This design comes from an exercise in tuning for small area on the open sky130 flow, not from production work.
RTL that was checked went through simulation tests only; none was proved equivalent to the original.
The series may have gaps, and a smaller design here may also do less where the tests do not look.
No functional check of the RTL was part of runs 3 and 5.

**flow/design.v**
```verilog
module decoder(digit, seg);
  input [3:0] digit;
  output [6:0] seg;
  reg [6:0] seg;
  always@(digit) begin  
    case(digit)
     4'b0000 : seg = 7'b1000000;
     4'b0001 : seg = 7'b1111001;
     4'b0010 : seg = 7'b0100100;
     4'b0011 : seg = 7'b0110000;
     4'b0100 : seg = 7'b0011001;
     4'b0101 : seg = 7'b0010010;
     4'b0110 : seg = 7'b0000010;
     4'b0111 : seg = 7'b1111000;
     4'b1000 : seg = 7'b0000000;
     4'b1001 : seg = 7'b0010000;
     default : seg = 7'b1111111;
    endcase
  end
endmodule
module digits_small(value, out100, out10, out1, len);
    input [6:0] value;
    output [3:0] out100, out10, out1;
    output [1:0] len;
    assign out100 = value / 100;
    assign out10 = (value % 100) / 10;
    assign out1 = value % 10;
    assign len = (out100 == 4'b0000) ? ( (out10 == 4'b0000) ? 2'b01 : 2'b10 ) : 2'b11;
endmodule
module digits_large(value, out1000, out100, out10, out1, len);
    input [9:0] value;
    output [3:0] out1000, out100, out10, out1;
    output [2:0] len;
    assign out1000 = value / 1000;
    assign out100 = (value % 1000) / 100;
    assign out10 = (value % 100) / 10;
    assign out1 = value % 10;
    assign len = (out1000 == 4'b0000) ? ( (out100 == 4'b0000) ? ( (out10 == 4'b0000) ? 3'b001 : 3'b010 ) : 3'b011 ) : 3'b100;
endmodule
module digits_immense(value, out100000, out10000, out1000, out100, out10, out1, len);
    input [16:0] value;
    output [3:0] out100000, out10000, out1000, out100, out10, out1;
    output [2:0] len;
    assign out100000 = value / 100000;
    assign out10000 = (value % 100000) / 10000;
    assign out1000 = (value % 10000) / 1000;
    assign out100 = (value % 1000) / 100;
    assign out10 = (value % 100) / 10;
    assign out1 = value % 10;
    assign len = (out100000 == 4'b0000) ? ( (out10000 == 4'b0000) ? ( (out1000 == 4'b0000) ? ( (out100 == 4'b0000) ? ( (out10 == 4'b0000) ? 3'b001 : 3'b010 ) : 3'b011 ) : 3'b100 ) : 3'b101 ) : 3'b110;
endmodule
module display_mux(mode, cn_now, qty_now, total_sum, seg5, seg4, seg3, seg2, seg1, seg0);
    input [2:0] mode;
    input [9:0] cn_now;
    input [6:0] qty_now;
    input [16:0] total_sum;
    wire [3:0] num_q100, num_q10, num_q1;
    wire [3:0] num_c1000, num_c100, num_c10, num_c1;
    wire [3:0] num_t100000, num_t10000, num_t1000, num_t100, num_t10, num_t1;
    wire [6:0] seg_q100, seg_q10, seg_q1;
    wire [6:0] seg_c1000, seg_c100, seg_c10, seg_c1;
    wire [6:0] seg_t100000, seg_t10000, seg_t1000, seg_t100, seg_t10, seg_t1;
    wire [1:0] len_qty;
    wire [2:0] len_cn, len_total;
    output [6:0] seg5, seg4, seg3, seg2, seg1, seg0;
    parameter [6:0] disp_bar = 7'b0111111,
                    disp_c = 7'b0100111,
                    disp_f = 7'b0001110,
                    disp_h = 7'b0001001,
                    disp_i = 7'b1111001,
                    disp_small_n = 7'b0101011,
                    disp_big_n = 7'b1001000,
                    disp_q = 7'b0011000,
                    disp_s = 7'b0010010,
                    disp_t = 7'b0000111,
                    disp_y = 7'b0010001,
                    disp_null = 7'b1111111;
    digits_small digits_qty(qty_now, num_q100, num_q10, num_q1, len_qty);
    digits_large digits_cn(cn_now, num_c1000, num_c100, num_c10, num_c1, len_cn);
    digits_immense digits_ts(total_sum, num_t100000, num_t10000, num_t1000, num_t100, num_t10, num_t1, len_total);
    decoder dc_q100(num_q100, seg_q100);
    decoder dc_q10(num_q10, seg_q10);
    decoder dc_q1(num_q1, seg_q1);
    decoder dc_c1000(num_c1000, seg_c1000);
    decoder dc_c100(num_c100, seg_c100);
    decoder dc_c10(num_c10, seg_c10);
    decoder dc_c1(num_c1, seg_c1);
    decoder dc_t100000(num_t100000, seg_t100000);
    decoder dc_t10000(num_t10000, seg_t10000);
    decoder dc_t1000(num_t1000, seg_t1000);
    decoder dc_t100(num_t100, seg_t100);
    decoder dc_t10(num_t10, seg_t10);
    decoder dc_t1(num_t1, seg_t1);
    assign seg5 = (mode[2] == 1'b1) ? disp_f
                                    : ( (mode[1] == 1'b1) ? ( (mode[0] == 1'b1) ? ( (len_total == 3'b110) ? seg_t100000 : disp_null ) : disp_q)
                                                        : ( (mode[0] == 1'b1) ? disp_c : disp_bar ) );
    assign seg4 = (mode[2] == 1'b1) ? disp_i
                                    : ( (mode[1] == 1'b1) ? ( (mode[0] == 1'b1) ? ( (len_total == 3'b101 || len_total == 3'b110) ? seg_t10000 : disp_null ) : disp_t)
                                                        : ( (mode[0] == 1'b1) ? disp_small_n : disp_bar ) );
    assign seg3 = (mode[2] == 1'b1) ? disp_big_n
                                    : ( (mode[1] == 1'b1) ? ( (mode[0] == 1'b1) ? ( (len_total == 3'b100 || len_total == 3'b101 || len_total == 3'b110) ? seg_t1000 : disp_null ) : disp_y)
                                                        : ( (mode[0] == 1'b1) ? ( (len_cn == 3'b100) ? seg_c1000 : disp_null ) : disp_bar ) );
    assign seg2 = (mode[2] == 1'b1) ? disp_i
                                    : ( (mode[1] == 1'b1) ? ( (mode[0] == 1'b1) ? ( (len_total == 3'b011 || len_total == 3'b100 || len_total == 3'b101 || len_total == 3'b110) ? seg_t100 : disp_null ) : ( (len_qty == 2'b11) ? seg_q100 : disp_null ) )
                                                        : ( (mode[0] == 1'b1) ? ( (len_cn == 3'b011 || len_cn == 3'b100) ? seg_c100 : disp_null ) : disp_bar ) );
    assign seg1 = (mode[2] == 1'b1) ? disp_s
                                    : ( (mode[1] == 1'b1) ? ( (mode[0] == 1'b1) ? ( (len_total == 3'b010 || len_total == 3'b011 || len_total == 3'b100 || len_total == 3'b101 || len_total == 3'b110) ? seg_t10 : disp_null ) : ( (len_qty == 2'b10 || len_qty == 2'b11) ? seg_q10 : disp_null ) )
                                                        : ( (mode[0] == 1'b1) ? ( (len_cn == 3'b010 || len_cn == 3'b011 || len_cn == 3'b100) ? seg_c10 : disp_null ) : disp_bar ) );
    assign seg0 = (mode[2] == 1'b1) ? disp_h
                                    : ( (mode[1] == 1'b1) ? ( (mode[0] == 1'b1) ? seg_t1 : seg_q1)
                                                        : ( (mode[0] == 1'b1) ? seg_c1 : disp_bar ) );
endmodule
module item_dic(cn, price);
    input [9:0] cn;
    output [16:0] price;
    reg [16:0] price;
    always@(cn) begin
        if(cn < 256) price <= 100;
        else if(cn < 512) price <= 500;
        else price <= 1000;
    end
endmodule
module vud_small(clk, ctrl, value);
    input clk;
    input [3:0] ctrl;
    parameter [3:0] idx_upper_bound = 6;
    parameter [idx_upper_bound:0] min = 0, max = 127;
    output [idx_upper_bound:0] value;
    reg [idx_upper_bound:0] value;
    wire rst, lock, flag_dir;
    wire flag_delta;
    assign {rst, lock, flag_dir, flag_delta} = ctrl;
    reg [idx_upper_bound:0] delta;
    always@(*) begin
        if(flag_delta == 1'b1) delta = 10;
        else delta = 1;
    end
    always@(posedge clk) begin
        if(!lock) ;
        else begin
            if(!rst) begin
                value <= 0;
            end
            else begin
                if(flag_dir == 1'b1) begin
                    if(value <= max - delta)
						      value <= value + delta;
                end
                else begin
                    if(value >= min + delta)
						      value <= value - delta;
                end
            end
        end
    end
endmodule
module vud_large(clk, ctrl, value);
    input clk;
    input [4:0] ctrl;
    parameter [3:0] idx_upper_bound = 9;
    parameter [idx_upper_bound:0] min = 0, max = 1023;
    output [idx_upper_bound:0] value;
    reg [idx_upper_bound:0] value;
    wire rst, lock, flag_dir;
    wire [1:0] flag_delta;
    assign {rst, lock, flag_dir, flag_delta} = ctrl;
    reg [idx_upper_bound:0] delta;
    always@(*) begin
        if(flag_delta == 2'b11) delta = 1000;
        else if(flag_delta == 2'b10) delta = 100;
        else if(flag_delta == 2'b01) delta = 10;
        else delta = 1;
    end
    always@(posedge clk) begin
        if(!lock) ;
        else begin
            if(!rst) begin
                value <= 0;
            end
            else begin
                if(flag_dir == 1'b1) begin
                    if(value > max - delta) ;
                    else value <= value + delta;
                end
                else begin
                    if(value < min + delta) ;
                    else value <= value - delta;
                end
            end
        end
    end
endmodule
module vm_control(clk, ctrl_cn, ctrl_qty, fix, switches, cn_now, qty_now, total_sum, mode);
    input clk;
    input [4:0] ctrl_cn;
    input [3:0] ctrl_qty;
    input fix;
    input [3:0] switches;
    output [2:0] mode;
    assign mode = m;
    wire [9:0] c;
    wire [16:0] item_price;
    output [9:0] cn_now;
    assign cn_now = c;
    output [6:0] qty_now;
    output [16:0] total_sum;
    reg [16:0] total_sum;
    reg [2:0] m;
    reg [3:0] switches_prev;
    always@(posedge clk) begin
        switches_prev <= switches;
        if(switches == 4'b0111) m <= 3'b000;
        else if(switches == 4'b1011) m <= 3'b001;
        else if(switches == 4'b1101) m <= 3'b010;
        else if(switches == 4'b1110) begin
            if(fix == 1'b1) m <= 3'b100;
            else begin
                if(switches_prev != 4'b1110) total_sum <= total_sum + (item_price * qty_now);
                m <= 3'b011;
            end
        end
		  if(m == 3'b000) total_sum <= 0;
    end
    vud_large vud_cn(clk, ctrl_cn, c);
    vud_small vud_qty(clk, ctrl_qty, qty_now);
    item_dic dic(c, item_price);
endmodule
module top_book_vending(clk, sw9, sw8, sw7, sw6, sw5, sw4, sw3, sw2, sw1 , sw0, btn3, btn2, btn1, btn0 , seg5, seg4, seg3, seg2, seg1, seg0);
    input sw0, sw1, sw2, sw3, sw4, sw5, sw6, sw7, sw8, sw9;
    input btn0, btn1, btn2, btn3;
    input clk;
    output [6:0] seg0, seg1, seg2, seg3, seg4, seg5;
    wire [9:0] cn_now;
    wire [6:0] qty_now;
    wire [16:0] total_sum;
    wire [2:0] mode;
    vm_control ctrl(clk, { sw9, sw8, sw7, sw6, sw5 }, { sw4, sw3, sw2, sw1 }, sw0, { btn3, btn2, btn1, btn0 }, cn_now, qty_now, total_sum, mode);
    display_mux mux(mode, cn_now, qty_now, total_sum, seg5, seg4, seg3, seg2, seg1, seg0);
endmodule
```
**flow/run.sh**
```bash
#!/bin/bash
# synth_recipe.tcl (not shown) runs the flow's synth.tcl, then flattens the netlist and writes it again
# the make line also repeats each setting of config.mk as NAME=value (left out here)
make -C /OpenROAD-flow-scripts/flow DESIGN_CONFIG=/design/flow/config.mk WORK_HOME=/design/flow/orfs CLKGATE_MAP_FILE= SYNTH_SCRIPT=/design/flow/synth_recipe.tcl finish
```
**flow/config.mk**
```make
export PLATFORM = sky130hd
export DESIGN_NAME = top_book_vending
export DESIGN_NICKNAME = top_book_vending
export VERILOG_FILES = /design/flow/design.v
export SDC_FILE = /design/flow/constraint.sdc
export NUM_CORES = 4
export LEC_CHECK = 0
export CAP_MARGIN = 20
export CORE_MARGIN = 2
export CORE_UTILIZATION = 40
export SLEW_MARGIN = 20
```
**flow/constraint.sdc**
```tcl
create_clock -name core_clock -period 20.0 [get_ports {clk}]
set_input_delay 4.0000 -clock core_clock [delete_from_list [all_inputs] [get_ports {clk}]]
set_output_delay 4.0000 -clock core_clock [all_outputs]
set_load 0.01 [all_outputs]
```
Fig. 1: run 1, sequential cells colored by netlist name
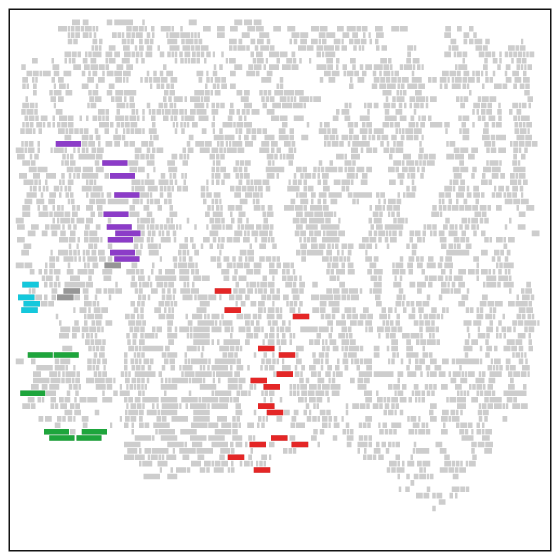
| signal | color | flops |
|---|---|---|
| `ctrl.total_sum` | red | 15 |
| `ctrl.vud_cn.value` | purple | 10 |
| `ctrl.vud_qty.value` | green | 7 |
| `ctrl.switches_prev` | cyan | 4 |
not colored: 3
Seq area share: 4.42%
final core utilization: 42.9%

Fig. 2: run 1, pin map
Pins as bars across the die edge, other pins in gray.
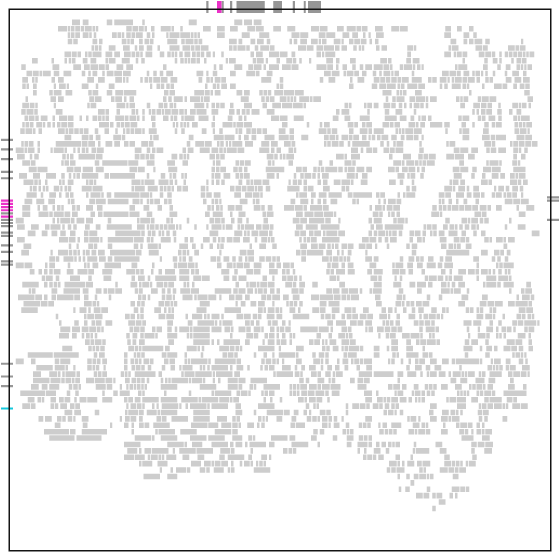
| port | color | pins | direction | edge |
|---|---|---|---|---|
| `seg0` | magenta | 7 | output | 5 left, 2 top |
| `sw2` | cyan | 1 | input | left |
I/O Buffers: 56
Die Ht: 230 µm
Die Width: 230 µm

Fig. 3: run 1, full-chip view from the flow's report step
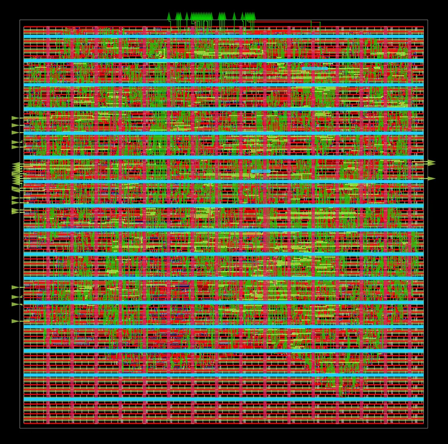
design area: 21500 µm²
die area: 52700 µm²
non-filler cells, final: 3580

Fig. 4: run 1, gate families picked out
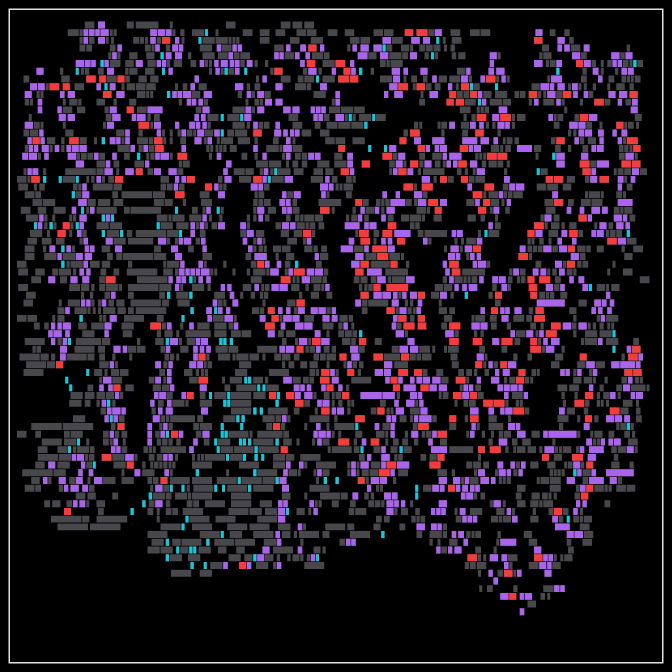
| family | color | cells | most used |
|---|---|---|---|
| inv cells | cyan | 147 | inv_1 |
| non-inverting ao/oa cells | red | 223 | a21o_1 |
| aoi and oai cells | purple | 879 | a21oi_1 |
commonest non-fill, non-tap cell in the layout: nor2_1
fraction of area in multi-input gates: 84.5%

==> results_dict.tcl, run 1 <==
set metrics [dict create \
    crit_fanout 25 \
    avgViaCountPerCell 6.31 \
    finClkSkew_ns 0.0153 \
    fmax_mhz 59.1 \
    fin_crit_sh_pct 84.6 \
    critPathCaptureType "primary output" \
    ys_seq_area_share_pct 4.67 \
    drive_above_1_share_pct 7.02 \
    hold_path.class "flip-flop to flip-flop" \
    grt_max_degree 48 \
    drc 0 \
    critPathKind "flip-flop to primary output" \
    hpwlAfterDp_um 50900 \
    numCtsBuffers 5 \
    post-place-cells 3572 \
    setup_ws_ns 3.09 \
    diodes 0 \
    max_cap_violations 0 \
    cp.required_ns 16.00 \
    drt_pre_antenna_iters 6 \
    postRouteAntennaNets 0 \
    nets 3094 \
    reg2reg_slack_ns 13.91 \
    final_cell_mix "nor2_1 (304), nand2_1 (254), a21oi_1 (226)" \
    cp.arrival_ns 12.91 \
    ys_ff_latch 39 \
    synth_edf_count 17 \
    max_stage_delay_ns 0.77 \
    hold_violations 0 \
    setup_tns_ns 0 \
    hold_depth 2 \
    grt_pass1_vias 21356 \
    antenna_found_initial 3 \
    cts_hold_buf 0 \
    synth_area_um2 20400 \
    path_clk_slew_ns 0.07 \
    finalMaxSlewViolations 0 \
    postSynthAreaPerCell_um2 6.86 \
    crit_start "ctrl.total_sum[8]" \
    worstHoldEndpoint "ctrl.total_sum[15]" \
    max_slew_margin_pct 25.5 \
    overflow 0 \
    grt_pass1_wl_um 108000 \
    worst-slew-pin-transition_ns 1.12 \
    clock_sinks 39 \
    hp-start "ctrl.total_sum[15]" \
    wirelength_um 66000 \
    cts_resized 0 \
    num_vias 22604 \
    design.core.area_um2 50200 \
    synth.distinct_cells 134 \
    dp_slack_ns 3.57 \
    synthToLayoutAreaGrowth_pct 5.58 \
    ys.flop_type "dfxtp_1" \
    cts-root-buf "clkbuf_16" \
    min_period_ns 16.91 \
    wl_per_cell_um 18.4 \
    setup.worst_path.start_class "flip-flop" \
    drtIter0Drc 2068 \
    cts_tree "done" \
    rr_endpoint "ctrl.total_sum[16]" \
    initial_core_util_pct 40.6 \
    synthArstFlopShare_pct 0 \
    htree_levels 2 \
    synthCells 2969 \
    cts_setup_buffers 0 \
    gp_congestion 0.904 \
    status "timing/DRC/antenna clean" \
    clockBufferDepth 2 \
]
[run 1: Yosys cell counts, types with 26 or more instances]
master	count	share of area, %
o21ai_0	194	4.8
mux2i_1	47	2.3
buf_2	27	0.66
a21o_1	42	1.5
and3_1	28	0.86
ha_1	128	7.9
a211oi_1	26	0.96
o31ai_1	32	1.2
a21oi_1	227	5.6
inv_1	135	2.5
xnor2_1	122	5.2
xor2_1	31	1.3
or3_1	27	0.83
nor3_1	94	2.3
o21a_1	34	1.3
o21ai_1	27	0.66
nor2b_1	41	1.3
mux2_2	34	1.9
nand3_1	90	2.2
o22ai_1	32	0.98
fa_1	44	4.3
nand2_1	254	4.7
o21bai_1	33	1.2
o211ai_1	47	1.7
nand2b_1	27	0.83
nor2_1	304	5.6
a31oi_1	64	2.0
and2_1	66	2.0
nand4_1	26	0.80
clkbuf_1	105	1.9
[run 1: worst max path at each step]
stage / to / slack (ns) / cells after the start
after global placement: seg2[2] / 3.77 / 39
after detailed placement: seg2[2] / 3.57 / 39
after CTS: seg2[2] / 3.20 / 39
after floorplan: seg2[2] / 6.42 / 39
final: seg2[2] / 3.09 / 39
after global routing: seg2[2] / 2.14 / 39
[run 1: layer usage]
| metal | GRT usage, % | wire length, µm | vias up |
|---|---|---|---|
| li1 | - | - | 11009 |
| met2 | 40.9 | 30200 | 761 |
| met3 | 2.55 | 3770 | 118 |
| met5 | 0 | 22 | - |
| met4 | 6.76 | 1540 | 4 |
| met1 | 32.4 | 30400 | 10712 |
[run 1: critical path, delay by kind of cell, from the launching register on]
kind                     cells  cell delay [ns]
AO/OA/AOI/OAI               22             6.85
AND/OR/NAND/NOR              7             1.95
buffers and inverters        4             1.73
adder cells (fa/ha/maj)      2             0.60
XOR/XNOR                     2             0.56
multiplexers                 2             0.53
flip-flops                   1             0.34
[run 1: stage by stage]
step	hold WS [ns]	util (%)	cell area (µm²)
5_1_grt	0.597	42.9	21500
3_5_place_dp	0.536	42.5	21300
3_3_place_gp	0.532	42.5	21300
6_report	0.548	42.9	21500
4_1_cts	0.550	42.8	21500
2_1_floorplan	0.601	-	20400
[run 1: final cells by class]
cell class | instances | area [µm²]
fillers | 5223 | 28700
multi-input cells | 2622 | 18200
flip-flops and latches | 39 | 951
well taps | 672 | 841
repair buffers | 92 | 831
inverters | 147 | 552
clock buffers | 6 | 150
clock inverters | 2 | 13.8
[run 1: sequential cells by signal (all words and copies together) (netlist names)]
| register | count |
|---|---|
| ctrl.total_sum | 15 |
| ctrl.vud_qty.value | 7 |
| ctrl.switches_prev | 4 |
| ctrl.m | 3 |
| ctrl.vud_cn.value | 10 |
[run 1: cell families (layout without fill, tap and decap cells)]
group / count (synthesis) / in the layout / share of synthesized area (%)
AO/OA/AOI/OAI: 1102 / 1102 / 38.1
AND/OR/NAND/NOR: 1085 / 1085 / 26.4
buffers and inverters: 309 / 247 / 6.20
adder cells (fa/ha/maj): 191 / 191 / 13.1
XOR/XNOR: 155 / 155 / 6.77
multiplexers: 87 / 87 / 4.75
flip-flops: 39 / 39 / 4.67
other: 1 / 2 / 0.0184
## Run 2: files that changed since run 1, shown whole
==> flow/design.v <==
module top_book_vending(clk, sw9, sw8, sw7, sw6, sw5, sw4, sw3, sw2, sw1 , sw0, btn3, btn2, btn1, btn0 , seg5, seg4, seg3, seg2, seg1, seg0);
    input sw0, sw1, sw2, sw3, sw4, sw5, sw6, sw7, sw8, sw9;
    input btn0, btn1, btn2, btn3;
    input clk;
    output [6:0] seg0, seg1, seg2, seg3, seg4, seg5;
    reg       c3;             
    reg [3:0] c2, c1, c0;
    reg       q2;             
    reg [3:0] q1, q0;
    reg       t5;             
    reg [3:0] t4, t3, t2, t1, t0;
    reg [2:0] m;              
    reg       prev_buy;       
    wire [3:0] B = {btn3, btn2, btn1, btn0};
    wire [1:0] ck = {sw6, sw5};
    wire c_up = sw7;
    reg c_blk;
    always @* begin
        if (c_up) begin
            case (ck)
                2'd0: c_blk = c3 & c1[1] & (c0 == 4'd3);                        
                2'd1: c_blk = c3 & (c1[1] | (c1[0] & (c0 >= 4'd4)));            
                2'd2: c_blk = c3 | ((c2 == 4'd9) & ((c1 >= 4'd3) | ((c1 == 4'd2) & (c0 >= 4'd4))));  
                default: c_blk = c3 | (c2 != 4'd0) | (c1 >= 4'd3) | ((c1 == 4'd2) & (c0 >= 4'd4));  
            endcase
        end else begin
            case (ck)
                2'd0: c_blk = ~c3 & (c2 == 4'd0) & (c1 == 4'd0) & (c0 == 4'd0);
                2'd1: c_blk = ~c3 & (c2 == 4'd0) & (c1 == 4'd0);
                2'd2: c_blk = ~c3 & (c2 == 4'd0);
                default: c_blk = ~c3;
            endcase
        end
    end
    wire [3:0] cw = c_up ? 4'd9 : 4'd0;       
    wire ca0 = (ck == 2'd0);
    wire ca1 = (ck == 2'd1) | (ca0 & (c0 == cw));
    wire ca2 = (ck == 2'd2) | (ca1 & (c1 == cw));
    wire ca3 = (ck == 2'd3) | (ca2 & (c2 == cw));
    wire [3:0] c0s = c_up ? ((c0 == 4'd9) ? 4'd0 : c0 + 4'd1) : ((c0 == 4'd0) ? 4'd9 : c0 - 4'd1);
    wire [3:0] c1s = c_up ? ((c1 == 4'd9) ? 4'd0 : c1 + 4'd1) : ((c1 == 4'd0) ? 4'd9 : c1 - 4'd1);
    wire [3:0] c2s = c_up ? ((c2 == 4'd9) ? 4'd0 : c2 + 4'd1) : ((c2 == 4'd0) ? 4'd9 : c2 - 4'd1);
    always @(posedge clk) begin
        if (sw8) begin
            if (!sw9) begin
                c3 <= 1'b0; c2 <= 4'd0; c1 <= 4'd0; c0 <= 4'd0;
            end else if (!c_blk) begin
                if (ca0) c0 <= c0s;
                if (ca1) c1 <= c1s;
                if (ca2) c2 <= c2s;
                if (ca3) c3 <= ~c3;
            end
        end
    end
    wire qk = sw1;
    wire q_up = sw2;
    reg q_blk;
    always @* begin
        if (q_up) begin
            if (!qk) q_blk = q2 & q1[1] & (q0 == 4'd7);                        
            else     q_blk = q2 & (q1[1] | (q1[0] & (q0 >= 4'd8)));             
        end else begin
            if (!qk) q_blk = ~q2 & (q1 == 4'd0) & (q0 == 4'd0);
            else     q_blk = ~q2 & (q1 == 4'd0);
        end
    end
    wire [3:0] qw = q_up ? 4'd9 : 4'd0;
    wire qa0 = ~qk;
    wire qa1 = qk | (q0 == qw);
    wire qa2 = (qa1 & (q1 == qw));
    wire [3:0] q0s = q_up ? ((q0 == 4'd9) ? 4'd0 : q0 + 4'd1) : ((q0 == 4'd0) ? 4'd9 : q0 - 4'd1);
    wire [3:0] q1s = q_up ? ((q1 == 4'd9) ? 4'd0 : q1 + 4'd1) : ((q1 == 4'd0) ? 4'd9 : q1 - 4'd1);
    always @(posedge clk) begin
        if (sw3) begin
            if (!sw4) begin
                q2 <= 1'b0; q1 <= 4'd0; q0 <= 4'd0;
            end else if (!q_blk) begin
                if (qa0) q0 <= q0s;
                if (qa1) q1 <= q1s;
                if (qa2) q2 <= ~q2;
            end
        end
    end
    wire lt256 = ~c3 & ((c2 <= 4'd1) | ((c2 == 4'd2) & ((c1 <= 4'd4) | ((c1 == 4'd5) & (c0 <= 4'd5)))));
    wire lt512 = ~c3 & ((c2 <= 4'd4) | ((c2 == 4'd5) & ((c1 == 4'd0) | ((c1 == 4'd1) & (c0 <= 4'd1)))));
    reg [3:0] a2, a3, a4;
    reg       a5;
    always @* begin
        if (lt256) begin             
            a2 = q0; a3 = q1; a4 = {3'd0, q2}; a5 = 1'b0;
        end else if (lt512) begin    
            a2 = q0[0] ? 4'd5 : 4'd0;
            a3 = {1'b0, q0[3:1]} + (q1[0] ? 4'd5 : 4'd0);
            a4 = {1'b0, q1[3:1]} + (q2 ? 4'd5 : 4'd0);
            a5 = 1'b0;
        end else begin               
            a2 = 4'd0; a3 = q0; a4 = q1; a5 = q2;
        end
    end
    wire [4:0] z2 = t2 + a2;
    wire k2 = z2 > 5'd9;
    wire [3:0] s2 = k2 ? z2 - 5'd10 : z2;
    wire [4:0] z3 = t3 + a3 + k2;
    wire k3 = z3 > 5'd9;
    wire [3:0] s3 = k3 ? z3 - 5'd10 : z3;
    wire [4:0] z4 = t4 + a4 + k3;
    wire k4 = z4 > 5'd9;
    wire [3:0] s4 = k4 ? z4 - 5'd10 : z4;
    wire [1:0] s5 = t5 + a5 + k4;             
    wire [4:0] d0x = {1'b0, t0} - 5'd2;
    wire b0 = d0x[4];
    wire [3:0] d0 = b0 ? d0x + 5'd10 : d0x;
    wire [4:0] d1x = {1'b0, t1} - 5'd7 - b0;
    wire b1 = d1x[4];
    wire [3:0] d1 = b1 ? d1x + 5'd10 : d1x;
    wire [4:0] d2x = {1'b0, s2} - 5'd0 - b1;
    wire b2 = d2x[4];
    wire [3:0] d2 = b2 ? d2x + 5'd10 : d2x;
    wire [4:0] d3x = {1'b0, s3} - 5'd1 - b2;
    wire b3 = d3x[4];
    wire [3:0] d3 = b3 ? d3x + 5'd10 : d3x;
    wire [4:0] d4x = {1'b0, s4} - 5'd3 - b3;
    wire b4 = d4x[4];
    wire [3:0] d4 = b4 ? d4x + 5'd10 : d4x;
    wire [2:0] d5x = {1'b0, s5} - 3'd1 - b4;
    wire wrap = ~d5x[2];                      
    wire buy = (B == 4'b1110) & ~sw0 & ~prev_buy;
    always @(posedge clk) begin
        prev_buy <= (B == 4'b1110);
        if (B == 4'b0111) m <= 3'd0;
        else if (B == 4'b1011) m <= 3'd1;
        else if (B == 4'b1101) m <= 3'd2;
        else if (B == 4'b1110) m <= sw0 ? 3'd4 : 3'd3;
        if (m == 3'd0) begin
            t5 <= 1'b0; t4 <= 4'd0; t3 <= 4'd0; t2 <= 4'd0; t1 <= 4'd0; t0 <= 4'd0;
        end else if (buy) begin
            if (wrap) begin
                t5 <= d5x[0]; t4 <= d4; t3 <= d3; t2 <= d2; t1 <= d1; t0 <= d0;
            end else begin
                t5 <= s5[0]; t4 <= s4; t3 <= s3; t2 <= s2;
            end
        end
    end
    localparam [111:0] DEC7 = {7'b1111111, 7'b1111111, 7'b1111111, 7'b1111111, 7'b1111111, 7'b1111111, 7'b0010000, 7'b0000000, 7'b1111000, 7'b0000010, 7'b0010010, 7'b0011001, 7'b0110000, 7'b0100100, 7'b1111001, 7'b1000000};
    localparam [6:0] BAR = 7'b0111111, BLANK = 7'b1111111,
                     L_C = 7'b0100111, L_N = 7'b0101011, L_Q = 7'b0011000,
                     L_T = 7'b0000111, L_Y = 7'b0010001, L_F = 7'b0001110,
                     L_I = 7'b1111001, L_BN = 7'b1001000, L_S = 7'b0010010,
                     L_H = 7'b0001001;
    wire m1 = (m == 3'd1), m2 = (m == 3'd2), m3 = (m == 3'd3), m0 = (m == 3'd0), m4 = m[2];
    wire cz2 = ~c3 & (c2 == 4'd0);
    wire cz1 = cz2 & (c1 == 4'd0);
    wire qz1 = ~q2 & (q1 == 4'd0);
    wire tz4 = ~t5 & (t4 == 4'd0);
    wire tz3 = tz4 & (t3 == 4'd0);
    wire tz2 = tz3 & (t2 == 4'd0);
    wire tz1 = tz2 & (t1 == 4'd0);
    wire [3:0] dd0 = m1 ? c0 : m2 ? q0 : t0;
    wire [3:0] dd1 = m1 ? (cz1 ? 4'd10 : c1) : m2 ? (qz1 ? 4'd10 : q1) : (tz1 ? 4'd10 : t1);
    wire [3:0] dd2 = m1 ? (cz2 ? 4'd10 : c2) : m2 ? (q2 ? 4'd1 : 4'd10) : (tz2 ? 4'd10 : t2);
    wire [3:0] dd3 = m1 ? (c3 ? 4'd1 : 4'd10) : (tz3 ? 4'd10 : t3);
    wire [3:0] dd4 = tz4 ? 4'd10 : t4;
    wire [3:0] dd5 = t5 ? 4'd1 : 4'd10;
    assign seg0 = m0 ? BAR : m4 ? L_H : DEC7[7*dd0 +: 7];
    assign seg1 = m0 ? BAR : m4 ? L_S : DEC7[7*dd1 +: 7];
    assign seg2 = m0 ? BAR : m4 ? L_I : DEC7[7*dd2 +: 7];
    assign seg3 = m0 ? BAR : m4 ? L_BN : m2 ? L_Y : DEC7[7*dd3 +: 7];
    assign seg4 = m0 ? BAR : m4 ? L_I : m2 ? L_T : m1 ? L_N : DEC7[7*dd4 +: 7];
    assign seg5 = m0 ? BAR : m4 ? L_F : m2 ? L_Q : m1 ? L_C : DEC7[7*dd5 +: 7];
endmodule
==> flow/config.mk <==
export PLATFORM = sky130hd
export DESIGN_NAME = top_book_vending
export DESIGN_NICKNAME = top_book_vending
export VERILOG_FILES = /design/flow/design.v
export SDC_FILE = /design/flow/constraint.sdc
export NUM_CORES = 4
export LEC_CHECK = 0
export ABC_AREA = 1
export CAP_MARGIN = 20
export CORE_MARGIN = 2
export CORE_UTILIZATION = 60
export SLEW_MARGIN = 20
==> run 2 against run 1 <==
Net effect:
- synthesized area fell by 71%
- first-iteration DRC count fell by 82%
- final area fell by 69%
- critical path depth rose by 4
- utilization rose by 26 points
- wire length fell by 76%
- synthesized cell count fell by 69%
- cell count fell by 69%
- maximum frequency rose by 110%
==> results_dict.tcl, run 2 <==
set metrics [dict create \
    status "timing/DRC/antenna clean" \
    cts_hold_buf 0 \
    met1_usage_pct 40.0 \
    finClkSkew_ns 0.00761 \
    ys_ff_latch 46 \
    final_cell_mix "nand2_1 (174), inv_1 (148), nor2_1 (104)" \
    synth.distinct_cells 61 \
    portBuffers 56 \
    min_period_ns 7.95 \
    num_vias 6234 \
    gp_congestion 0.927 \
    yosys.cell_count.top_type "nand2_1" \
    synth_area_um2 5900 \
    hold_path.class "flip-flop to flip-flop" \
    ys_seq_area_share_pct 19.3 \
    hold_violations 0 \
    yosys-top-cells-count "nand2_1 (174), inv_1 (148), nor2_1 (104), o21ai_0 (73), a21oi_1 (66)" \
    critPathCaptureType "flip-flop" \
    numCtsBuffers 5 \
    busiest_layer "met2" \
    die_area_um2 10600 \
    fin_crit_sh_pct 39.8 \
    cts_setup_buffers 0 \
    path_clk_slew_ns 0.09 \
    setup.worst_path.start_class "flip-flop" \
    initial_core_util_pct 61.2 \
    hpwlAfterDp_um 12800 \
    grt_pass1_vias 5547 \
    finalMaxSlewViolations 0 \
    synthCells 917 \
    crit_buf_inv 7 \
    use_met3_pct 2.51 \
    diodes 0 \
    synth.largest_area_cell "ha_1" \
    crit_fanout 14 \
    synthArstFlopShare_pct 0 \
    cts_tree "done" \
    fmax_mhz 126 \
    postSynthAreaPerCell_um2 6.43 \
    cts-root-buf "clkbuf_8" \
    critPathKind "flip-flop to flip-flop" \
    drtIter0Drc 363 \
    synthToLayoutAreaGrowth_pct 12.2 \
]
run 2: changes by cell type after synthesis, moves of 70 or more:
cell      change
ha_1         -70
a21oi_1     -161
nor2_1      -200
xnor2_1     -116
nor3_1       -85
o21ai_0     -121
nand2_1      -80
clkbuf_1     -95
run 2: through the flow:
step	util (%)	std cells	setup slack [ns]	instance area (µm²)
detailed placement	67.7	1087	12.15	6530
finish	68.7	1095	12.05	6620
CTS	68.7	1095	12.09	6620
global placement	67.7	1087	12.55	6530
floorplan	-	917	12.80	5900
global route	68.7	1095	11.32	6620
run 2: path summary, 6_finish.rpt:
kind           end  start  slack [ns]  cells past startpoint
max          t0[1]  c1[1]       12.05                     43
min          t1[1]  t1[1]        0.52                      2
max reg2reg  t0[1]  c1[1]       12.05                     43
min reg2reg  t1[1]  t1[1]        0.52                      2
run 2: layer usage:
layer	up-vias	routed length, µm
li1	3103	-
met1	2902	6780
met2	203	7860
met3	26	875
met4	0	433
met5	-	0
run 2: cell families after synthesis:
logic type      share of synthesized area, %
flops                                   19.3
buf+inv                                 12.7
fa+ha+maj                               14.3
simple gates                            30.2
xor+xnor                                2.48
compound gates                          21.0
run 2: cell type report:
type,count,area share (%)
clock buffers,7,1.32
clock inverters,1,0.0756
inverters,170,9.71
multi-input cells,681,60.6
flip-flops and latches,46,17.2
well taps,133,2.51
repair buffers,57,8.58
run 2: worst reg2reg max path: cells and delay by family, from the launching register on:
kind                     cells  cell delay (ns)
flip-flops                   1             0.49
AO/OA/AOI/OAI                4             0.49
adder cells (fa/ha/maj)      9             2.83
buffers and inverters        7             0.73
XOR/XNOR                     3             0.52
AND/OR/NAND/NOR             20             2.76
Fig. 5: run 2, gate families picked out
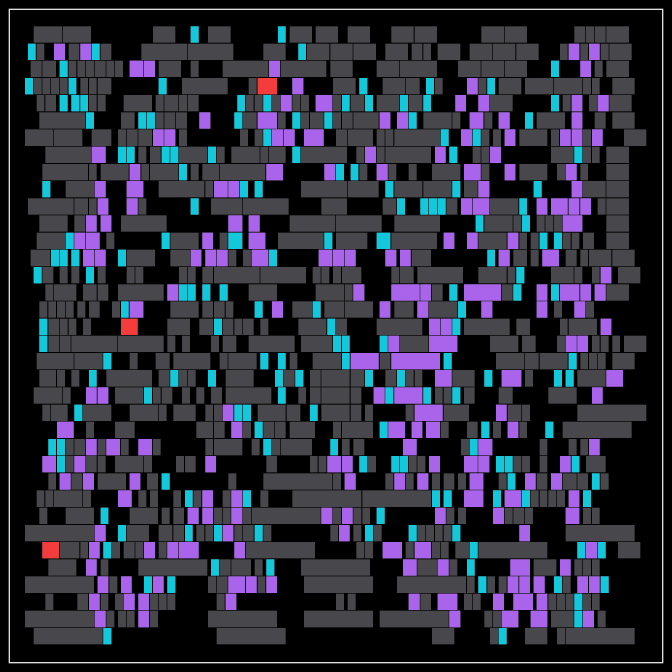
| family | color | cells | most used |
|---|---|---|---|
| non-inverting ao/oa cells | red | 3 | o21a_1 |
| inv cells | cyan | 170 | inv_1 |
| aoi and oai cells | purple | 207 | o21ai_0 |
non-filler cells, final: 1095
commonest non-fill, non-tap cell in the layout: nand2_1
fraction of area in multi-input gates: 60.6%

Fig. 6: run 2, pin map
Pins as bars across the die edge, other pins in gray.
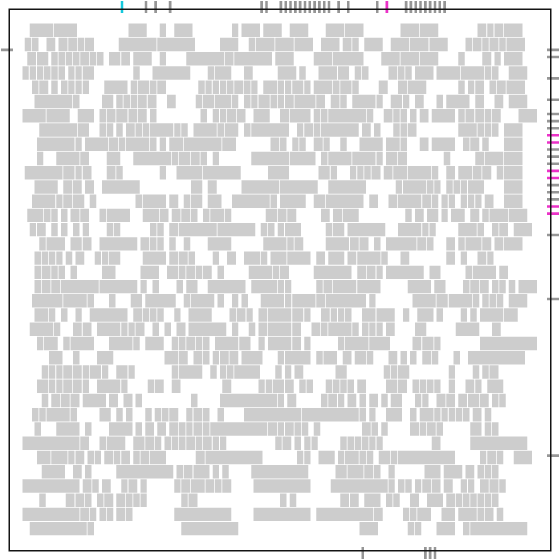
| port | color | pins | direction | edge |
|---|---|---|---|---|
| `sw2` | cyan | 1 | input | top |
| `seg0` | magenta | 7 | output | 6 right, 1 top |
all pins by edge: 30 top, 22 right, 4 bottom, 1 left
Die Ht: 103 µm
Die Width: 103 µm

## Run 3: files that changed since run 2, shown whole
removed: flow/run.sh
==> flow/design.v <==
module bcd_step(d, up, n);
    input [3:0] d;
    input up;
    output [3:0] n;
    wire nz = d[3] | d[2] | d[1];
    assign n[0] = ~d[0];
    assign n[1] = up ? ((d[1] ^ d[0]) & ~d[3]) : ((d[1] ^ ~d[0]) & nz);
    assign n[2] = up ? (d[2] ^ (d[1] & d[0])) : (d[2] ? (d[1] | d[0]) : (d[3] & ~d[0]));
    assign n[3] = up ? ((d[3] & ~d[0]) | (d[2] & d[1] & d[0])) : ((d[3] & d[0]) | ~(nz | d[0]));
endmodule
module seg7(d, s);
    input [3:0] d;
    output [6:0] s;
    assign s[0] = (d[0] & ~d[1] & ~d[2] & ~d[3]) | (d[2] & d[3]) | (~d[0] & ~d[1] & d[2]);
    assign s[1] = (~d[0] & d[1] & d[2]) | (d[1] & d[3]) | (d[0] & ~d[1] & d[2]);
    assign s[2] = (d[1] & d[3]) | (~d[0] & d[1] & ~d[2]);
    assign s[3] = (~d[0] & ~d[1] & d[2]) | (d[0] & ~d[1] & ~d[2] & ~d[3]) | (d[0] & d[1] & d[2]);
    assign s[4] = (~d[1] & d[2]) | d[0];
    assign s[5] = (d[1] & ~d[2]) | (d[0] & ~d[2] & ~d[3]) | (d[0] & d[1]);
    assign s[6] = (~d[1] & ~d[2] & ~d[3]) | (d[0] & d[1] & d[2]);
endmodule
module bcd_add(t, a, ci, s, co);
    input [3:0] t, a;
    input ci;
    output [3:0] s;
    output co;
    wire [4:0] z = t + a + ci;
    assign co = z[4] | (z[3] & (z[2] | z[1]));
    assign s = z[3:0] + {1'b0, co, co, 1'b0};
endmodule
module top_book_vending(clk, sw9, sw8, sw7, sw6, sw5, sw4, sw3, sw2, sw1 , sw0, btn3, btn2, btn1, btn0 , seg5, seg4, seg3, seg2, seg1, seg0);
    input sw0, sw1, sw2, sw3, sw4, sw5, sw6, sw7, sw8, sw9;
    input btn0, btn1, btn2, btn3;
    input clk;
    output [6:0] seg0, seg1, seg2, seg3, seg4, seg5;
    reg       c3;             
    reg [3:0] c2, c1, c0;
    reg       q2;             
    reg [3:0] q1, q0;
    reg       t5;             
    reg [3:0] t4, t3, t2, t1, t0;
    reg [2:0] m;              
    reg       prev_buy;       
    wire [3:0] B = {btn3, btn2, btn1, btn0};
    wire [1:0] ck = {sw6, sw5};
    wire c_up = sw7;
    wire cz2 = ~c3 & (c2 == 4'd0);
    wire cz1 = cz2 & (c1 == 4'd0);
    wire c1ge24 = (c1 >= 4'd3) | ((c1 == 4'd2) & (c0 >= 4'd4));
    reg c_blk;
    always @* begin
        if (c_up) begin
            case (ck)
                2'd0: c_blk = c3 & c1[1] & (c0 == 4'd3);                        
                2'd1: c_blk = c3 & (c1[1] | (c1[0] & (c0 >= 4'd4)));            
                2'd2: c_blk = c3 | ((c2 == 4'd9) & c1ge24);                     
                default: c_blk = ~cz2 | c1ge24;                                 
            endcase
        end else begin
            case (ck)
                2'd0: c_blk = cz1 & (c0 == 4'd0);
                2'd1: c_blk = cz1;
                2'd2: c_blk = cz2;
                default: c_blk = ~c3;
            endcase
        end
    end
    wire [3:0] cw = c_up ? 4'd9 : 4'd0;       
    wire ca0 = (ck == 2'd0);
    wire ca1 = (ck == 2'd1) | (ca0 & (c0 == cw));
    wire ca2 = (ck == 2'd2) | (ca1 & (c1 == cw));
    wire ca3 = (ck == 2'd3) | (ca2 & (c2 == cw));
    wire [3:0] c0s, c1s, c2s;
    bcd_step st_c0(c0, c_up, c0s);
    bcd_step st_c1(c1, c_up, c1s);
    bcd_step st_c2(c2, c_up, c2s);
    wire c_go = ~sw9 | ~c_blk;
    always @(posedge clk) begin
        if (sw8 & c_go & (~sw9 | ca0)) c0 <= sw9 ? c0s : 4'd0;
        if (sw8 & c_go & (~sw9 | ca1)) c1 <= sw9 ? c1s : 4'd0;
        if (sw8 & c_go & (~sw9 | ca2)) c2 <= sw9 ? c2s : 4'd0;
        if (sw8 & c_go & (~sw9 | ca3)) c3 <= sw9 & ~c3;
    end
    wire qk = sw1;
    wire q_up = sw2;
    wire qz1 = ~q2 & (q1 == 4'd0);
    reg q_blk;
    always @* begin
        if (q_up) begin
            if (!qk) q_blk = q2 & q1[1] & (q0 == 4'd7);                        
            else     q_blk = q2 & (q1[1] | (q1[0] & (q0 >= 4'd8)));             
        end else begin
            if (!qk) q_blk = qz1 & (q0 == 4'd0);
            else     q_blk = qz1;
        end
    end
    wire [3:0] qw = q_up ? 4'd9 : 4'd0;
    wire qa0 = ~qk;
    wire qa1 = qk | (q0 == qw);
    wire qa2 = qa1 & (q1 == qw);
    wire [3:0] q0s, q1s;
    bcd_step st_q0(q0, q_up, q0s);
    bcd_step st_q1(q1, q_up, q1s);
    wire q_go = ~sw4 | ~q_blk;
    always @(posedge clk) begin
        if (sw3 & q_go & (~sw4 | qa0)) q0 <= sw4 ? q0s : 4'd0;
        if (sw3 & q_go & (~sw4 | qa1)) q1 <= sw4 ? q1s : 4'd0;
        if (sw3 & q_go & (~sw4 | qa2)) q2 <= sw4 & ~q2;
    end
    wire lt256 = ~c3 & ((c2 <= 4'd1) | ((c2 == 4'd2) & ((c1 <= 4'd4) | ((c1 == 4'd5) & (c0 <= 4'd5)))));
    wire lt512 = ~c3 & ((c2 <= 4'd4) | ((c2 == 4'd5) & ((c1 == 4'd0) | ((c1 == 4'd1) & (c0 <= 4'd1)))));
    reg [3:0] a2, a3, a4;
    reg       a5;
    always @* begin
        if (lt256) begin             
            a2 = q0; a3 = q1; a4 = {3'd0, q2}; a5 = 1'b0;
        end else if (lt512) begin    
            a2 = {1'b0, q0[0], 1'b0, q0[0]};
            a3 = {1'b0, q0[3:1]} + {1'b0, q1[0], 1'b0, q1[0]};
            a4 = {1'b0, q1[3:1]} + {1'b0, q2, 1'b0, q2};
            a5 = 1'b0;
        end else begin               
            a2 = 4'd0; a3 = q0; a4 = q1; a5 = q2;
        end
    end
    wire [3:0] s2, s3, s4;
    wire k2, k3, k4;
    bcd_add ad2(t2, a2, 1'b0, s2, k2);
    bcd_add ad3(t3, a3, k2, s3, k3);
    bcd_add ad4(t4, a4, k3, s4, k4);
    wire [1:0] s5 = t5 + a5 + k4;             
    wire lge72 = (t1 >= 4'd8) | ((t1 == 4'd7) & (t0 >= 4'd2));
    wire wrap = s5[1] | (s5[0] & ((s4 >= 4'd4) | ((s4 == 4'd3) & ((s3 >= 4'd2) | ((s3 == 4'd1) & ((s2 != 4'd0) | lge72))))));
    wire [3:0] w0 = (t0 >= 4'd2) ? t0 - 4'd2 : t0 + 4'd8;
    wire [3:0] w1x = t1 + 4'd2 + (t0 >= 4'd2);
    wire [3:0] w1 = (w1x >= 4'd10) ? w1x - 4'd10 : w1x;
    wire b2 = ~lge72;
    wire [4:0] w2x = {1'b0, s2} - b2;
    wire b3 = w2x[4];
    wire [3:0] w2 = b3 ? w2x + 5'd10 : w2x;
    wire [4:0] w3x = {1'b0, s3} - 5'd1 - b3;
    wire b4 = w3x[4];
    wire [3:0] w3 = b4 ? w3x + 5'd10 : w3x;
    wire [4:0] w4x = {1'b0, s4} - 5'd3 - b4;
    wire b5 = w4x[4];
    wire [3:0] w4 = b5 ? w4x + 5'd10 : w4x;
    wire w5 = s5[1] & ~s5[0] & ~b5;            
    wire m0 = (m == 3'd0);
    wire buy = (B == 4'b1110) & ~sw0 & ~prev_buy;
    always @(posedge clk) begin
        prev_buy <= (B == 4'b1110);
        if (B == 4'b0111) m <= 3'd0;
        else if (B == 4'b1011) m <= 3'd1;
        else if (B == 4'b1101) m <= 3'd2;
        else if (B == 4'b1110) m <= sw0 ? 3'd4 : 3'd3;
        if (m0 | buy) begin
            t5 <= ~m0 & (wrap ? w5 : s5[0]);
            t4 <= m0 ? 4'd0 : wrap ? w4 : s4;
            t3 <= m0 ? 4'd0 : wrap ? w3 : s3;
            t2 <= m0 ? 4'd0 : wrap ? w2 : s2;
        end
        if (m0 | (buy & wrap)) begin
            t1 <= m0 ? 4'd0 : w1;
            t0 <= m0 ? 4'd0 : w0;
        end
    end
    localparam [6:0] BAR = 7'b0111111,
                     L_C = 7'b0100111, L_N = 7'b0101011, L_Q = 7'b0011000,
                     L_T = 7'b0000111, L_Y = 7'b0010001, L_F = 7'b0001110,
                     L_I = 7'b1111001, L_BN = 7'b1001000, L_S = 7'b0010010,
                     L_H = 7'b0001001;
    wire m1 = ~m[2] & ~m[1] & m[0];
    wire m2 = ~m[2] & m[1] & ~m[0];
    wire m4 = m[2];
    wire tz4 = ~t5 & (t4 == 4'd0);
    wire tz3 = tz4 & (t3 == 4'd0);
    wire tz2 = tz3 & (t2 == 4'd0);
    wire tz1 = tz2 & (t1 == 4'd0);
    wire [3:0] dd0 = m1 ? c0 : m2 ? q0 : t0;
    wire [3:0] dd1 = m1 ? (cz1 ? 4'd15 : c1) : m2 ? (qz1 ? 4'd15 : q1) : (tz1 ? 4'd15 : t1);
    wire [3:0] dd2 = m1 ? (cz2 ? 4'd15 : c2) : m2 ? (q2 ? 4'd1 : 4'd15) : (tz2 ? 4'd15 : t2);
    wire [3:0] dd3 = m1 ? (c3 ? 4'd1 : 4'd15) : (tz3 ? 4'd15 : t3);
    wire [3:0] dd4 = tz4 ? 4'd15 : t4;
    wire [3:0] dd5 = t5 ? 4'd1 : 4'd15;
    wire [6:0] e0, e1, e2, e3, e4, e5;
    seg7 dc0(dd0, e0);
    seg7 dc1(dd1, e1);
    seg7 dc2(dd2, e2);
    seg7 dc3(dd3, e3);
    seg7 dc4(dd4, e4);
    seg7 dc5(dd5, e5);
    assign seg0 = m0 ? BAR : m4 ? L_H : e0;
    assign seg1 = m0 ? BAR : m4 ? L_S : e1;
    assign seg2 = m0 ? BAR : m4 ? L_I : e2;
    assign seg3 = m0 ? BAR : m4 ? L_BN : m2 ? L_Y : e3;
    assign seg4 = m0 ? BAR : m4 ? L_I : m2 ? L_T : m1 ? L_N : e4;
    assign seg5 = m0 ? BAR : m4 ? L_F : m2 ? L_Q : m1 ? L_C : e5;
endmodule
==> flow/flow/run.sh <==
#!/bin/bash
# Own layout flow: the standard ORFS flow (standard.sh) with three changes that
# only change how the layout is made:
#  1. synthesis maps the logic with a stronger ABC area script (flow/area.abc);
#     everything else in synthesis, registers included, is the standard synthesis;
#  2. every input and output port is buffered with the smallest buffer (buf_1);
#  3. the clock tree uses small clock buffers and no dummy loads.
# Each tool's output goes to a log file of its own in this folder and in orfs/logs.
set -euo pipefail
W=$(pwd)
F=$W/flow

# 1. synthesis: ORFS's synth.tcl with our ABC script in place of the area/speed one
sed 's#log_cmd abc {\*}$abc_args#log_cmd abc {*}[lreplace $abc_args 1 1 '"$F"'/area.abc]#' \
    "$FLOW_HOME/scripts/synth.tcl" > "$W/own_synth_core.tcl"
grep -q "$F/area.abc" "$W/own_synth_core.tcl"
sed 's#$::env(SCRIPTS_DIR)/synth.tcl#'"$W"'/own_synth_core.tcl#' "$W/synth_recipe.tcl" > "$W/own_synth.tcl"
grep -q own_synth_core "$W/own_synth.tcl"
sed 's#SYNTH_SCRIPT=[^ ]*#SYNTH_SCRIPT='"$W"'/own_synth.tcl#' "$W/standard.sh" > "$W/own_standard.sh"
grep -q own_synth.tcl "$W/own_standard.sh"

# 2. and 3. through ORFS's own variables
export BUFFER_PORTS_ARGS="-buffer_cell sky130_fd_sc_hd__buf_1"
export CTS_ARGS="-sink_clustering_enable -repair_clock_nets -dont_use_dummy_load -buf_list {sky130_fd_sc_hd__clkbuf_2 sky130_fd_sc_hd__clkbuf_4 sky130_fd_sc_hd__clkbuf_8}"

bash "$W/own_standard.sh" finish > "$W/flow_make.log" 2>&1
==> flow/flow/area.abc <==
strash
&get -n
&deepsyn -T 30
&put
dch -f
amap
strash
&get -n
&deepsyn -T 30
&put
dch -f
amap
topo
==> flow/standard.sh <==
#!/bin/bash
# synth_recipe.tcl (not shown) runs the flow's synth.tcl, then flattens the netlist and writes it again
# the make line also repeats each setting of config.mk as NAME=value (left out here)
make -C /OpenROAD-flow-scripts/flow DESIGN_CONFIG=/design/flow/config.mk WORK_HOME=/design/flow/orfs CLKGATE_MAP_FILE= SYNTH_SCRIPT=/design/flow/synth_recipe.tcl "${@:-finish}"
==> run 3 against run 2 <==
Net effect:
- register-to-register slack worse by 1.7 ns
- via count down 19%
- highest routed layer unchanged
- worst hold slack better by 0.066 ns
- clock skew up 0.0082 ns
- die area down 18%
- non-clock buffer count up 1
- cell count down 26%
- critical path depth down 3
==> results_dict.tcl, run 3 <==
set metrics [dict create \
    clockBufferDepth 2 \
    fillCellCount 666 \
    postSynthAreaPerCell_um2 7.42 \
    drc 0 \
    ys_warn_count 1 \
    die_area_um2 8750 \
    hold_path.class "flip-flop to flip-flop" \
    finClkSkew_ns 0.0158 \
    crit_fanout 8 \
    fin_crit_sh_pct 48.1 \
    cp.required_ns 20.16 \
    portBuffers 56 \
    ios 57 \
    synthToLayoutAreaGrowth_pct 8.55 \
    cts_hold_buf 0 \
    setup.worst_path.start_class "flip-flop" \
    rsz0062_at_grt "no" \
    clk_latency_ns 0.30 \
    status "timing/DRC/antenna clean" \
    ys_seq_area_share_pct 27.9 \
    synth_top_area_share_pct 26.2 \
    slowest_stage "o21ai_0" \
    dieWidth_um 93.6 \
    initial_core_util_pct 62.0 \
    nets 785 \
    max_stage_delay_ns 0.55 \
    max_cap_violations 0 \
    numCtsBuffers 5 \
    ys_ff_latch 46 \
    critPathCaptureType "flip-flop" \
    final_cell_mix "nor2_1 (130), clkinv_1 (110), o21ai_0 (56), buf_1 (56), ha_1 (49)" \
    num_vias 5029 \
    synth_edf_count 42 \
    synth.distinct_cells 50 \
    fmax_mhz 104 \
    cts-root-buf "clkbuf_8" \
    cts_setup_buffers 0 \
    finalSetupViolCount 0 \
    path_clk_slew_ns 0.09 \
    gp_congestion 0.937 \
    worst-slew-pin-transition_ns 0.766 \
    critPathKind "flip-flop to flip-flop" \
    cp_top_family "compound AO/OA/AOI/OAI gates" \
    diodes 0 \
    drive_above_1_share_pct 1.13 \
    synth_area_um2 4810 \
    ys.flop_type "edfxtp_1" \
    grt_pass1_vias 4594 \
    max_slew_margin_pct 48.7 \
    cp_common_cell "clkinv_1" \
    drt_pre_antenna_iters 5 \
    hold_violations 0 \
    crit_buf_inv 10 \
    avgViaCountPerCell 6.19 \
    cts_tree "done" \
    regArea_um2 1340 \
    yosys.cell_count.top_type "nor2_1" \
    multi_input_area_um2 3050 \
    min_period_ns 9.62 \
    synthArstFlopShare_pct 0 \
    postRouteAntennaNets 0 \
    grt_usage_pct 31.8 \
    dieHeight_um 93.6 \
    hpwlAfterDp_um 11100 \
    cts_resized 0 \
    synthCells 649 \
    clock_sinks 46 \
    yosys-top-cells-count "nor2_1 (130), clkinv_1 (110), o21ai_0 (56), ha_1 (49), nand2_1 (46)" \
    drtIter0Drc 394 \
    setup_tns_ns 0 \
    synthTopCellsByArea "edfxtp_1 (26%), ha_1 (13%), nor2_1 (10%)" \
    finalMaxSlewViolations 0 \
    grt_pass1_wl_um 21900 \
    antenna_found_initial 0 \
    grt_max_degree 17 \
    overflow 0 \
    synth.largest_area_cell "edfxtp_1" \
    cp.arrival_ns 9.78 \
    htree_levels 2 \
    final_common_cell "nor2_1" \
]
run 3: changes by cell type in the layout (fill, tap and decap cells not counted), sizes merged, moves of 20 or more:
cell	delta
clkinv	+106
nand2	-136
clkdlybuf4s50	-56
edfxtp	+20
inv	-167
dfxtp	-20
a21oi	-32
o21ai	-30
nand3	-46
buf	+57
run 3: per-layer routing:
metal  up-vias  global-route usage (%)  part of all wire, %
met1      2300                    43.9                   44
met2       252                    49.8                   44
li1       2444                       -                    -
met4         0                    12.1                  3.1
met5         -                       0                    0
met3        33                    5.72                  8.8
run 3: cell families (layout without fill, tap and decap cells):
group,Yosys count,after routing,share of synthesized area [%]
AND/OR/NAND/NOR,240,240,21.2
AO/OA/AOI/OAI,190,190,25.0
buffers and inverters,112,173,8.89
adder cells (fa/ha/maj),58,58,16.5
flip-flops,46,46,27.9
XOR/XNOR,3,3,0.546
run 3: worst reg2reg max path: cells and delay by family, from the launching register on:
kind	cells	cell delay, ns
flops	1	0.51
fa+ha+maj	8	2.77
buf+inv	10	1.44
simple gates	8	1.41
compound gates	14	3.33
run 3: per-stage QoR:
| step | util (%) | hold WS (ns) | instance area (µm²) | std cells | setup WS, ns |
|---|---|---|---|---|---|
| 3_5_place_dp | 66.4 | 0.567 | 5160 | 807 | 10.60 |
| 5_1_grt | 67.3 | 0.616 | 5230 | 812 | 9.38 |
| 2_1_floorplan | - | 0.541 | 4810 | 649 | 11.09 |
| 6_report | 67.3 | 0.582 | 5230 | 812 | 10.38 |
| 3_3_place_gp | 66.4 | 0.569 | 5160 | 807 | 10.95 |
| 4_1_cts | 67.3 | 0.580 | 5230 | 812 | 10.55 |
run 3: cell type report:
| cell class | count | area share, % |
|---|---|---|
| clock buffers | 5 | 1.32 |
| inverters | 110 | 7.90 |
| multi-input cells | 491 | 58.4 |
| flip-flops and latches | 46 | 25.7 |
| well taps | 102 | 2.44 |
| repair buffers | 58 | 4.31 |
run 3: path summary, 6_finish.rpt:
path / startpoint / end / slack (ns) / cells past startpoint
worst max register to register: c0[0] / t2[3] / 10.38 / 40
worst max-delay path: c0[0] / t2[3] / 10.38 / 40
worst min-delay path: t0[1] / t0[1] / 0.58 / 1
worst min register to register: t0[1] / t0[1] / 0.58 / 1
Fig. 7: run 3, cells colored by class
Fill, decap, tap and diode cells in gray.
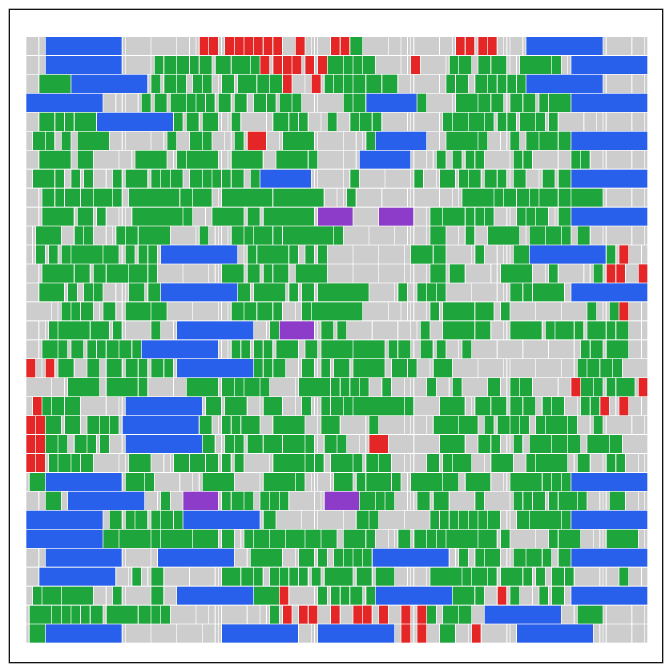
| class | color | cells |
|---|---|---|
| registers | blue | 46 |
| clock-net drivers | purple | 5 |
| remaining logic cells | green | 601 |
| remaining buffers and delay cells | red | 58 |
cell row count: 32
final core utilization: 67.3%
Seq area share: 25.7%
design area: 5230 µm²
core area: 7770 µm²

Fig. 8: run 3, metal layers overlaid
Scale bar: 20 µm.
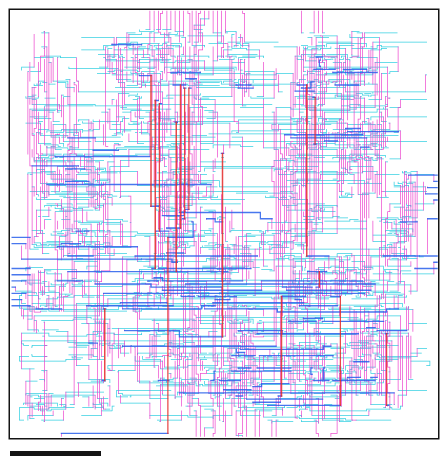
| layer | color | wire length |
|---|---|---|
| M2 | magenta | 6000 µm |
| M4 | red | 423 µm |
| M1 | cyan | 5980 µm |
| M3 | blue | 1200 µm |
drt wl/cell: 16.8 µm
final wirelength: 13600 µm

## Run 4: what changed since run 3
--- a/flow/design.v
+++ b/flow/design.v
@@ -38,7 +38,9 @@
     reg       q2;             
     reg [3:0] q1, q0;
     reg       t5;             
-    reg [3:0] t4, t3, t2, t1, t0;
+    reg [3:0] t4, t3, t2, t1;
+    reg [1:0] t0h;            
+    wire [3:0] t0 = {t0h, t1[0], 1'b0};
     reg [2:0] m;              
     reg       prev_buy;       
     wire [3:0] B = {btn3, btn2, btn1, btn0};
@@ -46,14 +48,15 @@
     wire c_up = sw7;
     wire cz2 = ~c3 & (c2 == 4'd0);
     wire cz1 = cz2 & (c1 == 4'd0);
-    wire c1ge24 = (c1 >= 4'd3) | ((c1 == 4'd2) & (c0 >= 4'd4));
+    wire c0ge4 = c0[3] | c0[2];
+    wire c1ge24 = c1[3] | c1[2] | (c1[1] & (c1[0] | c0ge4));
     reg c_blk;
     always @* begin
         if (c_up) begin
             case (ck)
-                2'd0: c_blk = c3 & c1[1] & (c0 == 4'd3);                        
-                2'd1: c_blk = c3 & (c1[1] | (c1[0] & (c0 >= 4'd4)));            
-                2'd2: c_blk = c3 | ((c2 == 4'd9) & c1ge24);                     
+                2'd0: c_blk = c3 & c1[1] & c0[1] & c0[0];                       
+                2'd1: c_blk = c3 & (c1[1] | (c1[0] & c0ge4));           
+                2'd2: c_blk = c3 | (c2[3] & c2[0] & c1ge24);                    
                 default: c_blk = ~cz2 | c1ge24;                                 
             endcase
         end else begin
@@ -65,11 +68,10 @@
             endcase
         end
     end
-    wire [3:0] cw = c_up ? 4'd9 : 4'd0;       
     wire ca0 = (ck == 2'd0);
-    wire ca1 = (ck == 2'd1) | (ca0 & (c0 == cw));
-    wire ca2 = (ck == 2'd2) | (ca1 & (c1 == cw));
-    wire ca3 = (ck == 2'd3) | (ca2 & (c2 == cw));
+    wire ca1 = (ck == 2'd1) | (ca0 & (c_up ? c0[3] & c0[0] : c0 == 4'd0));
+    wire ca2 = (ck == 2'd2) | (ca1 & (c_up ? c1[3] & c1[0] : c1 == 4'd0));
+    wire ca3 = (ck == 2'd3) | (ca2 & (c_up ? c2[3] & c2[0] : c2 == 4'd0));
     wire [3:0] c0s, c1s, c2s;
     bcd_step st_c0(c0, c_up, c0s);
     bcd_step st_c1(c1, c_up, c1s);
@@ -87,17 +89,16 @@
     reg q_blk;
     always @* begin
         if (q_up) begin
-            if (!qk) q_blk = q2 & q1[1] & (q0 == 4'd7);                        
-            else     q_blk = q2 & (q1[1] | (q1[0] & (q0 >= 4'd8)));             
+            if (!qk) q_blk = q2 & q1[1] & q0[2] & q0[1] & q0[0];                       
+            else     q_blk = q2 & (q1[1] | (q1[0] & q0[3]));            
         end else begin
             if (!qk) q_blk = qz1 & (q0 == 4'd0);
             else     q_blk = qz1;
         end
     end
-    wire [3:0] qw = q_up ? 4'd9 : 4'd0;
     wire qa0 = ~qk;
-    wire qa1 = qk | (q0 == qw);
-    wire qa2 = qa1 & (q1 == qw);
+    wire qa1 = qk | (q_up ? q0[3] & q0[0] : q0 == 4'd0);
+    wire qa2 = qa1 & (q_up ? q1[3] & q1[0] : q1 == 4'd0);
     wire [3:0] q0s, q1s;
     bcd_step st_q0(q0, q_up, q0s);
     bcd_step st_q1(q1, q_up, q1s);
@@ -107,8 +108,9 @@
         if (sw3 & q_go & (~sw4 | qa1)) q1 <= sw4 ? q1s : 4'd0;
         if (sw3 & q_go & (~sw4 | qa2)) q2 <= sw4 & ~q2;
     end
-    wire lt256 = ~c3 & ((c2 <= 4'd1) | ((c2 == 4'd2) & ((c1 <= 4'd4) | ((c1 == 4'd5) & (c0 <= 4'd5)))));
-    wire lt512 = ~c3 & ((c2 <= 4'd4) | ((c2 == 4'd5) & ((c1 == 4'd0) | ((c1 == 4'd1) & (c0 <= 4'd1)))));
+    wire c1le4 = ~c1[3] & ~(c1[2] & (c1[1] | c1[0]));
+    wire lt256 = ~c3 & ~c2[3] & ~c2[2] & (~c2[1] | (~c2[0] & (c1le4 | (c1 == 4'd5) & ~c0[3] & ~(c0[2] & c0[1]))));
+    wire lt512 = ~c3 & ~c2[3] & (~c2[2] | (~c2[1] & (~c2[0] | ((c1 == 4'd0) | ((c1 == 4'd1) & ~c0[3] & ~c0[2] & ~c0[1])))));
     reg [3:0] a2, a3, a4;
     reg       a5;
     always @* begin
@@ -129,11 +131,16 @@
     bcd_add ad3(t3, a3, k2, s3, k3);
     bcd_add ad4(t4, a4, k3, s4, k4);
     wire [1:0] s5 = t5 + a5 + k4;             
-    wire lge72 = (t1 >= 4'd8) | ((t1 == 4'd7) & (t0 >= 4'd2));
+    wire lge72 = t1[3] | (t1[0] & t1[1] & t1[2]);
     wire wrap = s5[1] | (s5[0] & ((s4 >= 4'd4) | ((s4 == 4'd3) & ((s3 >= 4'd2) | ((s3 == 4'd1) & ((s2 != 4'd0) | lge72))))));
-    wire [3:0] w0 = (t0 >= 4'd2) ? t0 - 4'd2 : t0 + 4'd8;
-    wire [3:0] w1x = t1 + 4'd2 + (t0 >= 4'd2);
-    wire [3:0] w1 = (w1x >= 4'd10) ? w1x - 4'd10 : w1x;
+    wire [1:0] w0h;
+    wire [3:0] w1;
+    assign w0h[0] = t0h[1] | (t1[0] & t0h[0]);
+    assign w0h[1] = ~t1[0] & ~t0h[0] & ~t0h[1];
+    assign w1[0] = t0h[1] | (~t1[0] & t0h[0]);
+    assign w1[1] = (~t1[0] & ~t1[1] & ~t1[3]) | (t1[0] & t1[3]) | (t1[0] & t1[1] & ~t1[2]);
+    assign w1[2] = (t1[0] & ~t1[2] & ~t1[3]) | (t1[1] & ~t1[2]) | (~t1[0] & ~t1[1] & t1[2]);
+    assign w1[3] = (t1[0] & ~t1[1] & t1[2]) | (~t1[0] & t1[1] & t1[2]);
     wire b2 = ~lge72;
     wire [4:0] w2x = {1'b0, s2} - b2;
     wire b3 = w2x[4];
@@ -161,7 +168,7 @@
         end
         if (m0 | (buy & wrap)) begin
             t1 <= m0 ? 4'd0 : w1;
-            t0 <= m0 ? 4'd0 : w0;
+            t0h <= m0 ? 2'd0 : w0h;
         end
     end
     localparam [6:0] BAR = 7'b0111111,
==> flow/flow/run.sh (replaced) <==
#!/bin/bash
# Own layout flow: the standard ORFS flow (standard.sh) with three changes that
# only change how the layout is made:
#  1. synthesis maps all the logic with a stronger ABC area script (flow/area.abc);
#     everything else in synthesis, registers included, is the standard synthesis;
#  2. every input and output port is buffered with the smallest buffer (buf_1);
#  3. the clock tree uses small clock buffers and no dummy loads.
# Each tool's output goes to a log file of its own in this folder and in orfs/logs.
set -euo pipefail
W=$(pwd)
F=$W/flow

# 1. synthesis: ORFS's synth.tcl with our ABC script in place of the area/speed one
sed 's#log_cmd abc {\*}$abc_args#log_cmd abc {*}[lreplace $abc_args 1 1 '"$F"'/area.abc]#' \
    "$FLOW_HOME/scripts/synth.tcl" > "$W/own_synth_core.tcl"
grep -q "$F/area.abc" "$W/own_synth_core.tcl"
sed 's#$::env(SCRIPTS_DIR)/synth.tcl#'"$W"'/own_synth_core.tcl#' "$W/synth_recipe.tcl" > "$W/own_synth.tcl"
grep -q own_synth_core "$W/own_synth.tcl"
# (ADDER_MAP_FILE empty: no full/half-adder cells are extracted before ABC, so ABC maps all the logic)
sed 's#SYNTH_SCRIPT=[^ ]*#SYNTH_SCRIPT='"$W"'/own_synth.tcl ADDER_MAP_FILE=#' "$W/standard.sh" > "$W/own_standard.sh"
grep -q own_synth.tcl "$W/own_standard.sh"

# 2. and 3. through ORFS's own variables
export BUFFER_PORTS_ARGS="-buffer_cell sky130_fd_sc_hd__buf_1"
export CTS_ARGS="-sink_clustering_enable -repair_clock_nets -dont_use_dummy_load -sink_clustering_size 50 -sink_clustering_max_diameter 300 -root_buf sky130_fd_sc_hd__clkbuf_8 -buf_list {sky130_fd_sc_hd__clkbuf_8 sky130_fd_sc_hd__clkbuf_16}"

bash "$W/own_standard.sh" finish > "$W/flow_make.log" 2>&1
==> run 4 against run 3 <==
Net effect:
- still clean on timing, DRC and antenna
- setup slack improved by 0.024 ns
- critical path depth increased by 1
- maximum frequency increased by 0.26%
- register-to-register slack improved by 0.02 ns
- synthesized cell count decreased by 5.7%
- clock skew decreased by 0.0021 ns
- synthesized area decreased by 15%
- utilization decreased by 0.62 points
==> results_dict.tcl, run 4 <==
set metrics [dict create \
    status "timing/DRC/antenna clean" \
    hpwlAfterDp_um 9170 \
    ios 57 \
    fmax_mhz 104 \
    crit_fanout 10 \
    setup.worst_path.start_class "flip-flop" \
    ys_warn_count 1 \
    portBuffers 56 \
    cp_common_cell "o21ai_0" \
    r2r_start "c2[0]" \
    synthCells 612 \
    die_area_um2 7480 \
    ys.flop_type "edfxtp_1" \
    cp.required_ns 20.05 \
    hold_depth 2 \
    setup_tns_ns 0 \
    fin_hold_ws_ns 0.588 \
    nets 689 \
    postRouteAntennaNets 0 \
    critPathCaptureType "flip-flop" \
    synth_top_area_share_pct 30.2 \
    cts_setup_buffers 0 \
    drive_above_1_share_pct 0.893 \
    synth.distinct_cells 42 \
    diodes 0 \
    yosys-top-cells-count "nor2_1 (151), clkinv_1 (81), o21ai_0 (73), nand2_1 (69), edfxtp_1 (41)" \
    fin_crit_sh_pct 48.0 \
    clock_sinks 45 \
    worst-slew-pin-transition_ns 0.991 \
    reg2reg_slack_ns 10.41 \
    rr_endpoint "t4[3]" \
    min_period_ns 9.59 \
    hp-start "m[0]" \
    final_cell_mix "nor2_1 (151), clkinv_1 (81), o21ai_0 (72)" \
    fin_cells 752 \
    postSynthAreaPerCell_um2 6.67 \
    synthTopCellsByArea "edfxtp_1 (30%), nor2_1 (14%), o21ai_0 (9.0%)" \
    dp_slack_ns 10.71 \
    synth.largest_area_cell "edfxtp_1" \
    htree_levels 2 \
    drc 0 \
    multi_input_area_um2 2450 \
    gp_congestion 0.979 \
    final_common_cell "nor2_1" \
    max_slew_margin_pct 33.2 \
    cts-root-buf "clkbuf_8" \
    critPathKind "flip-flop to flip-flop" \
    design.core.area_um2 6680 \
    avgViaCountPerCell 6.26 \
    setup_ws_ns 10.41 \
    max_stage_delay_ns 0.79 \
    finClkSkew_ns 0.0137 \
    numCtsBuffers 5 \
    rsz0062_at_grt "no" \
    cts_resized 0 \
    drtIter0Drc 409 \
    hold_path.class "flip-flop to flip-flop" \
    grt_pass1_wl_um 19000 \
    yosys.cell_count.top_type "nor2_1" \
    finalSetupViolCount 0 \
    overflow 0 \
    synthArstFlopShare_pct 0 \
    worstHoldEndpoint "m[0]" \
]
## run 4: cell types whose count changed in the layout (fill, tap and decap cells not counted), moves of 6 or more
cell,change
a211oi_1,+7
clkinv_1,-29
fa_1,-9
ha_1,-49
nand2_1,+23
nand3_1,-6
nor2_1,+21
o21ai_0,+16
o22ai_1,-7
o31ai_1,-6
## run 4: metrics by stage
step,utilization (%),cell area (µm²)
3_5_place_dp,65.6,4380
4_1_cts,66.6,4450
5_1_grt,66.6,4450
2_1_floorplan,-,4080
6_report,66.6,4450
3_3_place_gp,65.6,4380
## run 4: worst max-delay path, delay by kind of cell, from the launching register on
family                 cells  cell delay, ns
AO/OA/AOI/OAI             16            4.19
AND/OR/NAND/NOR           20            3.82
flip-flops                 1            0.47
buffers and inverters      5            0.87
## run 4: final cells by class
| type | instances | area share, % |
|---|---|---|
| clock buffers | 5 | 1.55 |
| inverters | 81 | 6.83 |
| multi-input cells | 484 | 55.0 |
| flip-flops and latches | 45 | 29.4 |
| well taps | 80 | 2.25 |
| repair buffers | 57 | 4.89 |
## run 4: worst max-delay path by stage
stage,startpoint,end,slack [ns]
6_report,c2[0],t4[3],10.41
4_1_cts,c2[0],t4[3],10.66
3_3_place_gp,c2[0],t4[3],11.34
3_5_place_dp,c2[0],t4[3],10.71
2_1_floorplan,c1[0],t4[3],11.37
5_1_grt,c2[0],t4[3],9.30
## run 4: per-layer routing
layer,GRT usage (%),up-vias,wire length (µm),part of all wire (%)
met4,10.1,0,272,2.4
li1,-,2337,-,-
met3,5.24,29,956,8.3
met5,0,-,0,0
met1,43.7,2109,5080,44
met2,50.5,236,5220,45
## run 4: cell families (layout without fill, tap and decap cells)
family	count (synthesis)	count (layout)	share of synthesized area, %
compound gates	209	209	32.3
flops	45	45	32.1
buf+inv	83	143	7.82
simple gates	275	275	27.8
Fig. 9: run 4, pin map
Pins as bars across the die edge, other pins in gray.
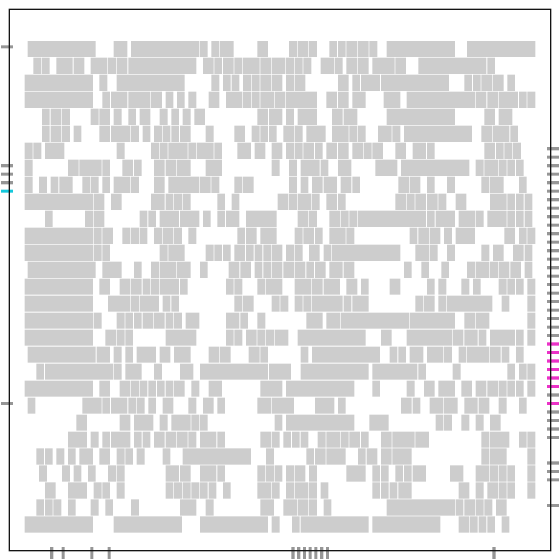
| port | color | pins | direction | edge |
|---|---|---|---|---|
| `seg0` | magenta | 7 | output | right |
| `sw2` | cyan | 1 | input | left |
Die Ht: 86.5 µm
Die Width: 86.5 µm

Fig. 10: run 4, metal layers overlaid
Scale bar: 20 µm.
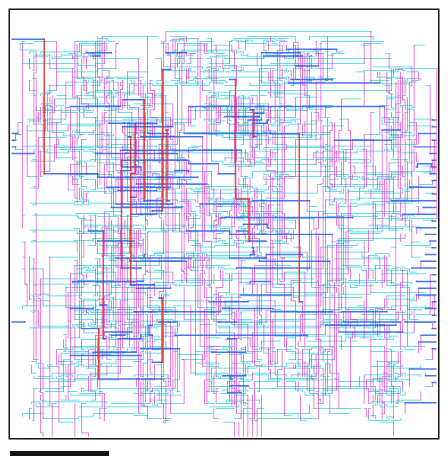
| layer | color | wire length |
|---|---|---|
| M3 | blue | 956 µm |
| M4 | red | 272 µm |
| M1 | cyan | 5080 µm |
| M2 | magenta | 5220 µm |
drt wl/cell: 15.3 µm
final wirelength: 11500 µm
vias: 4711
gr usage total: 31.5%

## Run 5: what changed since run 4
--- a/flow/design.v
+++ b/flow/design.v
@@ -44,6 +44,15 @@
     reg [2:0] m;              
     reg       prev_buy;       
     wire [3:0] B = {btn3, btn2, btn1, btn0};
+    function [3:0] hold4(input e, input [3:0] n, input [3:0] q);
+        hold4 = ({4{e}} & n) | ({4{~e}} & q);
+    endfunction
+    function [1:0] hold2(input e, input [1:0] n, input [1:0] q);
+        hold2 = ({2{e}} & n) | ({2{~e}} & q);
+    endfunction
+    function hold1(input e, input n, input q);
+        hold1 = (e & n) | (~e & q);
+    endfunction
     wire [1:0] ck = {sw6, sw5};
     wire c_up = sw7;
     wire cz2 = ~c3 & (c2 == 4'd0);
@@ -78,10 +87,10 @@
     bcd_step st_c2(c2, c_up, c2s);
     wire c_go = ~sw9 | ~c_blk;
     always @(posedge clk) begin
-        if (sw8 & c_go & (~sw9 | ca0)) c0 <= sw9 ? c0s : 4'd0;
-        if (sw8 & c_go & (~sw9 | ca1)) c1 <= sw9 ? c1s : 4'd0;
-        if (sw8 & c_go & (~sw9 | ca2)) c2 <= sw9 ? c2s : 4'd0;
-        if (sw8 & c_go & (~sw9 | ca3)) c3 <= sw9 & ~c3;
+        c0 <= hold4(sw8 & c_go & (~sw9 | ca0), {4{sw9}} & c0s, c0);
+        c1 <= hold4(sw8 & c_go & (~sw9 | ca1), {4{sw9}} & c1s, c1);
+        c2 <= hold4(sw8 & c_go & (~sw9 | ca2), {4{sw9}} & c2s, c2);
+        c3 <= hold1(sw8 & c_go & (~sw9 | ca3), sw9 & ~c3, c3);
     end
     wire qk = sw1;
     wire q_up = sw2;
@@ -104,9 +113,9 @@
     bcd_step st_q1(q1, q_up, q1s);
     wire q_go = ~sw4 | ~q_blk;
     always @(posedge clk) begin
-        if (sw3 & q_go & (~sw4 | qa0)) q0 <= sw4 ? q0s : 4'd0;
-        if (sw3 & q_go & (~sw4 | qa1)) q1 <= sw4 ? q1s : 4'd0;
-        if (sw3 & q_go & (~sw4 | qa2)) q2 <= sw4 & ~q2;
+        q0 <= hold4(sw3 & q_go & (~sw4 | qa0), {4{sw4}} & q0s, q0);
+        q1 <= hold4(sw3 & q_go & (~sw4 | qa1), {4{sw4}} & q1s, q1);
+        q2 <= hold1(sw3 & q_go & (~sw4 | qa2), sw4 & ~q2, q2);
     end
     wire c1le4 = ~c1[3] & ~(c1[2] & (c1[1] | c1[0]));
     wire lt256 = ~c3 & ~c2[3] & ~c2[2] & (~c2[1] | (~c2[0] & (c1le4 | (c1 == 4'd5) & ~c0[3] & ~(c0[2] & c0[1]))));
@@ -152,33 +161,29 @@
     wire b5 = w4x[4];
     wire [3:0] w4 = b5 ? w4x + 5'd10 : w4x;
     wire w5 = s5[1] & ~s5[0] & ~b5;            
-    wire m0 = (m == 3'd0);
+    wire m0 = m[2] & ~m[0];
     wire buy = (B == 4'b1110) & ~sw0 & ~prev_buy;
     always @(posedge clk) begin
         prev_buy <= (B == 4'b1110);
-        if (B == 4'b0111) m <= 3'd0;
-        else if (B == 4'b1011) m <= 3'd1;
-        else if (B == 4'b1101) m <= 3'd2;
-        else if (B == 4'b1110) m <= sw0 ? 3'd4 : 3'd3;
-        if (m0 | buy) begin
-            t5 <= ~m0 & (wrap ? w5 : s5[0]);
-            t4 <= m0 ? 4'd0 : wrap ? w4 : s4;
-            t3 <= m0 ? 4'd0 : wrap ? w3 : s3;
-            t2 <= m0 ? 4'd0 : wrap ? w2 : s2;
-        end
-        if (m0 | (buy & wrap)) begin
-            t1 <= m0 ? 4'd0 : w1;
-            t0h <= m0 ? 2'd0 : w0h;
-        end
+        if (B == 4'b0111) m <= 3'b100;
+        else if (B == 4'b1011) m <= 3'b001;
+        else if (B == 4'b1101) m <= 3'b010;
+        else if (B == 4'b1110) m <= {sw0, 1'b0, sw0};
+        t5 <= hold1(m0 | buy, ~m0 & (wrap ? w5 : s5[0]), t5);
+        t4 <= hold4(m0 | buy, {4{~m0}} & (wrap ? w4 : s4), t4);
+        t3 <= hold4(m0 | buy, {4{~m0}} & (wrap ? w3 : s3), t3);
+        t2 <= hold4(m0 | buy, {4{~m0}} & (wrap ? w2 : s2), t2);
+        t1 <= hold4(m0 | (buy & wrap), {4{~m0}} & w1, t1);
+        t0h <= hold2(m0 | (buy & wrap), {2{~m0}} & w0h, t0h);
     end
     localparam [6:0] BAR = 7'b0111111,
                      L_C = 7'b0100111, L_N = 7'b0101011, L_Q = 7'b0011000,
                      L_T = 7'b0000111, L_Y = 7'b0010001, L_F = 7'b0001110,
                      L_I = 7'b1111001, L_BN = 7'b1001000, L_S = 7'b0010010,
                      L_H = 7'b0001001;
-    wire m1 = ~m[2] & ~m[1] & m[0];
-    wire m2 = ~m[2] & m[1] & ~m[0];
-    wire m4 = m[2];
+    wire m1 = m[0];              
+    wire m2 = m[1];
+    wire m4 = m[2];              
     wire tz4 = ~t5 & (t4 == 4'd0);
     wire tz3 = tz4 & (t3 == 4'd0);
     wire tz2 = tz3 & (t2 == 4'd0);
==> run 5 against run 4 <==
Net effect:
- still clean on timing, DRC and antenna
- cell count rose by 2.0%
- worst hold slack got worse by 0.081 ns
- utilization rose by 0.44 points
- first-iteration DRC count fell by 5.1%
==> results_dict.tcl, run 5 <==
set metrics [dict create \
    final_cell_mix "nor2_1 (145), clkinv_1 (93), o21ai_0 (73)" \
    max_stage_delay_ns 0.61 \
    rsz0062_at_grt "no" \
    cts_setup_buffers 0 \
    setup_ws_ns 11.50 \
    min_period_ns 8.50 \
    ios 57 \
    hp-start "m[1]" \
    status "timing/DRC/antenna clean" \
    cp_top_family "compound AO/OA/AOI/OAI gates" \
    cp.required_ns 20.06 \
    portBuffers 56 \
    diodes 0 \
    finalSetupViolCount 0 \
    synthCells 626 \
    nets 704 \
    fmax_mhz 118 \
    worst-slew-pin-transition_ns 0.880 \
    crit_buf_inv 6 \
    postRouteAntennaNets 0 \
    wl_per_cell_um 15.6 \
    max_slew_margin_pct 40.7 \
    grt_pass1_wl_um 19500 \
    critPathKind "flip-flop to flip-flop" \
    cts_resized 0 \
    drc 0 \
    finClkSkew_ns 0.0197 \
    avgViaCountPerCell 6.27 \
    synth.largest_area_cell "edfxtp_1" \
    overflow 0 \
    drive_above_1_share_pct 1.02 \
    final_common_cell "nor2_1" \
    synthTopCellsByArea "edfxtp_1 (30%), nor2_1 (13%), o21ai_0 (8.8%)" \
    setup.worst_path.start_class "flip-flop" \
    fin_hold_ws_ns 0.507 \
    fin_crit_sh_pct 42.5 \
    cts-root-buf "clkbuf_8" \
    postSynthAreaPerCell_um2 6.64 \
    synth.distinct_cells 45 \
    dp_slack_ns 11.69 \
]
-- run 5: changes by cell type after synthesis, sizes merged, moves of 5 or more --
cell / delta
clkinv: +12
nand2: -9
nand3: +6
nor2: -6
o21a: +5
o22ai: +9
or3: -6
-- run 5: routing by layer --
layer / vias up / part of all wire [%] / track usage (%)
met5: - / 0 / 0
met3: 20 / 7.8 / 4.08
li1: 2387 / - / -
met2: 246 / 48 / 53.3
met4: 0 / 2.2 / 10.9
met1: 2159 / 42 / 43.0
-- run 5: logic make-up after synthesis --
family                 after synthesis  share of synthesized area (%)
and+or+nand+nor                    272                           27.6
buffers and inverters               95                           8.76
AOI/OAI and AO/OA                  214                           32.1
DFF                                 45                           31.6
-- run 5: worst paths after layout --
check	endpoint	slack (ns)
setup reg to reg	flip-flop	11.50
setup / recovery	flip-flop	11.50
hold reg to reg	m[1]	0.51
hold / removal	m[1]	0.51
-- run 5: cell type report --
cell class,instances,area (µm²),area share (%)
flip-flops and latches,45,1310,28.9
repair buffers,58,225,4.97
clock buffers,5,68.8,1.52
multi-input cells,486,2480,54.7
well taps,80,100,2.21
inverters,93,349,7.70
-- run 5: stage by stage --
step           cell area, µm²  cells
2_1_floorplan            4150    626
4_1_cts                  4530    767
5_1_grt                  4530    767
3_5_place_dp             4460    762
3_3_place_gp             4460    762
6_report                 4530    767
Fig. 11: run 5, full-chip view from the flow's report step
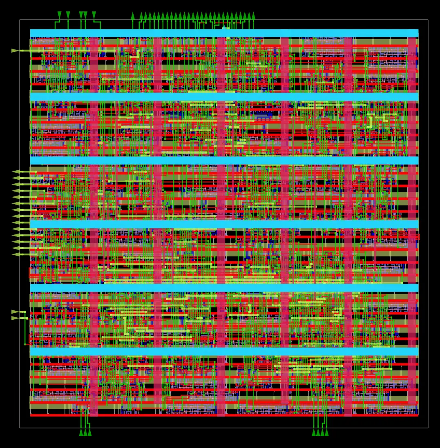
Die Width: 87.2 µm
final wirelength: 11900 µm
cell row count: 30

Fig. 12: run 5, pin map
Pins as bars across the die edge, other pins in gray.
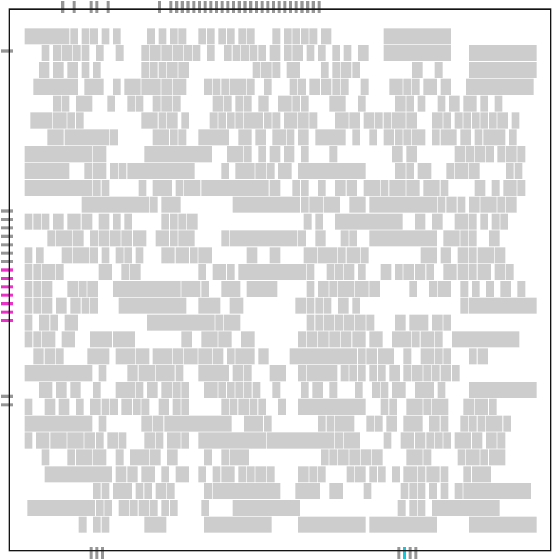
| port | color | pins | direction | edge |
|---|---|---|---|---|
| `seg0` | magenta | 7 | output | left |
| `sw2` | cyan | 1 | input | bottom |
Die Ht: 87.2 µm

--- run 6 (changed files replaced; the others as in run 5) ---
==> flow/design.v <==
module bcd_step(d, up, n);
    input [3:0] d;
    input up;
    output [3:0] n;
    wire nz = d[3] | d[2] | d[1];
    assign n[0] = ~d[0];
    assign n[1] = up ? ((d[1] ^ d[0]) & ~d[3]) : ((d[1] ^ ~d[0]) & nz);
    assign n[2] = up ? (d[2] ^ (d[1] & d[0])) : (d[2] ? (d[1] | d[0]) : (d[3] & ~d[0]));
    assign n[3] = up ? ((d[3] & ~d[0]) | (d[2] & d[1] & d[0])) : ((d[3] & d[0]) | ~(nz | d[0]));
endmodule
module seg7(d, s);
    input [3:0] d;
    output [6:0] s;
    assign s[0] = (d[0] & ~d[1] & ~d[2] & ~d[3]) | (d[2] & d[3]) | (~d[0] & ~d[1] & d[2]);
    assign s[1] = (~d[0] & d[1] & d[2]) | (d[1] & d[3]) | (d[0] & ~d[1] & d[2]);
    assign s[2] = (d[1] & d[3]) | (~d[0] & d[1] & ~d[2]);
    assign s[3] = (~d[0] & ~d[1] & d[2]) | (d[0] & ~d[1] & ~d[2] & ~d[3]) | (d[0] & d[1] & d[2]);
    assign s[4] = (~d[1] & d[2]) | d[0];
    assign s[5] = (d[1] & ~d[2]) | (d[0] & ~d[2] & ~d[3]) | (d[0] & d[1]);
    assign s[6] = (~d[1] & ~d[2] & ~d[3]) | (d[0] & d[1] & d[2]);
endmodule
module seg7_p0(d, s);
    input [3:0] d;
    output [6:0] s;
    assign s[0] = (d[0] & ~d[1] & ~d[2] & ~d[3]) | (d[2] & d[3]) | (~d[0] & ~d[1] & d[2]);
    assign s[1] = ~((~d[0] & ~d[1]) | (d[0] & d[1] & ~d[3]) | (~d[2]));
    assign s[2] = (d[1] & d[3]) | (~d[0] & d[1] & ~d[2]);
    assign s[3] = (~d[0] & ~d[1] & d[2]) | (d[0] & ~d[1] & ~d[2] & ~d[3]) | (d[0] & d[1] & d[2]);
    assign s[4] = (d[0]) | (~d[1] & d[2] & ~d[3]);
    assign s[5] = (d[1] & ~d[2]) | (d[0] & ~d[2] & ~d[3]) | (d[0] & d[1]);
    assign s[6] = (~d[1] & ~d[2] & ~d[3]) | (d[0] & d[1] & d[2] & ~d[3]);
endmodule
module seg7_p1(d, s);
    input [3:0] d;
    output [6:0] s;
    assign s[0] = (d[0] & ~d[1] & ~d[2] & ~d[3]) | (d[1] & d[3]) | (~d[0] & ~d[1] & d[2]);
    assign s[1] = (~d[0] & d[1] & d[2]) | (d[1] & d[3]) | (d[0] & ~d[1] & d[2]);
    assign s[2] = (d[1] & d[3]) | (~d[0] & d[1] & ~d[2]);
    assign s[3] = (d[1] & d[3]) | (~d[0] & ~d[1] & d[2]) | (d[0] & ~d[1] & ~d[2] & ~d[3]) | (d[0] & d[1] & d[2]);
    assign s[4] = (~d[1] & d[2]) | (d[0]);
    assign s[5] = (d[1] & ~d[2]) | (d[0] & ~d[2] & ~d[3]) | (d[0] & d[1]);
    assign s[6] = (~d[1] & ~d[2] & ~d[3]) | (d[0] & d[1] & d[2]);
endmodule
module seg7_p2(d, s);
    input [3:0] d;
    output [6:0] s;
    assign s[0] = (d[0] & ~d[1] & ~d[2] & ~d[3]) | (d[1] & d[3]) | (~d[0] & ~d[1] & d[2]);
    assign s[1] = (~d[0] & d[1] & d[2]) | (d[1] & d[3]) | (d[0] & ~d[1] & d[2]);
    assign s[2] = (d[1] & d[3]) | (~d[0] & d[1] & ~d[2]);
    assign s[3] = (d[1] & d[3]) | (~d[0] & ~d[1] & d[2]) | (d[0] & ~d[1] & ~d[2] & ~d[3]) | (d[0] & d[1] & d[2]);
    assign s[4] = (~d[1] & d[2]) | (d[0]);
    assign s[5] = (d[1] & ~d[2]) | (d[0] & ~d[2] & ~d[3]) | (d[0] & d[1]);
    assign s[6] = (~d[1] & ~d[2] & ~d[3]) | (d[0] & d[1] & d[2]);
endmodule
module seg7_p3(d, s);
    input [3:0] d;
    output [6:0] s;
    assign s[0] = (~d[0] & ~d[1] & d[2]) | (d[0] & ~d[1] & ~d[2] & ~d[3]) | (d[0] & d[1] & d[3]);
    assign s[1] = (d[0] & ~d[1] & d[2]) | (~d[0] & d[1] & d[2] & ~d[3]) | (d[0] & d[1] & d[3]);
    assign s[2] = (d[0] & d[1] & d[3]) | (~d[0] & d[1] & ~d[2]);
    assign s[3] = (d[1] & d[3]) | (~d[0] & ~d[1] & d[2] & ~d[3]) | (d[0] & ~d[1] & ~d[2] & ~d[3]) | (d[0] & d[1] & d[2]);
    assign s[4] = (~d[1] & d[2]) | (d[0]);
    assign s[5] = (d[1] & ~d[2]) | (d[0] & ~d[2] & ~d[3]) | (d[0] & d[1]);
    assign s[6] = (~d[1] & ~d[2] & ~d[3]) | (d[1] & d[2] & d[3]) | (d[0] & d[1] & d[2]);
endmodule
module seg7_p4(d, s);
    input [3:0] d;
    output [6:0] s;
    assign s[0] = (d[0] & ~d[1] & ~d[2] & ~d[3]) | (d[1] & d[3]) | (~d[0] & ~d[1] & d[2]);
    assign s[1] = (~d[0] & d[1] & d[2]) | (d[1] & d[3]) | (d[0] & ~d[1] & d[2]);
    assign s[2] = (~d[0] & d[1] & ~d[2] & ~d[3]) | (d[0] & d[1] & d[3]) | (d[2] & d[3]);
    assign s[3] = (~d[0] & ~d[1] & d[2]) | (d[0] & ~d[1] & ~d[2] & ~d[3]) | (d[1] & ~d[2] & d[3]) | (d[0] & d[1] & d[2]);
    assign s[4] = (~d[1] & d[2]) | (d[0]);
    assign s[5] = (d[1] & ~d[2]) | (d[0] & ~d[2] & ~d[3]) | (d[0] & d[1]);
    assign s[6] = (~d[1] & ~d[2] & ~d[3]) | (d[0] & d[1] & d[2]);
endmodule
module bcd_add(t, a, ci, s, co);
    input [3:0] t, a;
    input ci;
    output [3:0] s;
    output co;
    wire [4:0] z = t + a + ci;
    assign co = z[4] | (z[3] & (z[2] | z[1]));
    assign s = z[3:0] + {1'b0, co, co, 1'b0};
endmodule
module top_book_vending(clk, sw9, sw8, sw7, sw6, sw5, sw4, sw3, sw2, sw1 , sw0, btn3, btn2, btn1, btn0 , seg5, seg4, seg3, seg2, seg1, seg0);
    input sw0, sw1, sw2, sw3, sw4, sw5, sw6, sw7, sw8, sw9;
    input btn0, btn1, btn2, btn3;
    input clk;
    output [6:0] seg0, seg1, seg2, seg3, seg4, seg5;
    reg [3:0] ch;             
    reg [3:0] c1, c0;         
    reg [3:0] qh;             
    reg [3:0] q0;             
    reg [3:0] th;             
    reg [3:0] t3, t2, t1;     
    reg [1:0] t0h;            
    wire [3:0] t0 = {t0h, t1[0], 1'b0};
    reg [2:0] m;              
    reg       prev_buy;       
    wire [3:0] B = {btn3, btn2, btn1, btn0};
    wire c3 = ch[3] & ch[1];                                     
    wire [3:0] c2 = {ch[3] & ~ch[1], ch[2], ch[1] & ~ch[3], ch[0]};
    wire q2 = qh[3] & (qh[2] | qh[1]);                           
    wire [3:0] q1 = q2 ? {2'b00, qh[2], qh[0]} : qh;
    wire t5 = th[3] & (th[2] | th[1]);                           
    wire [3:0] t4 = t5 ? {2'b00, th[2], th[0]} : th;
    wire [1:0] ck = {sw6, sw5};
    wire c_up = sw7;
    wire cz2 = (ch == 4'd0);
    wire cz1 = cz2 & (c1 == 4'd0);
    wire c0ge4 = c0[3] | c0[2];
    wire c1ge24 = c1[3] | c1[2] | (c1[1] & (c1[0] | c0ge4));
    reg c_blk;
    always @* begin
        if (c_up) begin
            case (ck)
                2'd0: c_blk = c3 & c1[1] & c0[1] & c0[0];                   
                2'd1: c_blk = c3 & (c1[1] | (c1[0] & c0ge4));               
                2'd2: c_blk = c3 | (ch[3] & ch[0] & c1ge24);                
                default: c_blk = ~cz2 | c1ge24;                             
            endcase
        end else begin
            case (ck)
                2'd0: c_blk = cz1 & (c0 == 4'd0);
                2'd1: c_blk = cz1;
                2'd2: c_blk = cz2;
                default: c_blk = ~c3;
            endcase
        end
    end
    wire ca0 = (ck == 2'd0);
    wire ca1 = (ck == 2'd1) | (ca0 & (c_up ? c0[3] & c0[0] : c0 == 4'd0));
    wire cah = ck[1] | (ca1 & (c_up ? c1[3] & c1[0] : c1 == 4'd0));
    wire [3:0] c0s, c1s;
    bcd_step st_c0(c0, c_up, c0s);
    bcd_step st_c1(c1, c_up, c1s);
    wire [3:0] chs = (ck == 2'd3) ? {c_up, 1'b0, c_up, 1'b0} : c_up ? ch + 4'd1 : ch - 4'd1;
    wire c_go = ~sw9 | ~c_blk;
    always @(posedge clk) begin
        if (sw8 & c_go & (~sw9 | ca0)) c0 <= sw9 ? c0s : 4'd0;
        if (sw8 & c_go & (~sw9 | ca1)) c1 <= sw9 ? c1s : 4'd0;
        if (sw8 & c_go & (~sw9 | cah)) ch <= sw9 ? chs : 4'd0;
    end
    wire qk = sw1;
    wire q_up = sw2;
    wire qz1 = (qh == 4'd0);
    wire qh12 = qh[3] & qh[2];
    wire qh11 = qh[3] & qh[1] & qh[0];
    reg q_blk;
    always @* begin
        if (q_up) begin
            if (!qk) q_blk = qh12 & q0[2] & q0[1] & q0[0];                 
            else     q_blk = qh12 | (qh11 & q0[3]);                        
        end else begin
            if (!qk) q_blk = qz1 & (q0 == 4'd0);
            else     q_blk = qz1;
        end
    end
    wire qa0 = ~qk;
    wire qah = qk | (q_up ? q0[3] & q0[0] : q0 == 4'd0);
    wire [3:0] q0s;
    bcd_step st_q0(q0, q_up, q0s);
    wire [3:0] qhs = q_up ? qh + 4'd1 : qh - 4'd1;
    wire q_go = ~sw4 | ~q_blk;
    always @(posedge clk) begin
        if (sw3 & q_go & (~sw4 | qa0)) q0 <= sw4 ? q0s : 4'd0;
        if (sw3 & q_go & (~sw4 | qah)) qh <= sw4 ? qhs : 4'd0;
    end
    wire c1le4 = ~c1[3] & ~(c1[2] & (c1[1] | c1[0]));
    wire lt256 = (ch <= 4'd1) | ((ch == 4'd2) & (c1le4 | (c1 == 4'd5) & ~c0[3] & ~(c0[2] & c0[1])));
    wire lt512 = (ch <= 4'd4) | ((ch == 4'd5) & ((c1 == 4'd0) | ((c1 == 4'd1) & ~c0[3] & ~c0[2] & ~c0[1])));
    reg [3:0] a2, a3, ah;
    always @* begin
        if (lt256) begin             
            a2 = q0; a3 = q1; ah = {3'd0, q2};
        end else if (lt512) begin    
            a2 = {1'b0, q0[0], 1'b0, q0[0]};
            a3 = {1'b0, q0[3:1]} + {1'b0, qh[0], 1'b0, qh[0]};
            ah = {1'b0, qh[3:1]};
        end else begin               
            a2 = 4'd0; a3 = q0; ah = qh;
        end
    end
    wire [3:0] s2, s3;
    wire k2, k3;
    bcd_add ad2(t2, a2, 1'b0, s2, k2);
    bcd_add ad3(t3, a3, k2, s3, k3);
    wire [4:0] sh = th + ah + k3;             
    wire lge72 = t1[3] | (t1[0] & t1[1] & t1[2]);
    wire wrap = (sh >= 5'd14) | ((sh == 5'd13) & ((s3 >= 4'd2) | ((s3 == 4'd1) & ((s2 != 4'd0) | lge72))));
    wire [1:0] w0h;
    wire [3:0] w1;
    assign w0h[0] = t0h[1] | (t1[0] & t0h[0]);
    assign w0h[1] = ~t1[0] & ~t0h[0] & ~t0h[1];
    assign w1[0] = t0h[1] | (~t1[0] & t0h[0]);
    assign w1[1] = (~t1[0] & ~t1[1] & ~t1[3]) | (t1[0] & t1[3]) | (t1[0] & t1[1] & ~t1[2]);
    assign w1[2] = (t1[0] & ~t1[2] & ~t1[3]) | (t1[1] & ~t1[2]) | (~t1[0] & ~t1[1] & t1[2]);
    assign w1[3] = (t1[0] & ~t1[1] & t1[2]) | (~t1[0] & t1[1] & t1[2]);
    wire b2 = ~lge72;
    wire [4:0] w2x = {1'b0, s2} - b2;
    wire b3 = w2x[4];
    wire [3:0] w2 = b3 ? w2x + 5'd10 : w2x;
    wire [4:0] w3x = {1'b0, s3} - 5'd1 - b3;
    wire b4 = w3x[4];
    wire [3:0] w3 = b4 ? w3x + 5'd10 : w3x;
    wire [3:0] wh = sh - 5'd13 - b4;           
    wire m0 = m[2] & ~m[0];
    wire buy = (B == 4'b1110) & ~sw0 & ~prev_buy;
    always @(posedge clk) begin
        prev_buy <= (B == 4'b1110);
        if (B == 4'b0111) m <= 3'b100;
        else if (B == 4'b1011) m <= 3'b001;
        else if (B == 4'b1101) m <= 3'b010;
        else if (B == 4'b1110) m <= {sw0, 1'b0, sw0};
        if (m0 | buy) begin
            th <= m0 ? 4'd0 : wrap ? wh : sh[3:0];
            t3 <= m0 ? 4'd0 : wrap ? w3 : s3;
            t2 <= m0 ? 4'd0 : wrap ? w2 : s2;
        end
        if (m0 | (buy & wrap)) begin
            t1 <= m0 ? 4'd0 : w1;
            t0h <= m0 ? 2'd0 : w0h;
        end
    end
    localparam [6:0] BAR = 7'b0111111,
                     L_C = 7'b0100111, L_N = 7'b0101011, L_Q = 7'b0011000,
                     L_T = 7'b0000111, L_Y = 7'b0010001, L_F = 7'b0001110,
                     L_I = 7'b1111001, L_BN = 7'b1001000, L_S = 7'b0010010,
                     L_H = 7'b0001001;
    wire m1 = m[0];              
    wire m2 = m[1];
    wire m4 = m[2];              
    wire tz4 = (th == 4'd0);
    wire tz3 = tz4 & (t3 == 4'd0);
    wire tz2 = tz3 & (t2 == 4'd0);
    wire tz1 = tz2 & (t1 == 4'd0);
    wire [3:0] dd0 = m0 ? 4'd15 : m4 ? 4'd12 : m1 ? c0 : m2 ? q0 : t0;
    wire [3:0] dd1 = m0 ? 4'd11 : m4 ? 4'd5 : m1 ? (cz1 ? 4'd15 : c1) : m2 ? (qz1 ? 4'd15 : q1) : (tz1 ? 4'd15 : t1);
    wire [3:0] dd2 = m0 ? 4'd11 : m4 ? 4'd1 : m1 ? (cz2 ? 4'd15 : c2) : m2 ? (q2 ? 4'd1 : 4'd15) : (tz2 ? 4'd15 : t2);
    wire [3:0] dd3 = m0 ? 4'd11 : m4 ? 4'd14 : m2 ? 4'd12 : m1 ? (c3 ? 4'd1 : 4'd15) : (tz3 ? 4'd15 : t3);
    wire [3:0] dd4 = m0 ? 4'd11 : m4 ? 4'd1 : m2 ? 4'd14 : m1 ? 4'd10 : (tz4 ? 4'd15 : t4);
    seg7_p0 dc0(dd0, seg0);
    seg7_p1 dc1(dd1, seg1);
    seg7_p2 dc2(dd2, seg2);
    seg7_p3 dc3(dd3, seg3);
    seg7_p4 dc4(dd4, seg4);
    assign seg5 = m0 ? BAR : m4 ? L_F : m2 ? L_Q : m1 ? L_C : t5 ? 7'b1111001 : 7'b1111111;
endmodule
==> run 6 against run 5 <==
Net effect:
- final area is 8.5% lower
- utilization is 2.2 points higher
- worst hold slack worse by 0.0016 ns
- setup slack better by 0.93 ns
- non-clock buffer count stayed put
- wire length is 6.4% lower
- synthesized area is 9.1% lower
- global-route usage is 0.91 points higher
- register-to-register slack better by 1.3 ns
- flip-flop and latch count is 3 lower
- largest cell class unchanged
==> results_dict.tcl, run 6 <==
set metrics [dict create \
    status "timing/DRC/antenna clean" \
    postSynthAreaPerCell_um2 6.59 \
    worst-slew-pin-transition_ns 0.735 \
    critPathKind "flip-flop to primary output" \
    synthTopCellsByArea "edfxtp_1 (30%), nor2_1 (13%), clkinv_1 (8.4%)" \
    place_area_um2 4080 \
    yosys.cell_count.top_type "nor2_1" \
    synth.largest_area_cell "edfxtp_1" \
    dieHeight_um 83.3 \
    cp.required_ns 16.00 \
    ios 57 \
    synthToLayoutAreaGrowth_pct 9.87 \
    hold_path.class "flip-flop to flip-flop" \
    fin_area_um2 4150 \
    overflow 0 \
    synth.distinct_cells 36 \
    cts_setup_buffers 0 \
    fin_crit_sh_pct 37.9 \
    die_area_um2 6940 \
    postRouteAntennaNets 0 \
    nets 651 \
    synth_top_area_share_pct 30.2 \
    cts_tree "done" \
    numCtsBuffers 5 \
    final_cell_mix "nor2_1 (126), clkinv_1 (85), nand2_1 (67)" \
    yosys-top-cells-count "nor2_1 (126), clkinv_1 (85), nand2_1 (67), o21ai_0 (62), a21oi_1 (48)" \
    rows 28 \
    grt_pass1_vias 4066 \
    max_slew_margin_pct 50.8 \
    portBuffers 56 \
    drc 0 \
    final_common_cell "nor2_1" \
    setup.worst_path.start_class "flip-flop" \
    hp-start "m[1]" \
    finClkSkew_ns 0.0115 \
    rsz0062_at_grt "no" \
    cts-root-buf "clkbuf_8" \
    finalSetupViolCount 0 \
    wl_per_cell_um 15.8 \
    avgViaCountPerCell 6.36 \
    max_stage_delay_ns 0.53 \
    cp_common_cell "nor3_1" \
    diodes 0 \
    fmax_mhz 132 \
    hold_violations 0 \
    drive_above_1_share_pct 1.10 \
    dieWidth_um 83.3 \
    synthCells 573 \
    antenna_found_initial 0 \
    grt_pass1_wl_um 18800 \
    finalMaxSlewViolations 0 \
]
[run 6: cell types whose count changed in the layout (fill, tap and decap cells not counted), sizes merged, moves of 6 or more]
| cell | previous run | this run |
|---|---|---|
| o32ai | 9 | 3 |
| clkinv | 93 | 85 |
| a211oi | 8 | 17 |
| o22ai | 25 | 18 |
| o21ai | 73 | 62 |
| nand2 | 60 | 67 |
| nor2 | 145 | 126 |
| nand3 | 16 | 7 |
| a21oi | 37 | 48 |
[run 6: worst max-delay path, delay by kind of cell (launching register included)]
kind	cells	cell delay, ns
compound gates	5	1.06
buf+inv	2	0.29
flops	1	0.53
simple gates	6	1.39
[run 6: through the flow]
stage / setup WS [ns] / hold WS [ns] / cells / utilization, %
global placement: 12.95 / 0.480 / 704 / 68.1
finish: 12.43 / 0.506 / 709 / 69.3
CTS: 12.51 / 0.509 / 709 / 69.3
global route: 11.82 / 0.519 / 709 / 69.3
detailed placement: 12.84 / 0.490 / 704 / 68.1
floorplan: 13.16 / 0.470 / 573 / -
[run 6: cell families after synthesis]
| group | count (synthesis) | share of synthesized area, % |
|---|---|---|
| AOI/OAI and AO/OA | 196 | 31.6 |
| and+or+nand+nor | 248 | 27.2 |
| DFF | 42 | 32.3 |
| buffers and inverters | 87 | 8.85 |
[run 6: path summary, 6_finish.rpt]
kind,endpoint,slack (ns),cells past startpoint
setup reg to reg,t2[2],12.78,39
hold / removal,m[1],0.51,1
setup / recovery,seg1[1],12.43,13
hold reg to reg,m[1],0.51,1
[run 6: layout make-up]
class / count / area, µm² / share of cell area, %
Multi-Input combinational cell: 444 / 2220 / 53.5
Sequential cell: 42 / 1220 / 29.4
Inverter: 85 / 319 / 7.69
Timing Repair Buffer: 58 / 225 / 5.43
Tap cell: 75 / 93.8 / 2.26
Clock buffer: 5 / 68.8 / 1.66
[run 6: layer usage]
| metal | vias up | GRT usage [%] | wire length [µm] |
|---|---|---|---|
| met4 | 0 | 13.4 | 318 |
| li1 | 2185 | - | - |
| met3 | 31 | 7.26 | 1220 |
| met2 | 271 | 50.4 | 4940 |
| met1 | 2024 | 45.0 | 4700 |
| met5 | - | 0 | 0 |
Fig. 13: run 6, cells colored by class
Fill, decap, tap and diode cells in gray.
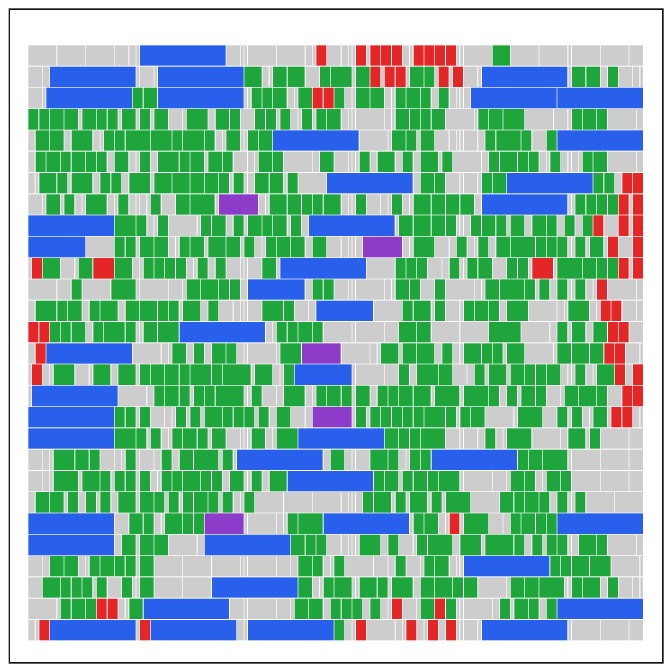
| class | color | cells |
|---|---|---|
| remaining logic cells | green | 529 |
| remaining buffers and delay cells | red | 58 |
| clock-net drivers | purple | 5 |
| registers | blue | 42 |
final core utilization: 69.3%
core area: 5990 µm²
Seq area share: 29.4%

Fig. 14: run 6, metal layers overlaid
Scale bar: 20 µm.
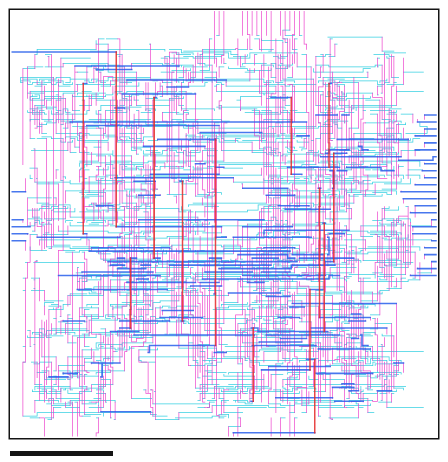
| layer | color | wire length |
|---|---|---|
| M1 | cyan | 4700 µm |
| M4 | red | 318 µm |
| M2 | magenta | 4940 µm |
| M3 | blue | 1220 µm |
vias: 4511
gr usage total: 32.9%
final wirelength: 11200 µm

## Run 7: what changed since run 6
--- a/flow/design.v
+++ b/flow/design.v
@@ -96,8 +96,8 @@
     reg [3:0] t3, t2, t1;     
     reg [1:0] t0h;            
     wire [3:0] t0 = {t0h, t1[0], 1'b0};
-    reg [2:0] m;              
-    reg       prev_buy;       
+    reg [2:0] m;
+    wire prev_buy = m[2] & m[1];
     wire [3:0] B = {btn3, btn2, btn1, btn0};
     wire c3 = ch[3] & ch[1];                                     
     wire [3:0] c2 = {ch[3] & ~ch[1], ch[2], ch[1] & ~ch[3], ch[0]};
@@ -205,14 +205,14 @@
     wire b4 = w3x[4];
     wire [3:0] w3 = b4 ? w3x + 5'd10 : w3x;
     wire [3:0] wh = sh - 5'd13 - b4;           
-    wire m0 = m[2] & ~m[0];
+    wire m0 = m[2] & ~m[1] & ~m[0];
     wire buy = (B == 4'b1110) & ~sw0 & ~prev_buy;
     always @(posedge clk) begin
-        prev_buy <= (B == 4'b1110);
         if (B == 4'b0111) m <= 3'b100;
         else if (B == 4'b1011) m <= 3'b001;
         else if (B == 4'b1101) m <= 3'b010;
-        else if (B == 4'b1110) m <= {sw0, 1'b0, sw0};
+        else if (B == 4'b1110) m <= {2'b11, sw0};
+        else if (prev_buy) m <= {m[0], 1'b0, m[0]};
         if (m0 | buy) begin
             th <= m0 ? 4'd0 : wrap ? wh : sh[3:0];
             t3 <= m0 ? 4'd0 : wrap ? w3 : s3;
@@ -229,8 +229,8 @@
                      L_I = 7'b1111001, L_BN = 7'b1001000, L_S = 7'b0010010,
                      L_H = 7'b0001001;
     wire m1 = m[0];              
-    wire m2 = m[1];
-    wire m4 = m[2];              
+    wire m2 = m[1] & ~m[2];
+    wire m4 = m[2] & m[0];
     wire tz4 = (th == 4'd0);
     wire tz3 = tz4 & (t3 == 4'd0);
     wire tz2 = tz3 & (t2 == 4'd0);
==> run 7 against run 6 <==
Net effect:
- clock-buffer cell count stayed put
- first-iteration DRC count decreased by 15%
- register-to-register slack worse by 0.90 ns
- synthesized cell count grew 4.4%
- sequential share of layout area is 1.1 points lower
- setup slack worse by 0.55 ns
- utilization shrank 1.7 points
==> results_dict.tcl, run 7 <==
set metrics [dict create \
    finClkSkew_ns 0.0195 \
    postRouteAntennaNets 0 \
    hold_path.class "flip-flop to flip-flop" \
    synthTopCellsByArea "edfxtp_1 (29%), nor2_1 (14%), o21ai_0 (9.2%)" \
    synth.distinct_cells 41 \
    dp_slack_ns 12.16 \
    setup.worst_path.start_class "flip-flop" \
    antenna_found_initial 0 \
    finalMaxSlewViolations 0 \
    worst-slew-pin-transition_ns 0.895 \
    hold_violations 0 \
    nets 675 \
    cp.required_ns 20.13 \
    hp-start "ch[0]" \
    synthCells 598 \
    cp_top_family "compound AO/OA/AOI/OAI gates" \
    portBuffers 56 \
    postSynthAreaPerCell_um2 6.47 \
    cts_setup_buffers 0 \
    cp_common_cell "nand2_1" \
    crit_buf_inv 4 \
    drive_above_1_share_pct 0.912 \
    synth_top_area_share_pct 29.5 \
    drc 0 \
    fin_crit_sh_pct 40.6 \
    design.core.area_um2 6280 \
    setup_ws_ns 11.88 \
    post-place-cells 730 \
    synthToLayoutAreaGrowth_pct 9.50 \
    max_stage_delay_ns 0.70 \
    synth.largest_area_cell "edfxtp_1" \
    die_area_um2 7110 \
    ios 57 \
    cts_tree "done" \
    status "timing/DRC/antenna clean" \
    cts-root-buf "clkbuf_8" \
    fin_hold_ws_ns 0.636 \
    final_core_util_pct 67.5 \
    max_slew_margin_pct 39.7 \
    avgViaCountPerCell 6.16 \
    yosys.cell_count.top_type "nor2_1" \
    finalSetupViolCount 0 \
    overflow 0 \
]
run 7: cell types whose count changed in the layout (fill, tap and decap cells not counted), moves of 7 or more:
cell,before,now
a21oi_1,48,30
nor2_1,126,142
nand2_1,67,79
a211oi_1,17,7
o21ai_0,61,71
a31oi_1,14,5
nor3_1,27,19
nand3_1,7,14
run 7: final cells by class:
| cell class | count | area (µm²) | area share (%) |
|---|---|---|---|
| multi-input cells | 465 | 2320 | 54.7 |
| flip-flops and latches | 41 | 1200 | 28.3 |
| inverters | 90 | 338 | 7.97 |
| repair buffers | 57 | 218 | 5.14 |
| well taps | 77 | 96.3 | 2.27 |
| clock buffers | 5 | 68.8 | 1.62 |
run 7: cell families after synthesis:
kind of cell,Yosys count,synth area share [%]
flops,41,31.0
buf+inv,92,9.11
simple gates,280,30.1
compound gates,185,29.8
run 7: worst reg2reg max path, delay by kind of cell, from the launching register on:
family                 cells  cell delay [ns]
AO/OA/AOI/OAI             17             4.06
AND/OR/NAND/NOR           23             2.72
flip-flops                 1             0.42
buffers and inverters      4             0.72
run 7: worst paths after layout:
kind / endpoint / slack, ns / cells past startpoint
worst max-delay path: t2[2] / 11.88 / 44
worst min-delay path: ch[0] / 0.64 / 1
worst max register to register: t2[2] / 11.88 / 44
worst min register to register: ch[0] / 0.64 / 1
run 7: metal layers:
| layer | GRT usage [%] | wire, µm | up-vias |
|---|---|---|---|
| li1 | - | - | 2236 |
| met1 | 40.8 | 4740 | 2018 |
| met2 | 51.0 | 5140 | 246 |
| met3 | 5.51 | 875 | 25 |
| met4 | 10.3 | 249 | 0 |
| met5 | 0 | 0 | - |
Fig. 15: run 7, full-chip view from the flow's report step
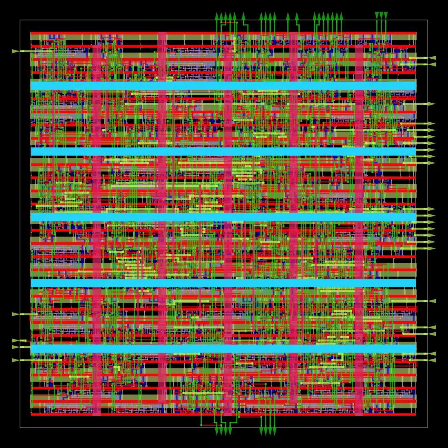
design area: 4240 µm²
final wirelength: 11000 µm
cell row count: 29
Die Width: 84.3 µm

Fig. 16: run 7, gate families picked out
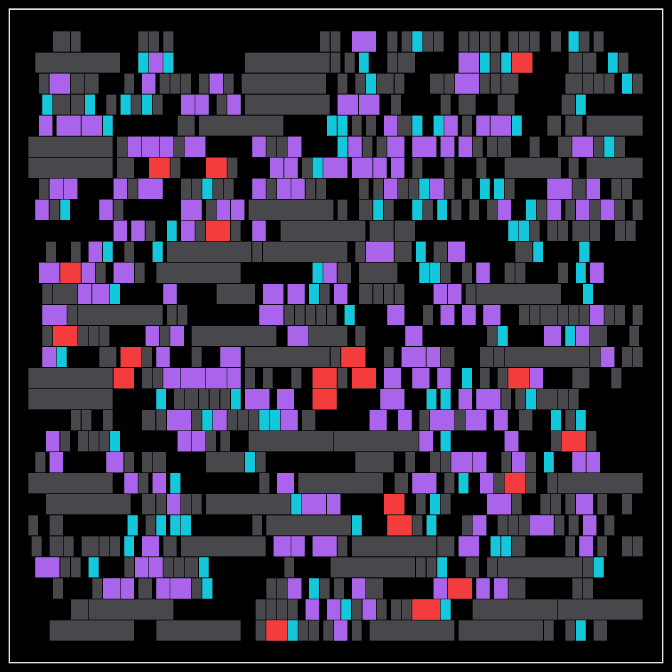
| family | color | cells | most used | where |
|---|---|---|---|---|
| non-inverting ao/oa cells | red | 20 | o21a_1 | widely spread |
| inv cells | cyan | 90 | clkinv_1 | widely spread |
| aoi and oai cells | purple | 165 | o21ai_0 | widely spread |
commonest non-fill, non-tap cell in the layout: nor2_1
fraction of area in multi-input gates: 54.7%
non-filler cells, final: 735

## Run 8: what changed since run 7
--- a/flow/design.v
+++ b/flow/design.v
@@ -136,11 +136,14 @@
     bcd_step st_c0(c0, c_up, c0s);
     bcd_step st_c1(c1, c_up, c1s);
     wire [3:0] chs = (ck == 2'd3) ? {c_up, 1'b0, c_up, 1'b0} : c_up ? ch + 4'd1 : ch - 4'd1;
-    wire c_go = ~sw9 | ~c_blk;
+    wire c_step = sw8 & sw9 & ~c_blk;    
+    wire c_clr = sw8 & ~sw9;             
     always @(posedge clk) begin
-        if (sw8 & c_go & (~sw9 | ca0)) c0 <= sw9 ? c0s : 4'd0;
-        if (sw8 & c_go & (~sw9 | ca1)) c1 <= sw9 ? c1s : 4'd0;
-        if (sw8 & c_go & (~sw9 | cah)) ch <= sw9 ? chs : 4'd0;
+        c0[2:0] <= (c_step & ca0) ? c0s[2:0] : c0[2:0] & {3{~c_clr}};
+        c1[2:0] <= (c_step & ca1) ? c1s[2:0] : c1[2:0] & {3{~c_clr}};
+        if ((c_step & ca0) | c_clr) c0[3] <= c0s[3] & ~c_clr;
+        if ((c_step & ca1) | c_clr) c1[3] <= c1s[3] & ~c_clr;
+        ch <= (c_step & cah) ? chs : ch & {4{~c_clr}};
     end
     wire qk = sw1;
     wire q_up = sw2;
@@ -162,10 +165,12 @@
     wire [3:0] q0s;
     bcd_step st_q0(q0, q_up, q0s);
     wire [3:0] qhs = q_up ? qh + 4'd1 : qh - 4'd1;
-    wire q_go = ~sw4 | ~q_blk;
+    wire q_step = sw3 & sw4 & ~q_blk;    
+    wire q_clr = sw3 & ~sw4;             
     always @(posedge clk) begin
-        if (sw3 & q_go & (~sw4 | qa0)) q0 <= sw4 ? q0s : 4'd0;
-        if (sw3 & q_go & (~sw4 | qah)) qh <= sw4 ? qhs : 4'd0;
+        q0[2:0] <= (q_step & qa0) ? q0s[2:0] : q0[2:0] & {3{~q_clr}};
+        if ((q_step & qa0) | q_clr) q0[3] <= q0s[3] & ~q_clr;
+        qh <= (q_step & qah) ? qhs : qh & {4{~q_clr}};
     end
     wire c1le4 = ~c1[3] & ~(c1[2] & (c1[1] | c1[0]));
     wire lt256 = (ch <= 4'd1) | ((ch == 4'd2) & (c1le4 | (c1 == 4'd5) & ~c0[3] & ~(c0[2] & c0[1])));
@@ -207,21 +212,18 @@
     wire [3:0] wh = sh - 5'd13 - b4;           
     wire m0 = m[2] & ~m[1] & ~m[0];
     wire buy = (B == 4'b1110) & ~sw0 & ~prev_buy;
+    wire buy_add = buy & ~m0;
     always @(posedge clk) begin
         if (B == 4'b0111) m <= 3'b100;
         else if (B == 4'b1011) m <= 3'b001;
         else if (B == 4'b1101) m <= 3'b010;
         else if (B == 4'b1110) m <= {2'b11, sw0};
-        else if (prev_buy) m <= {m[0], 1'b0, m[0]};
-        if (m0 | buy) begin
-            th <= m0 ? 4'd0 : wrap ? wh : sh[3:0];
-            t3 <= m0 ? 4'd0 : wrap ? w3 : s3;
-            t2 <= m0 ? 4'd0 : wrap ? w2 : s2;
-        end
-        if (m0 | (buy & wrap)) begin
-            t1 <= m0 ? 4'd0 : w1;
-            t0h <= m0 ? 2'd0 : w0h;
-        end
+        else m <= m & {~prev_buy | m[0], ~prev_buy, 1'b1};    
+        th <= buy_add ? (wrap ? wh : sh[3:0]) : th & {4{~m0}};
+        t3 <= buy_add ? (wrap ? w3 : s3) : t3 & {4{~m0}};
+        t2 <= buy_add ? (wrap ? w2 : s2) : t2 & {4{~m0}};
+        t1 <= (buy_add & wrap) ? w1 : t1 & {4{~m0}};
+        t0h <= (buy_add & wrap) ? w0h : t0h & {2{~m0}};
     end
     localparam [6:0] BAR = 7'b0111111,
                      L_C = 7'b0100111, L_N = 7'b0101011, L_Q = 7'b0011000,
==> flow/flow/area.abc (replaced) <==
strash
&get -n
&deepsyn -J 100
&put
dch -f
amap
strash
&get -n
&deepsyn -J 100
&put
dch -f
amap
topo
==> run 8 against run 7 <==
Net effect:
- synthesized cell count grew 3.2%
- critical path type unchanged
- largest cell class unchanged
- final area down 4.6%
- maximum frequency decreased by 4.2%
- utilization is 0.77 points higher
- clock skew barely moved
==> results_dict.tcl, run 8 <==
set metrics [dict create \
    status "timing/DRC/antenna clean" \
    postSynthAreaPerCell_um2 5.97 \
    worstHoldEndpoint "t0h[0]" \
    hold_depth 2 \
    avgViaCountPerCell 6.35 \
    overflow 0 \
    finalSetupViolCount 0 \
    wl_met1_um 5050 \
    hp-start "t0h[0]" \
    synthCells 617 \
    nets 693 \
    synth_top_area_share_pct 20.6 \
    postRouteAntennaNets 0 \
    wl_met3_um 1310 \
    highest_layer "met4" \
    cts_tree "done" \
    hold_path.class "flip-flop to flip-flop" \
    synthXorXnorAreaFrac_pct 0 \
    worst-slew-pin-transition_ns 0.857 \
    die_area_um2 6790 \
    fin_crit_sh_pct 42.4 \
    design.core.area_um2 5920 \
    yosys.cell_count.top_type "nor2_1" \
    reg2reg_depth 44 \
    synth.distinct_cells 48 \
    max_stage_delay_ns 0.65 \
    cp.required_ns 20.23 \
    cts-root-buf "clkbuf_8" \
    finalMaxSlewViolations 0 \
    yosys-mux-area-fraction_pct 0 \
    synth.largest_area_cell "dfxtp_1" \
    hold_violations 0 \
    ios 57 \
    antenna_found_initial 0 \
    synth_top_family_by_area "compound AO/OA/AOI/OAI gates" \
    yosys.area_share.adder_pct 0 \
    portBuffers 56 \
    wl_met2_um 5000 \
    dp_slack_ns 11.79 \
    finClkSkew_ns 0.0193 \
    rr_endpoint "t3[2]" \
    drive_above_1_share_pct 0.740 \
    synthToLayoutAreaGrowth_pct 9.71 \
    cts_setup_buffers 0 \
    yosys.area_share.simple_pct 30.7 \
    drc 0 \
]
## run 8: kinds of logic after synthesis
kind of cell	after synthesis
simple gates	267
flops	41
buf+inv	101
compound gates	208
## run 8: area by class of cell
class	count	area, µm²
Tap cell	75	93.8
Clock buffer	5	68.8
Timing Repair Buffer	56	210
Multi-Input combinational cell	475	2450
Inverter	99	372
Fill cell	549	1880
Sequential cell	41	851
## run 8: per-stage QoR
| stage | hold slack, ns | cells |
|---|---|---|
| floorplan | 0.452 | 617 |
| global placement | 0.465 | 746 |
| detailed placement | 0.490 | 746 |
| CTS | 0.513 | 751 |
| global route | 0.542 | 751 |
| finish | 0.517 | 751 |
## run 8: worst max-delay path by stage
| stage | to | slack [ns] | depth (start not counted) |
|---|---|---|---|
| floorplan | t3[2] | 13.18 | 44 |
| CTS | t3[2] | 11.74 | 44 |
| finish | t3[2] | 11.53 | 44 |
| global placement | t3[2] | 12.14 | 44 |
| detailed placement | t3[2] | 11.79 | 44 |
| global route | t3[2] | 10.68 | 44 |
## run 8: worst max-delay path, delay by kind of cell, from the launching register on
kind | cells | cell delay [ns]
AO/OA/AOI/OAI | 17 | 3.81
AND/OR/NAND/NOR | 18 | 2.56
buffers and inverters | 9 | 1.51
flip-flops | 1 | 0.46
## run 8: layer usage
| layer | GRT usage, % | up-vias |
|---|---|---|
| met2 | 52.4 | 307 |
| li1 | - | 2299 |
| met3 | 8.48 | 37 |
| met5 | 0 | - |
| met1 | 46.4 | 2126 |
| met4 | 11.8 | 0 |
Fig. 17: run 8, pin map
Pins as bars across the die edge, other pins in gray.
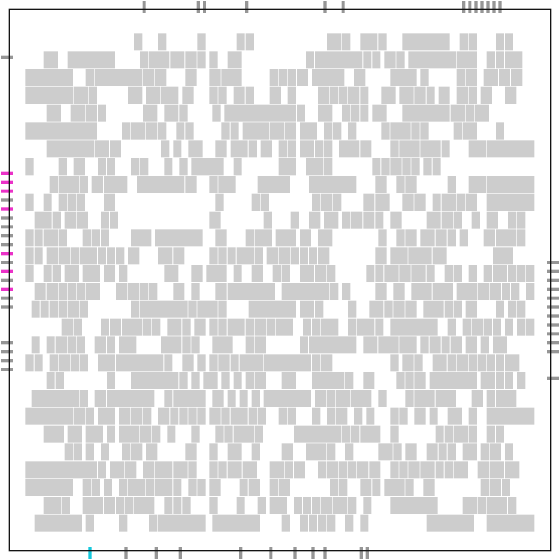
| port | color | pins | direction | edge |
|---|---|---|---|---|
| `sw2` | cyan | 1 | input | bottom |
| `seg0` | magenta | 7 | output | left |
Die Ht: 82.4 µm
Die Width: 82.4 µm

Fig. 18: run 8, cells colored by class
Fill, decap, tap and diode cells in gray.
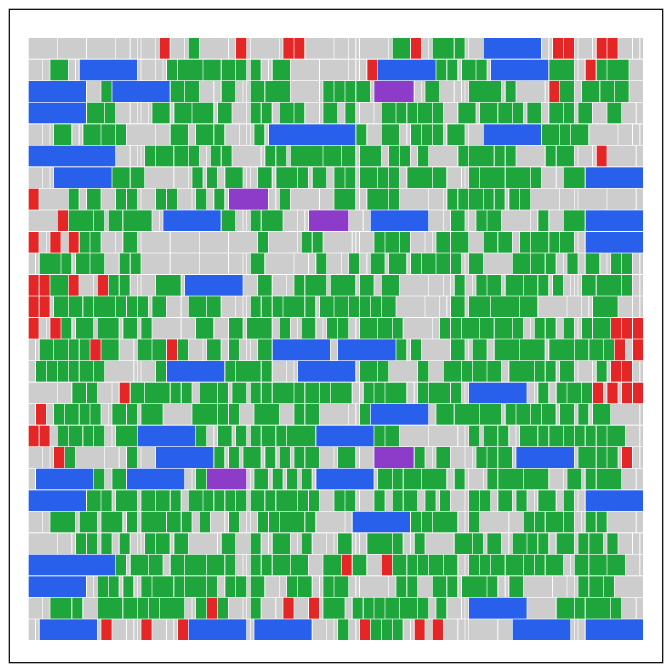
| class | color | cells |
|---|---|---|
| registers | blue | 41 |
| remaining buffers and delay cells | red | 56 |
| clock-net drivers | purple | 5 |
| remaining logic cells | green | 574 |
design area: 4040 µm²
final core utilization: 68.3%
Seq area share: 21.0%
cell row count: 28


==> layout pictures side by side <==
Metal layers overlaid.
picture 1
Scale bar: 20 µm.
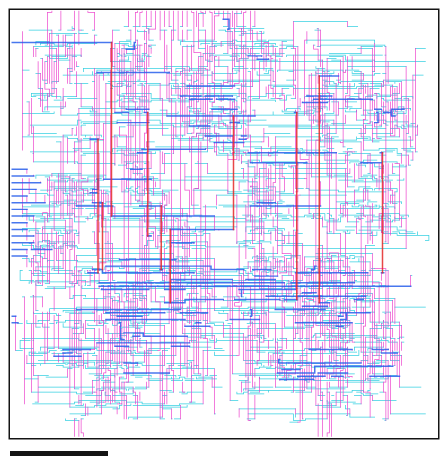
picture 2
Scale bar: 20 µm.
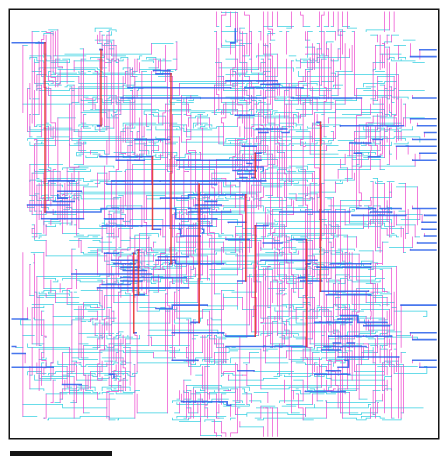
picture 3
Scale bar: 20 µm.
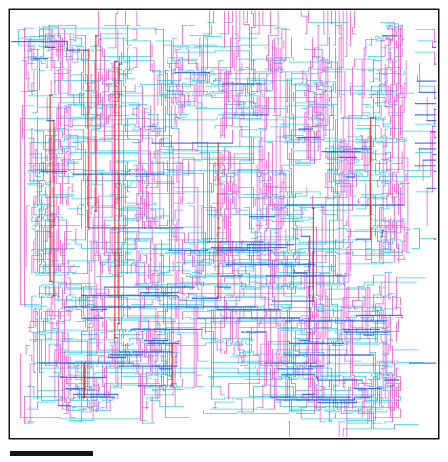
picture 4
Scale bar: 50 µm.
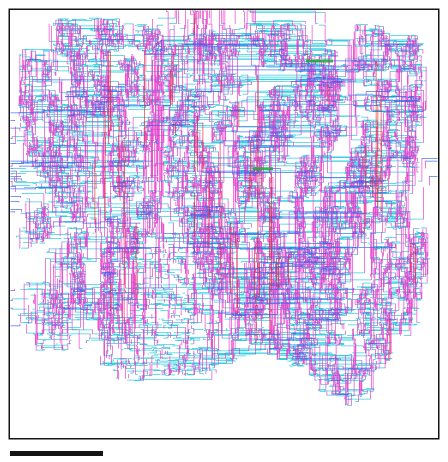
picture 5
Scale bar: 20 µm.
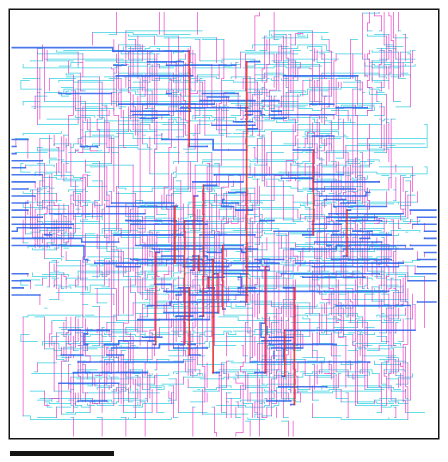
run 2: picture 3
run 5: picture 1
run 7: picture 2
run 1: picture 4
run 8: picture 5
Of these, largest die: picture 4
Of these, most wire: picture 4


==> gallery <==
Cells colored by class.
Fill, decap, tap and diode cells in gray.
panel A
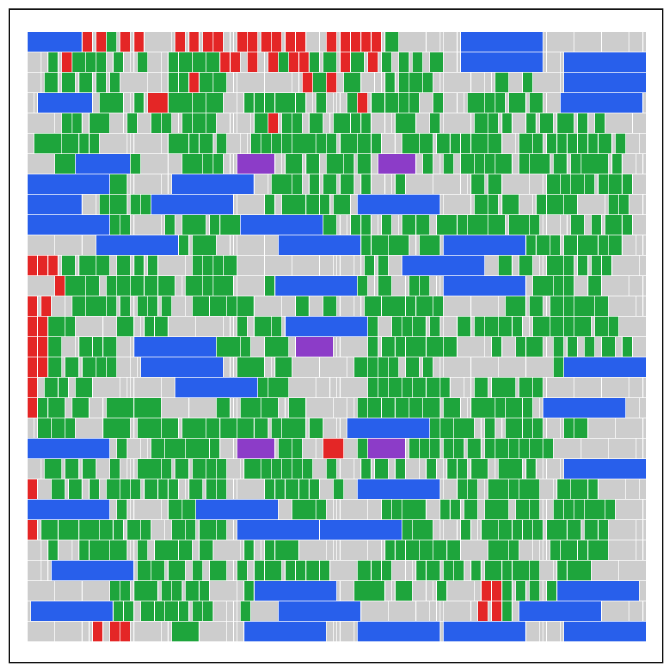
panel B
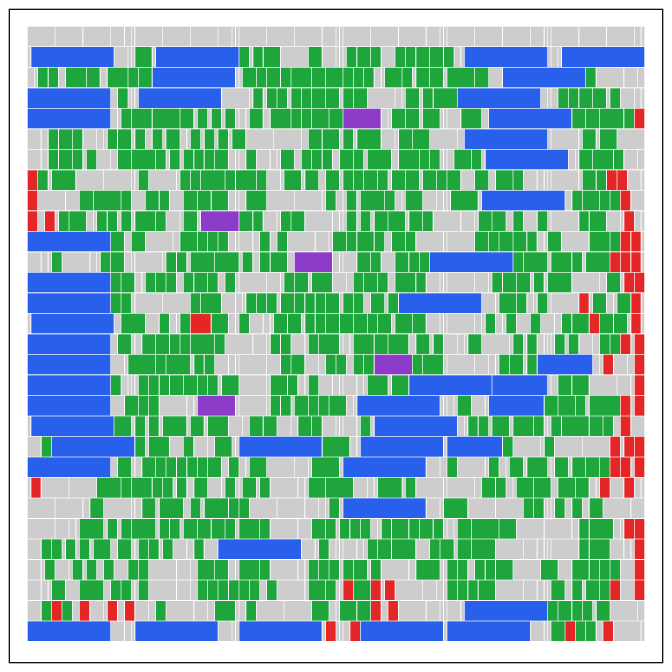
panel C
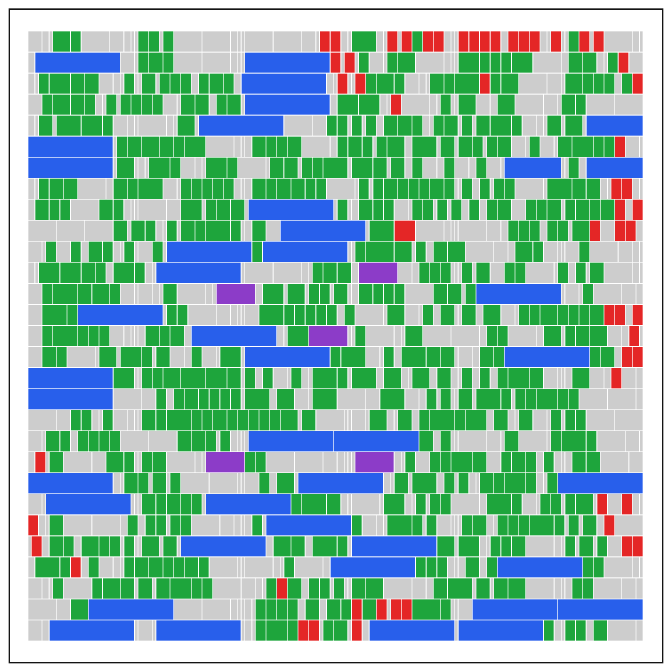
panel D
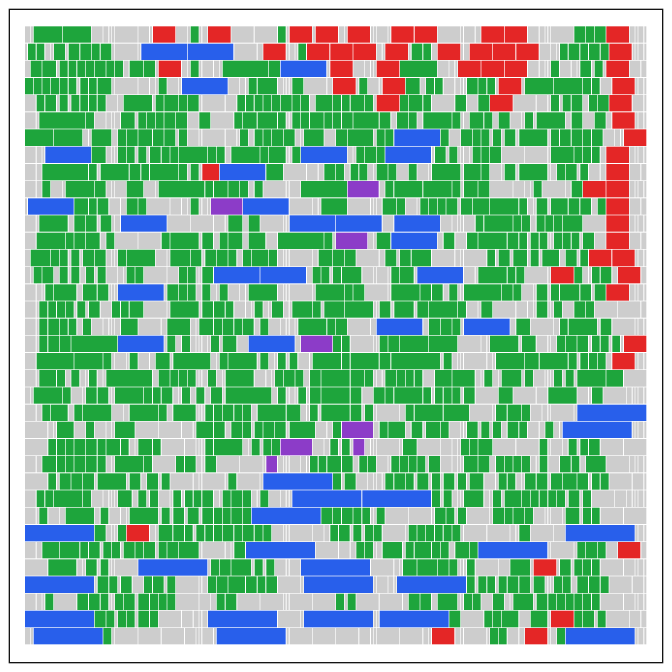
The one with the most cells is panel D.
panel C: run 7
panel B: run 4
panel A: run 5
panel D: run 2

## port drivers added, routing unchanged
In the flow no input, the clock included, has a driving cell. The finished layouts below were timed again as built, in two steps. Step 1 assumes that a clkbuf_16 drives the clock port and a buf_2 every other input. Step 2 adds t to the input delays and takes it off the output delays; t is the mean of the earliest and latest rising clock arrival at the registers after step 1. Input paths then give back, and output paths get back, about the clock's delay inside the block. a / b / c = ideal ports / drivers / drivers and shift; a / b = the first two.
run | t (ns) | setup slack, ns | latest minus earliest clock arrival (ns) | worst data-port slew with drivers (ns)
run 1 | 0.344 | 3.086 / 3.040 / 3.384 | 0.017 / 0.016 | 0.03
run 2 | 0.336 | 12.049 / 12.049 / 12.049 | 0.009 / 0.009 | 0.08
run 3 | 0.323 | 10.384 / 10.384 / 10.384 | 0.016 / 0.016 | 0.03
run 4 | 0.330 | 10.409 / 10.409 / 10.409 | 0.014 / 0.013 | 0.03
run 5 | 0.327 | 11.504 / 11.504 / 11.504 | 0.020 / 0.020 | 0.03
run 6 | 0.324 | 12.429 / 12.396 / 12.720 | 0.011 / 0.012 | 0.03
run 7 | 0.320 | 11.881 / 11.881 / 11.881 | 0.019 / 0.020 | 0.03
run 8 | 0.328 | 11.529 / 11.529 / 11.529 | 0.020 / 0.019 | 0.04
After both steps setup and hold are still met in every run listed.
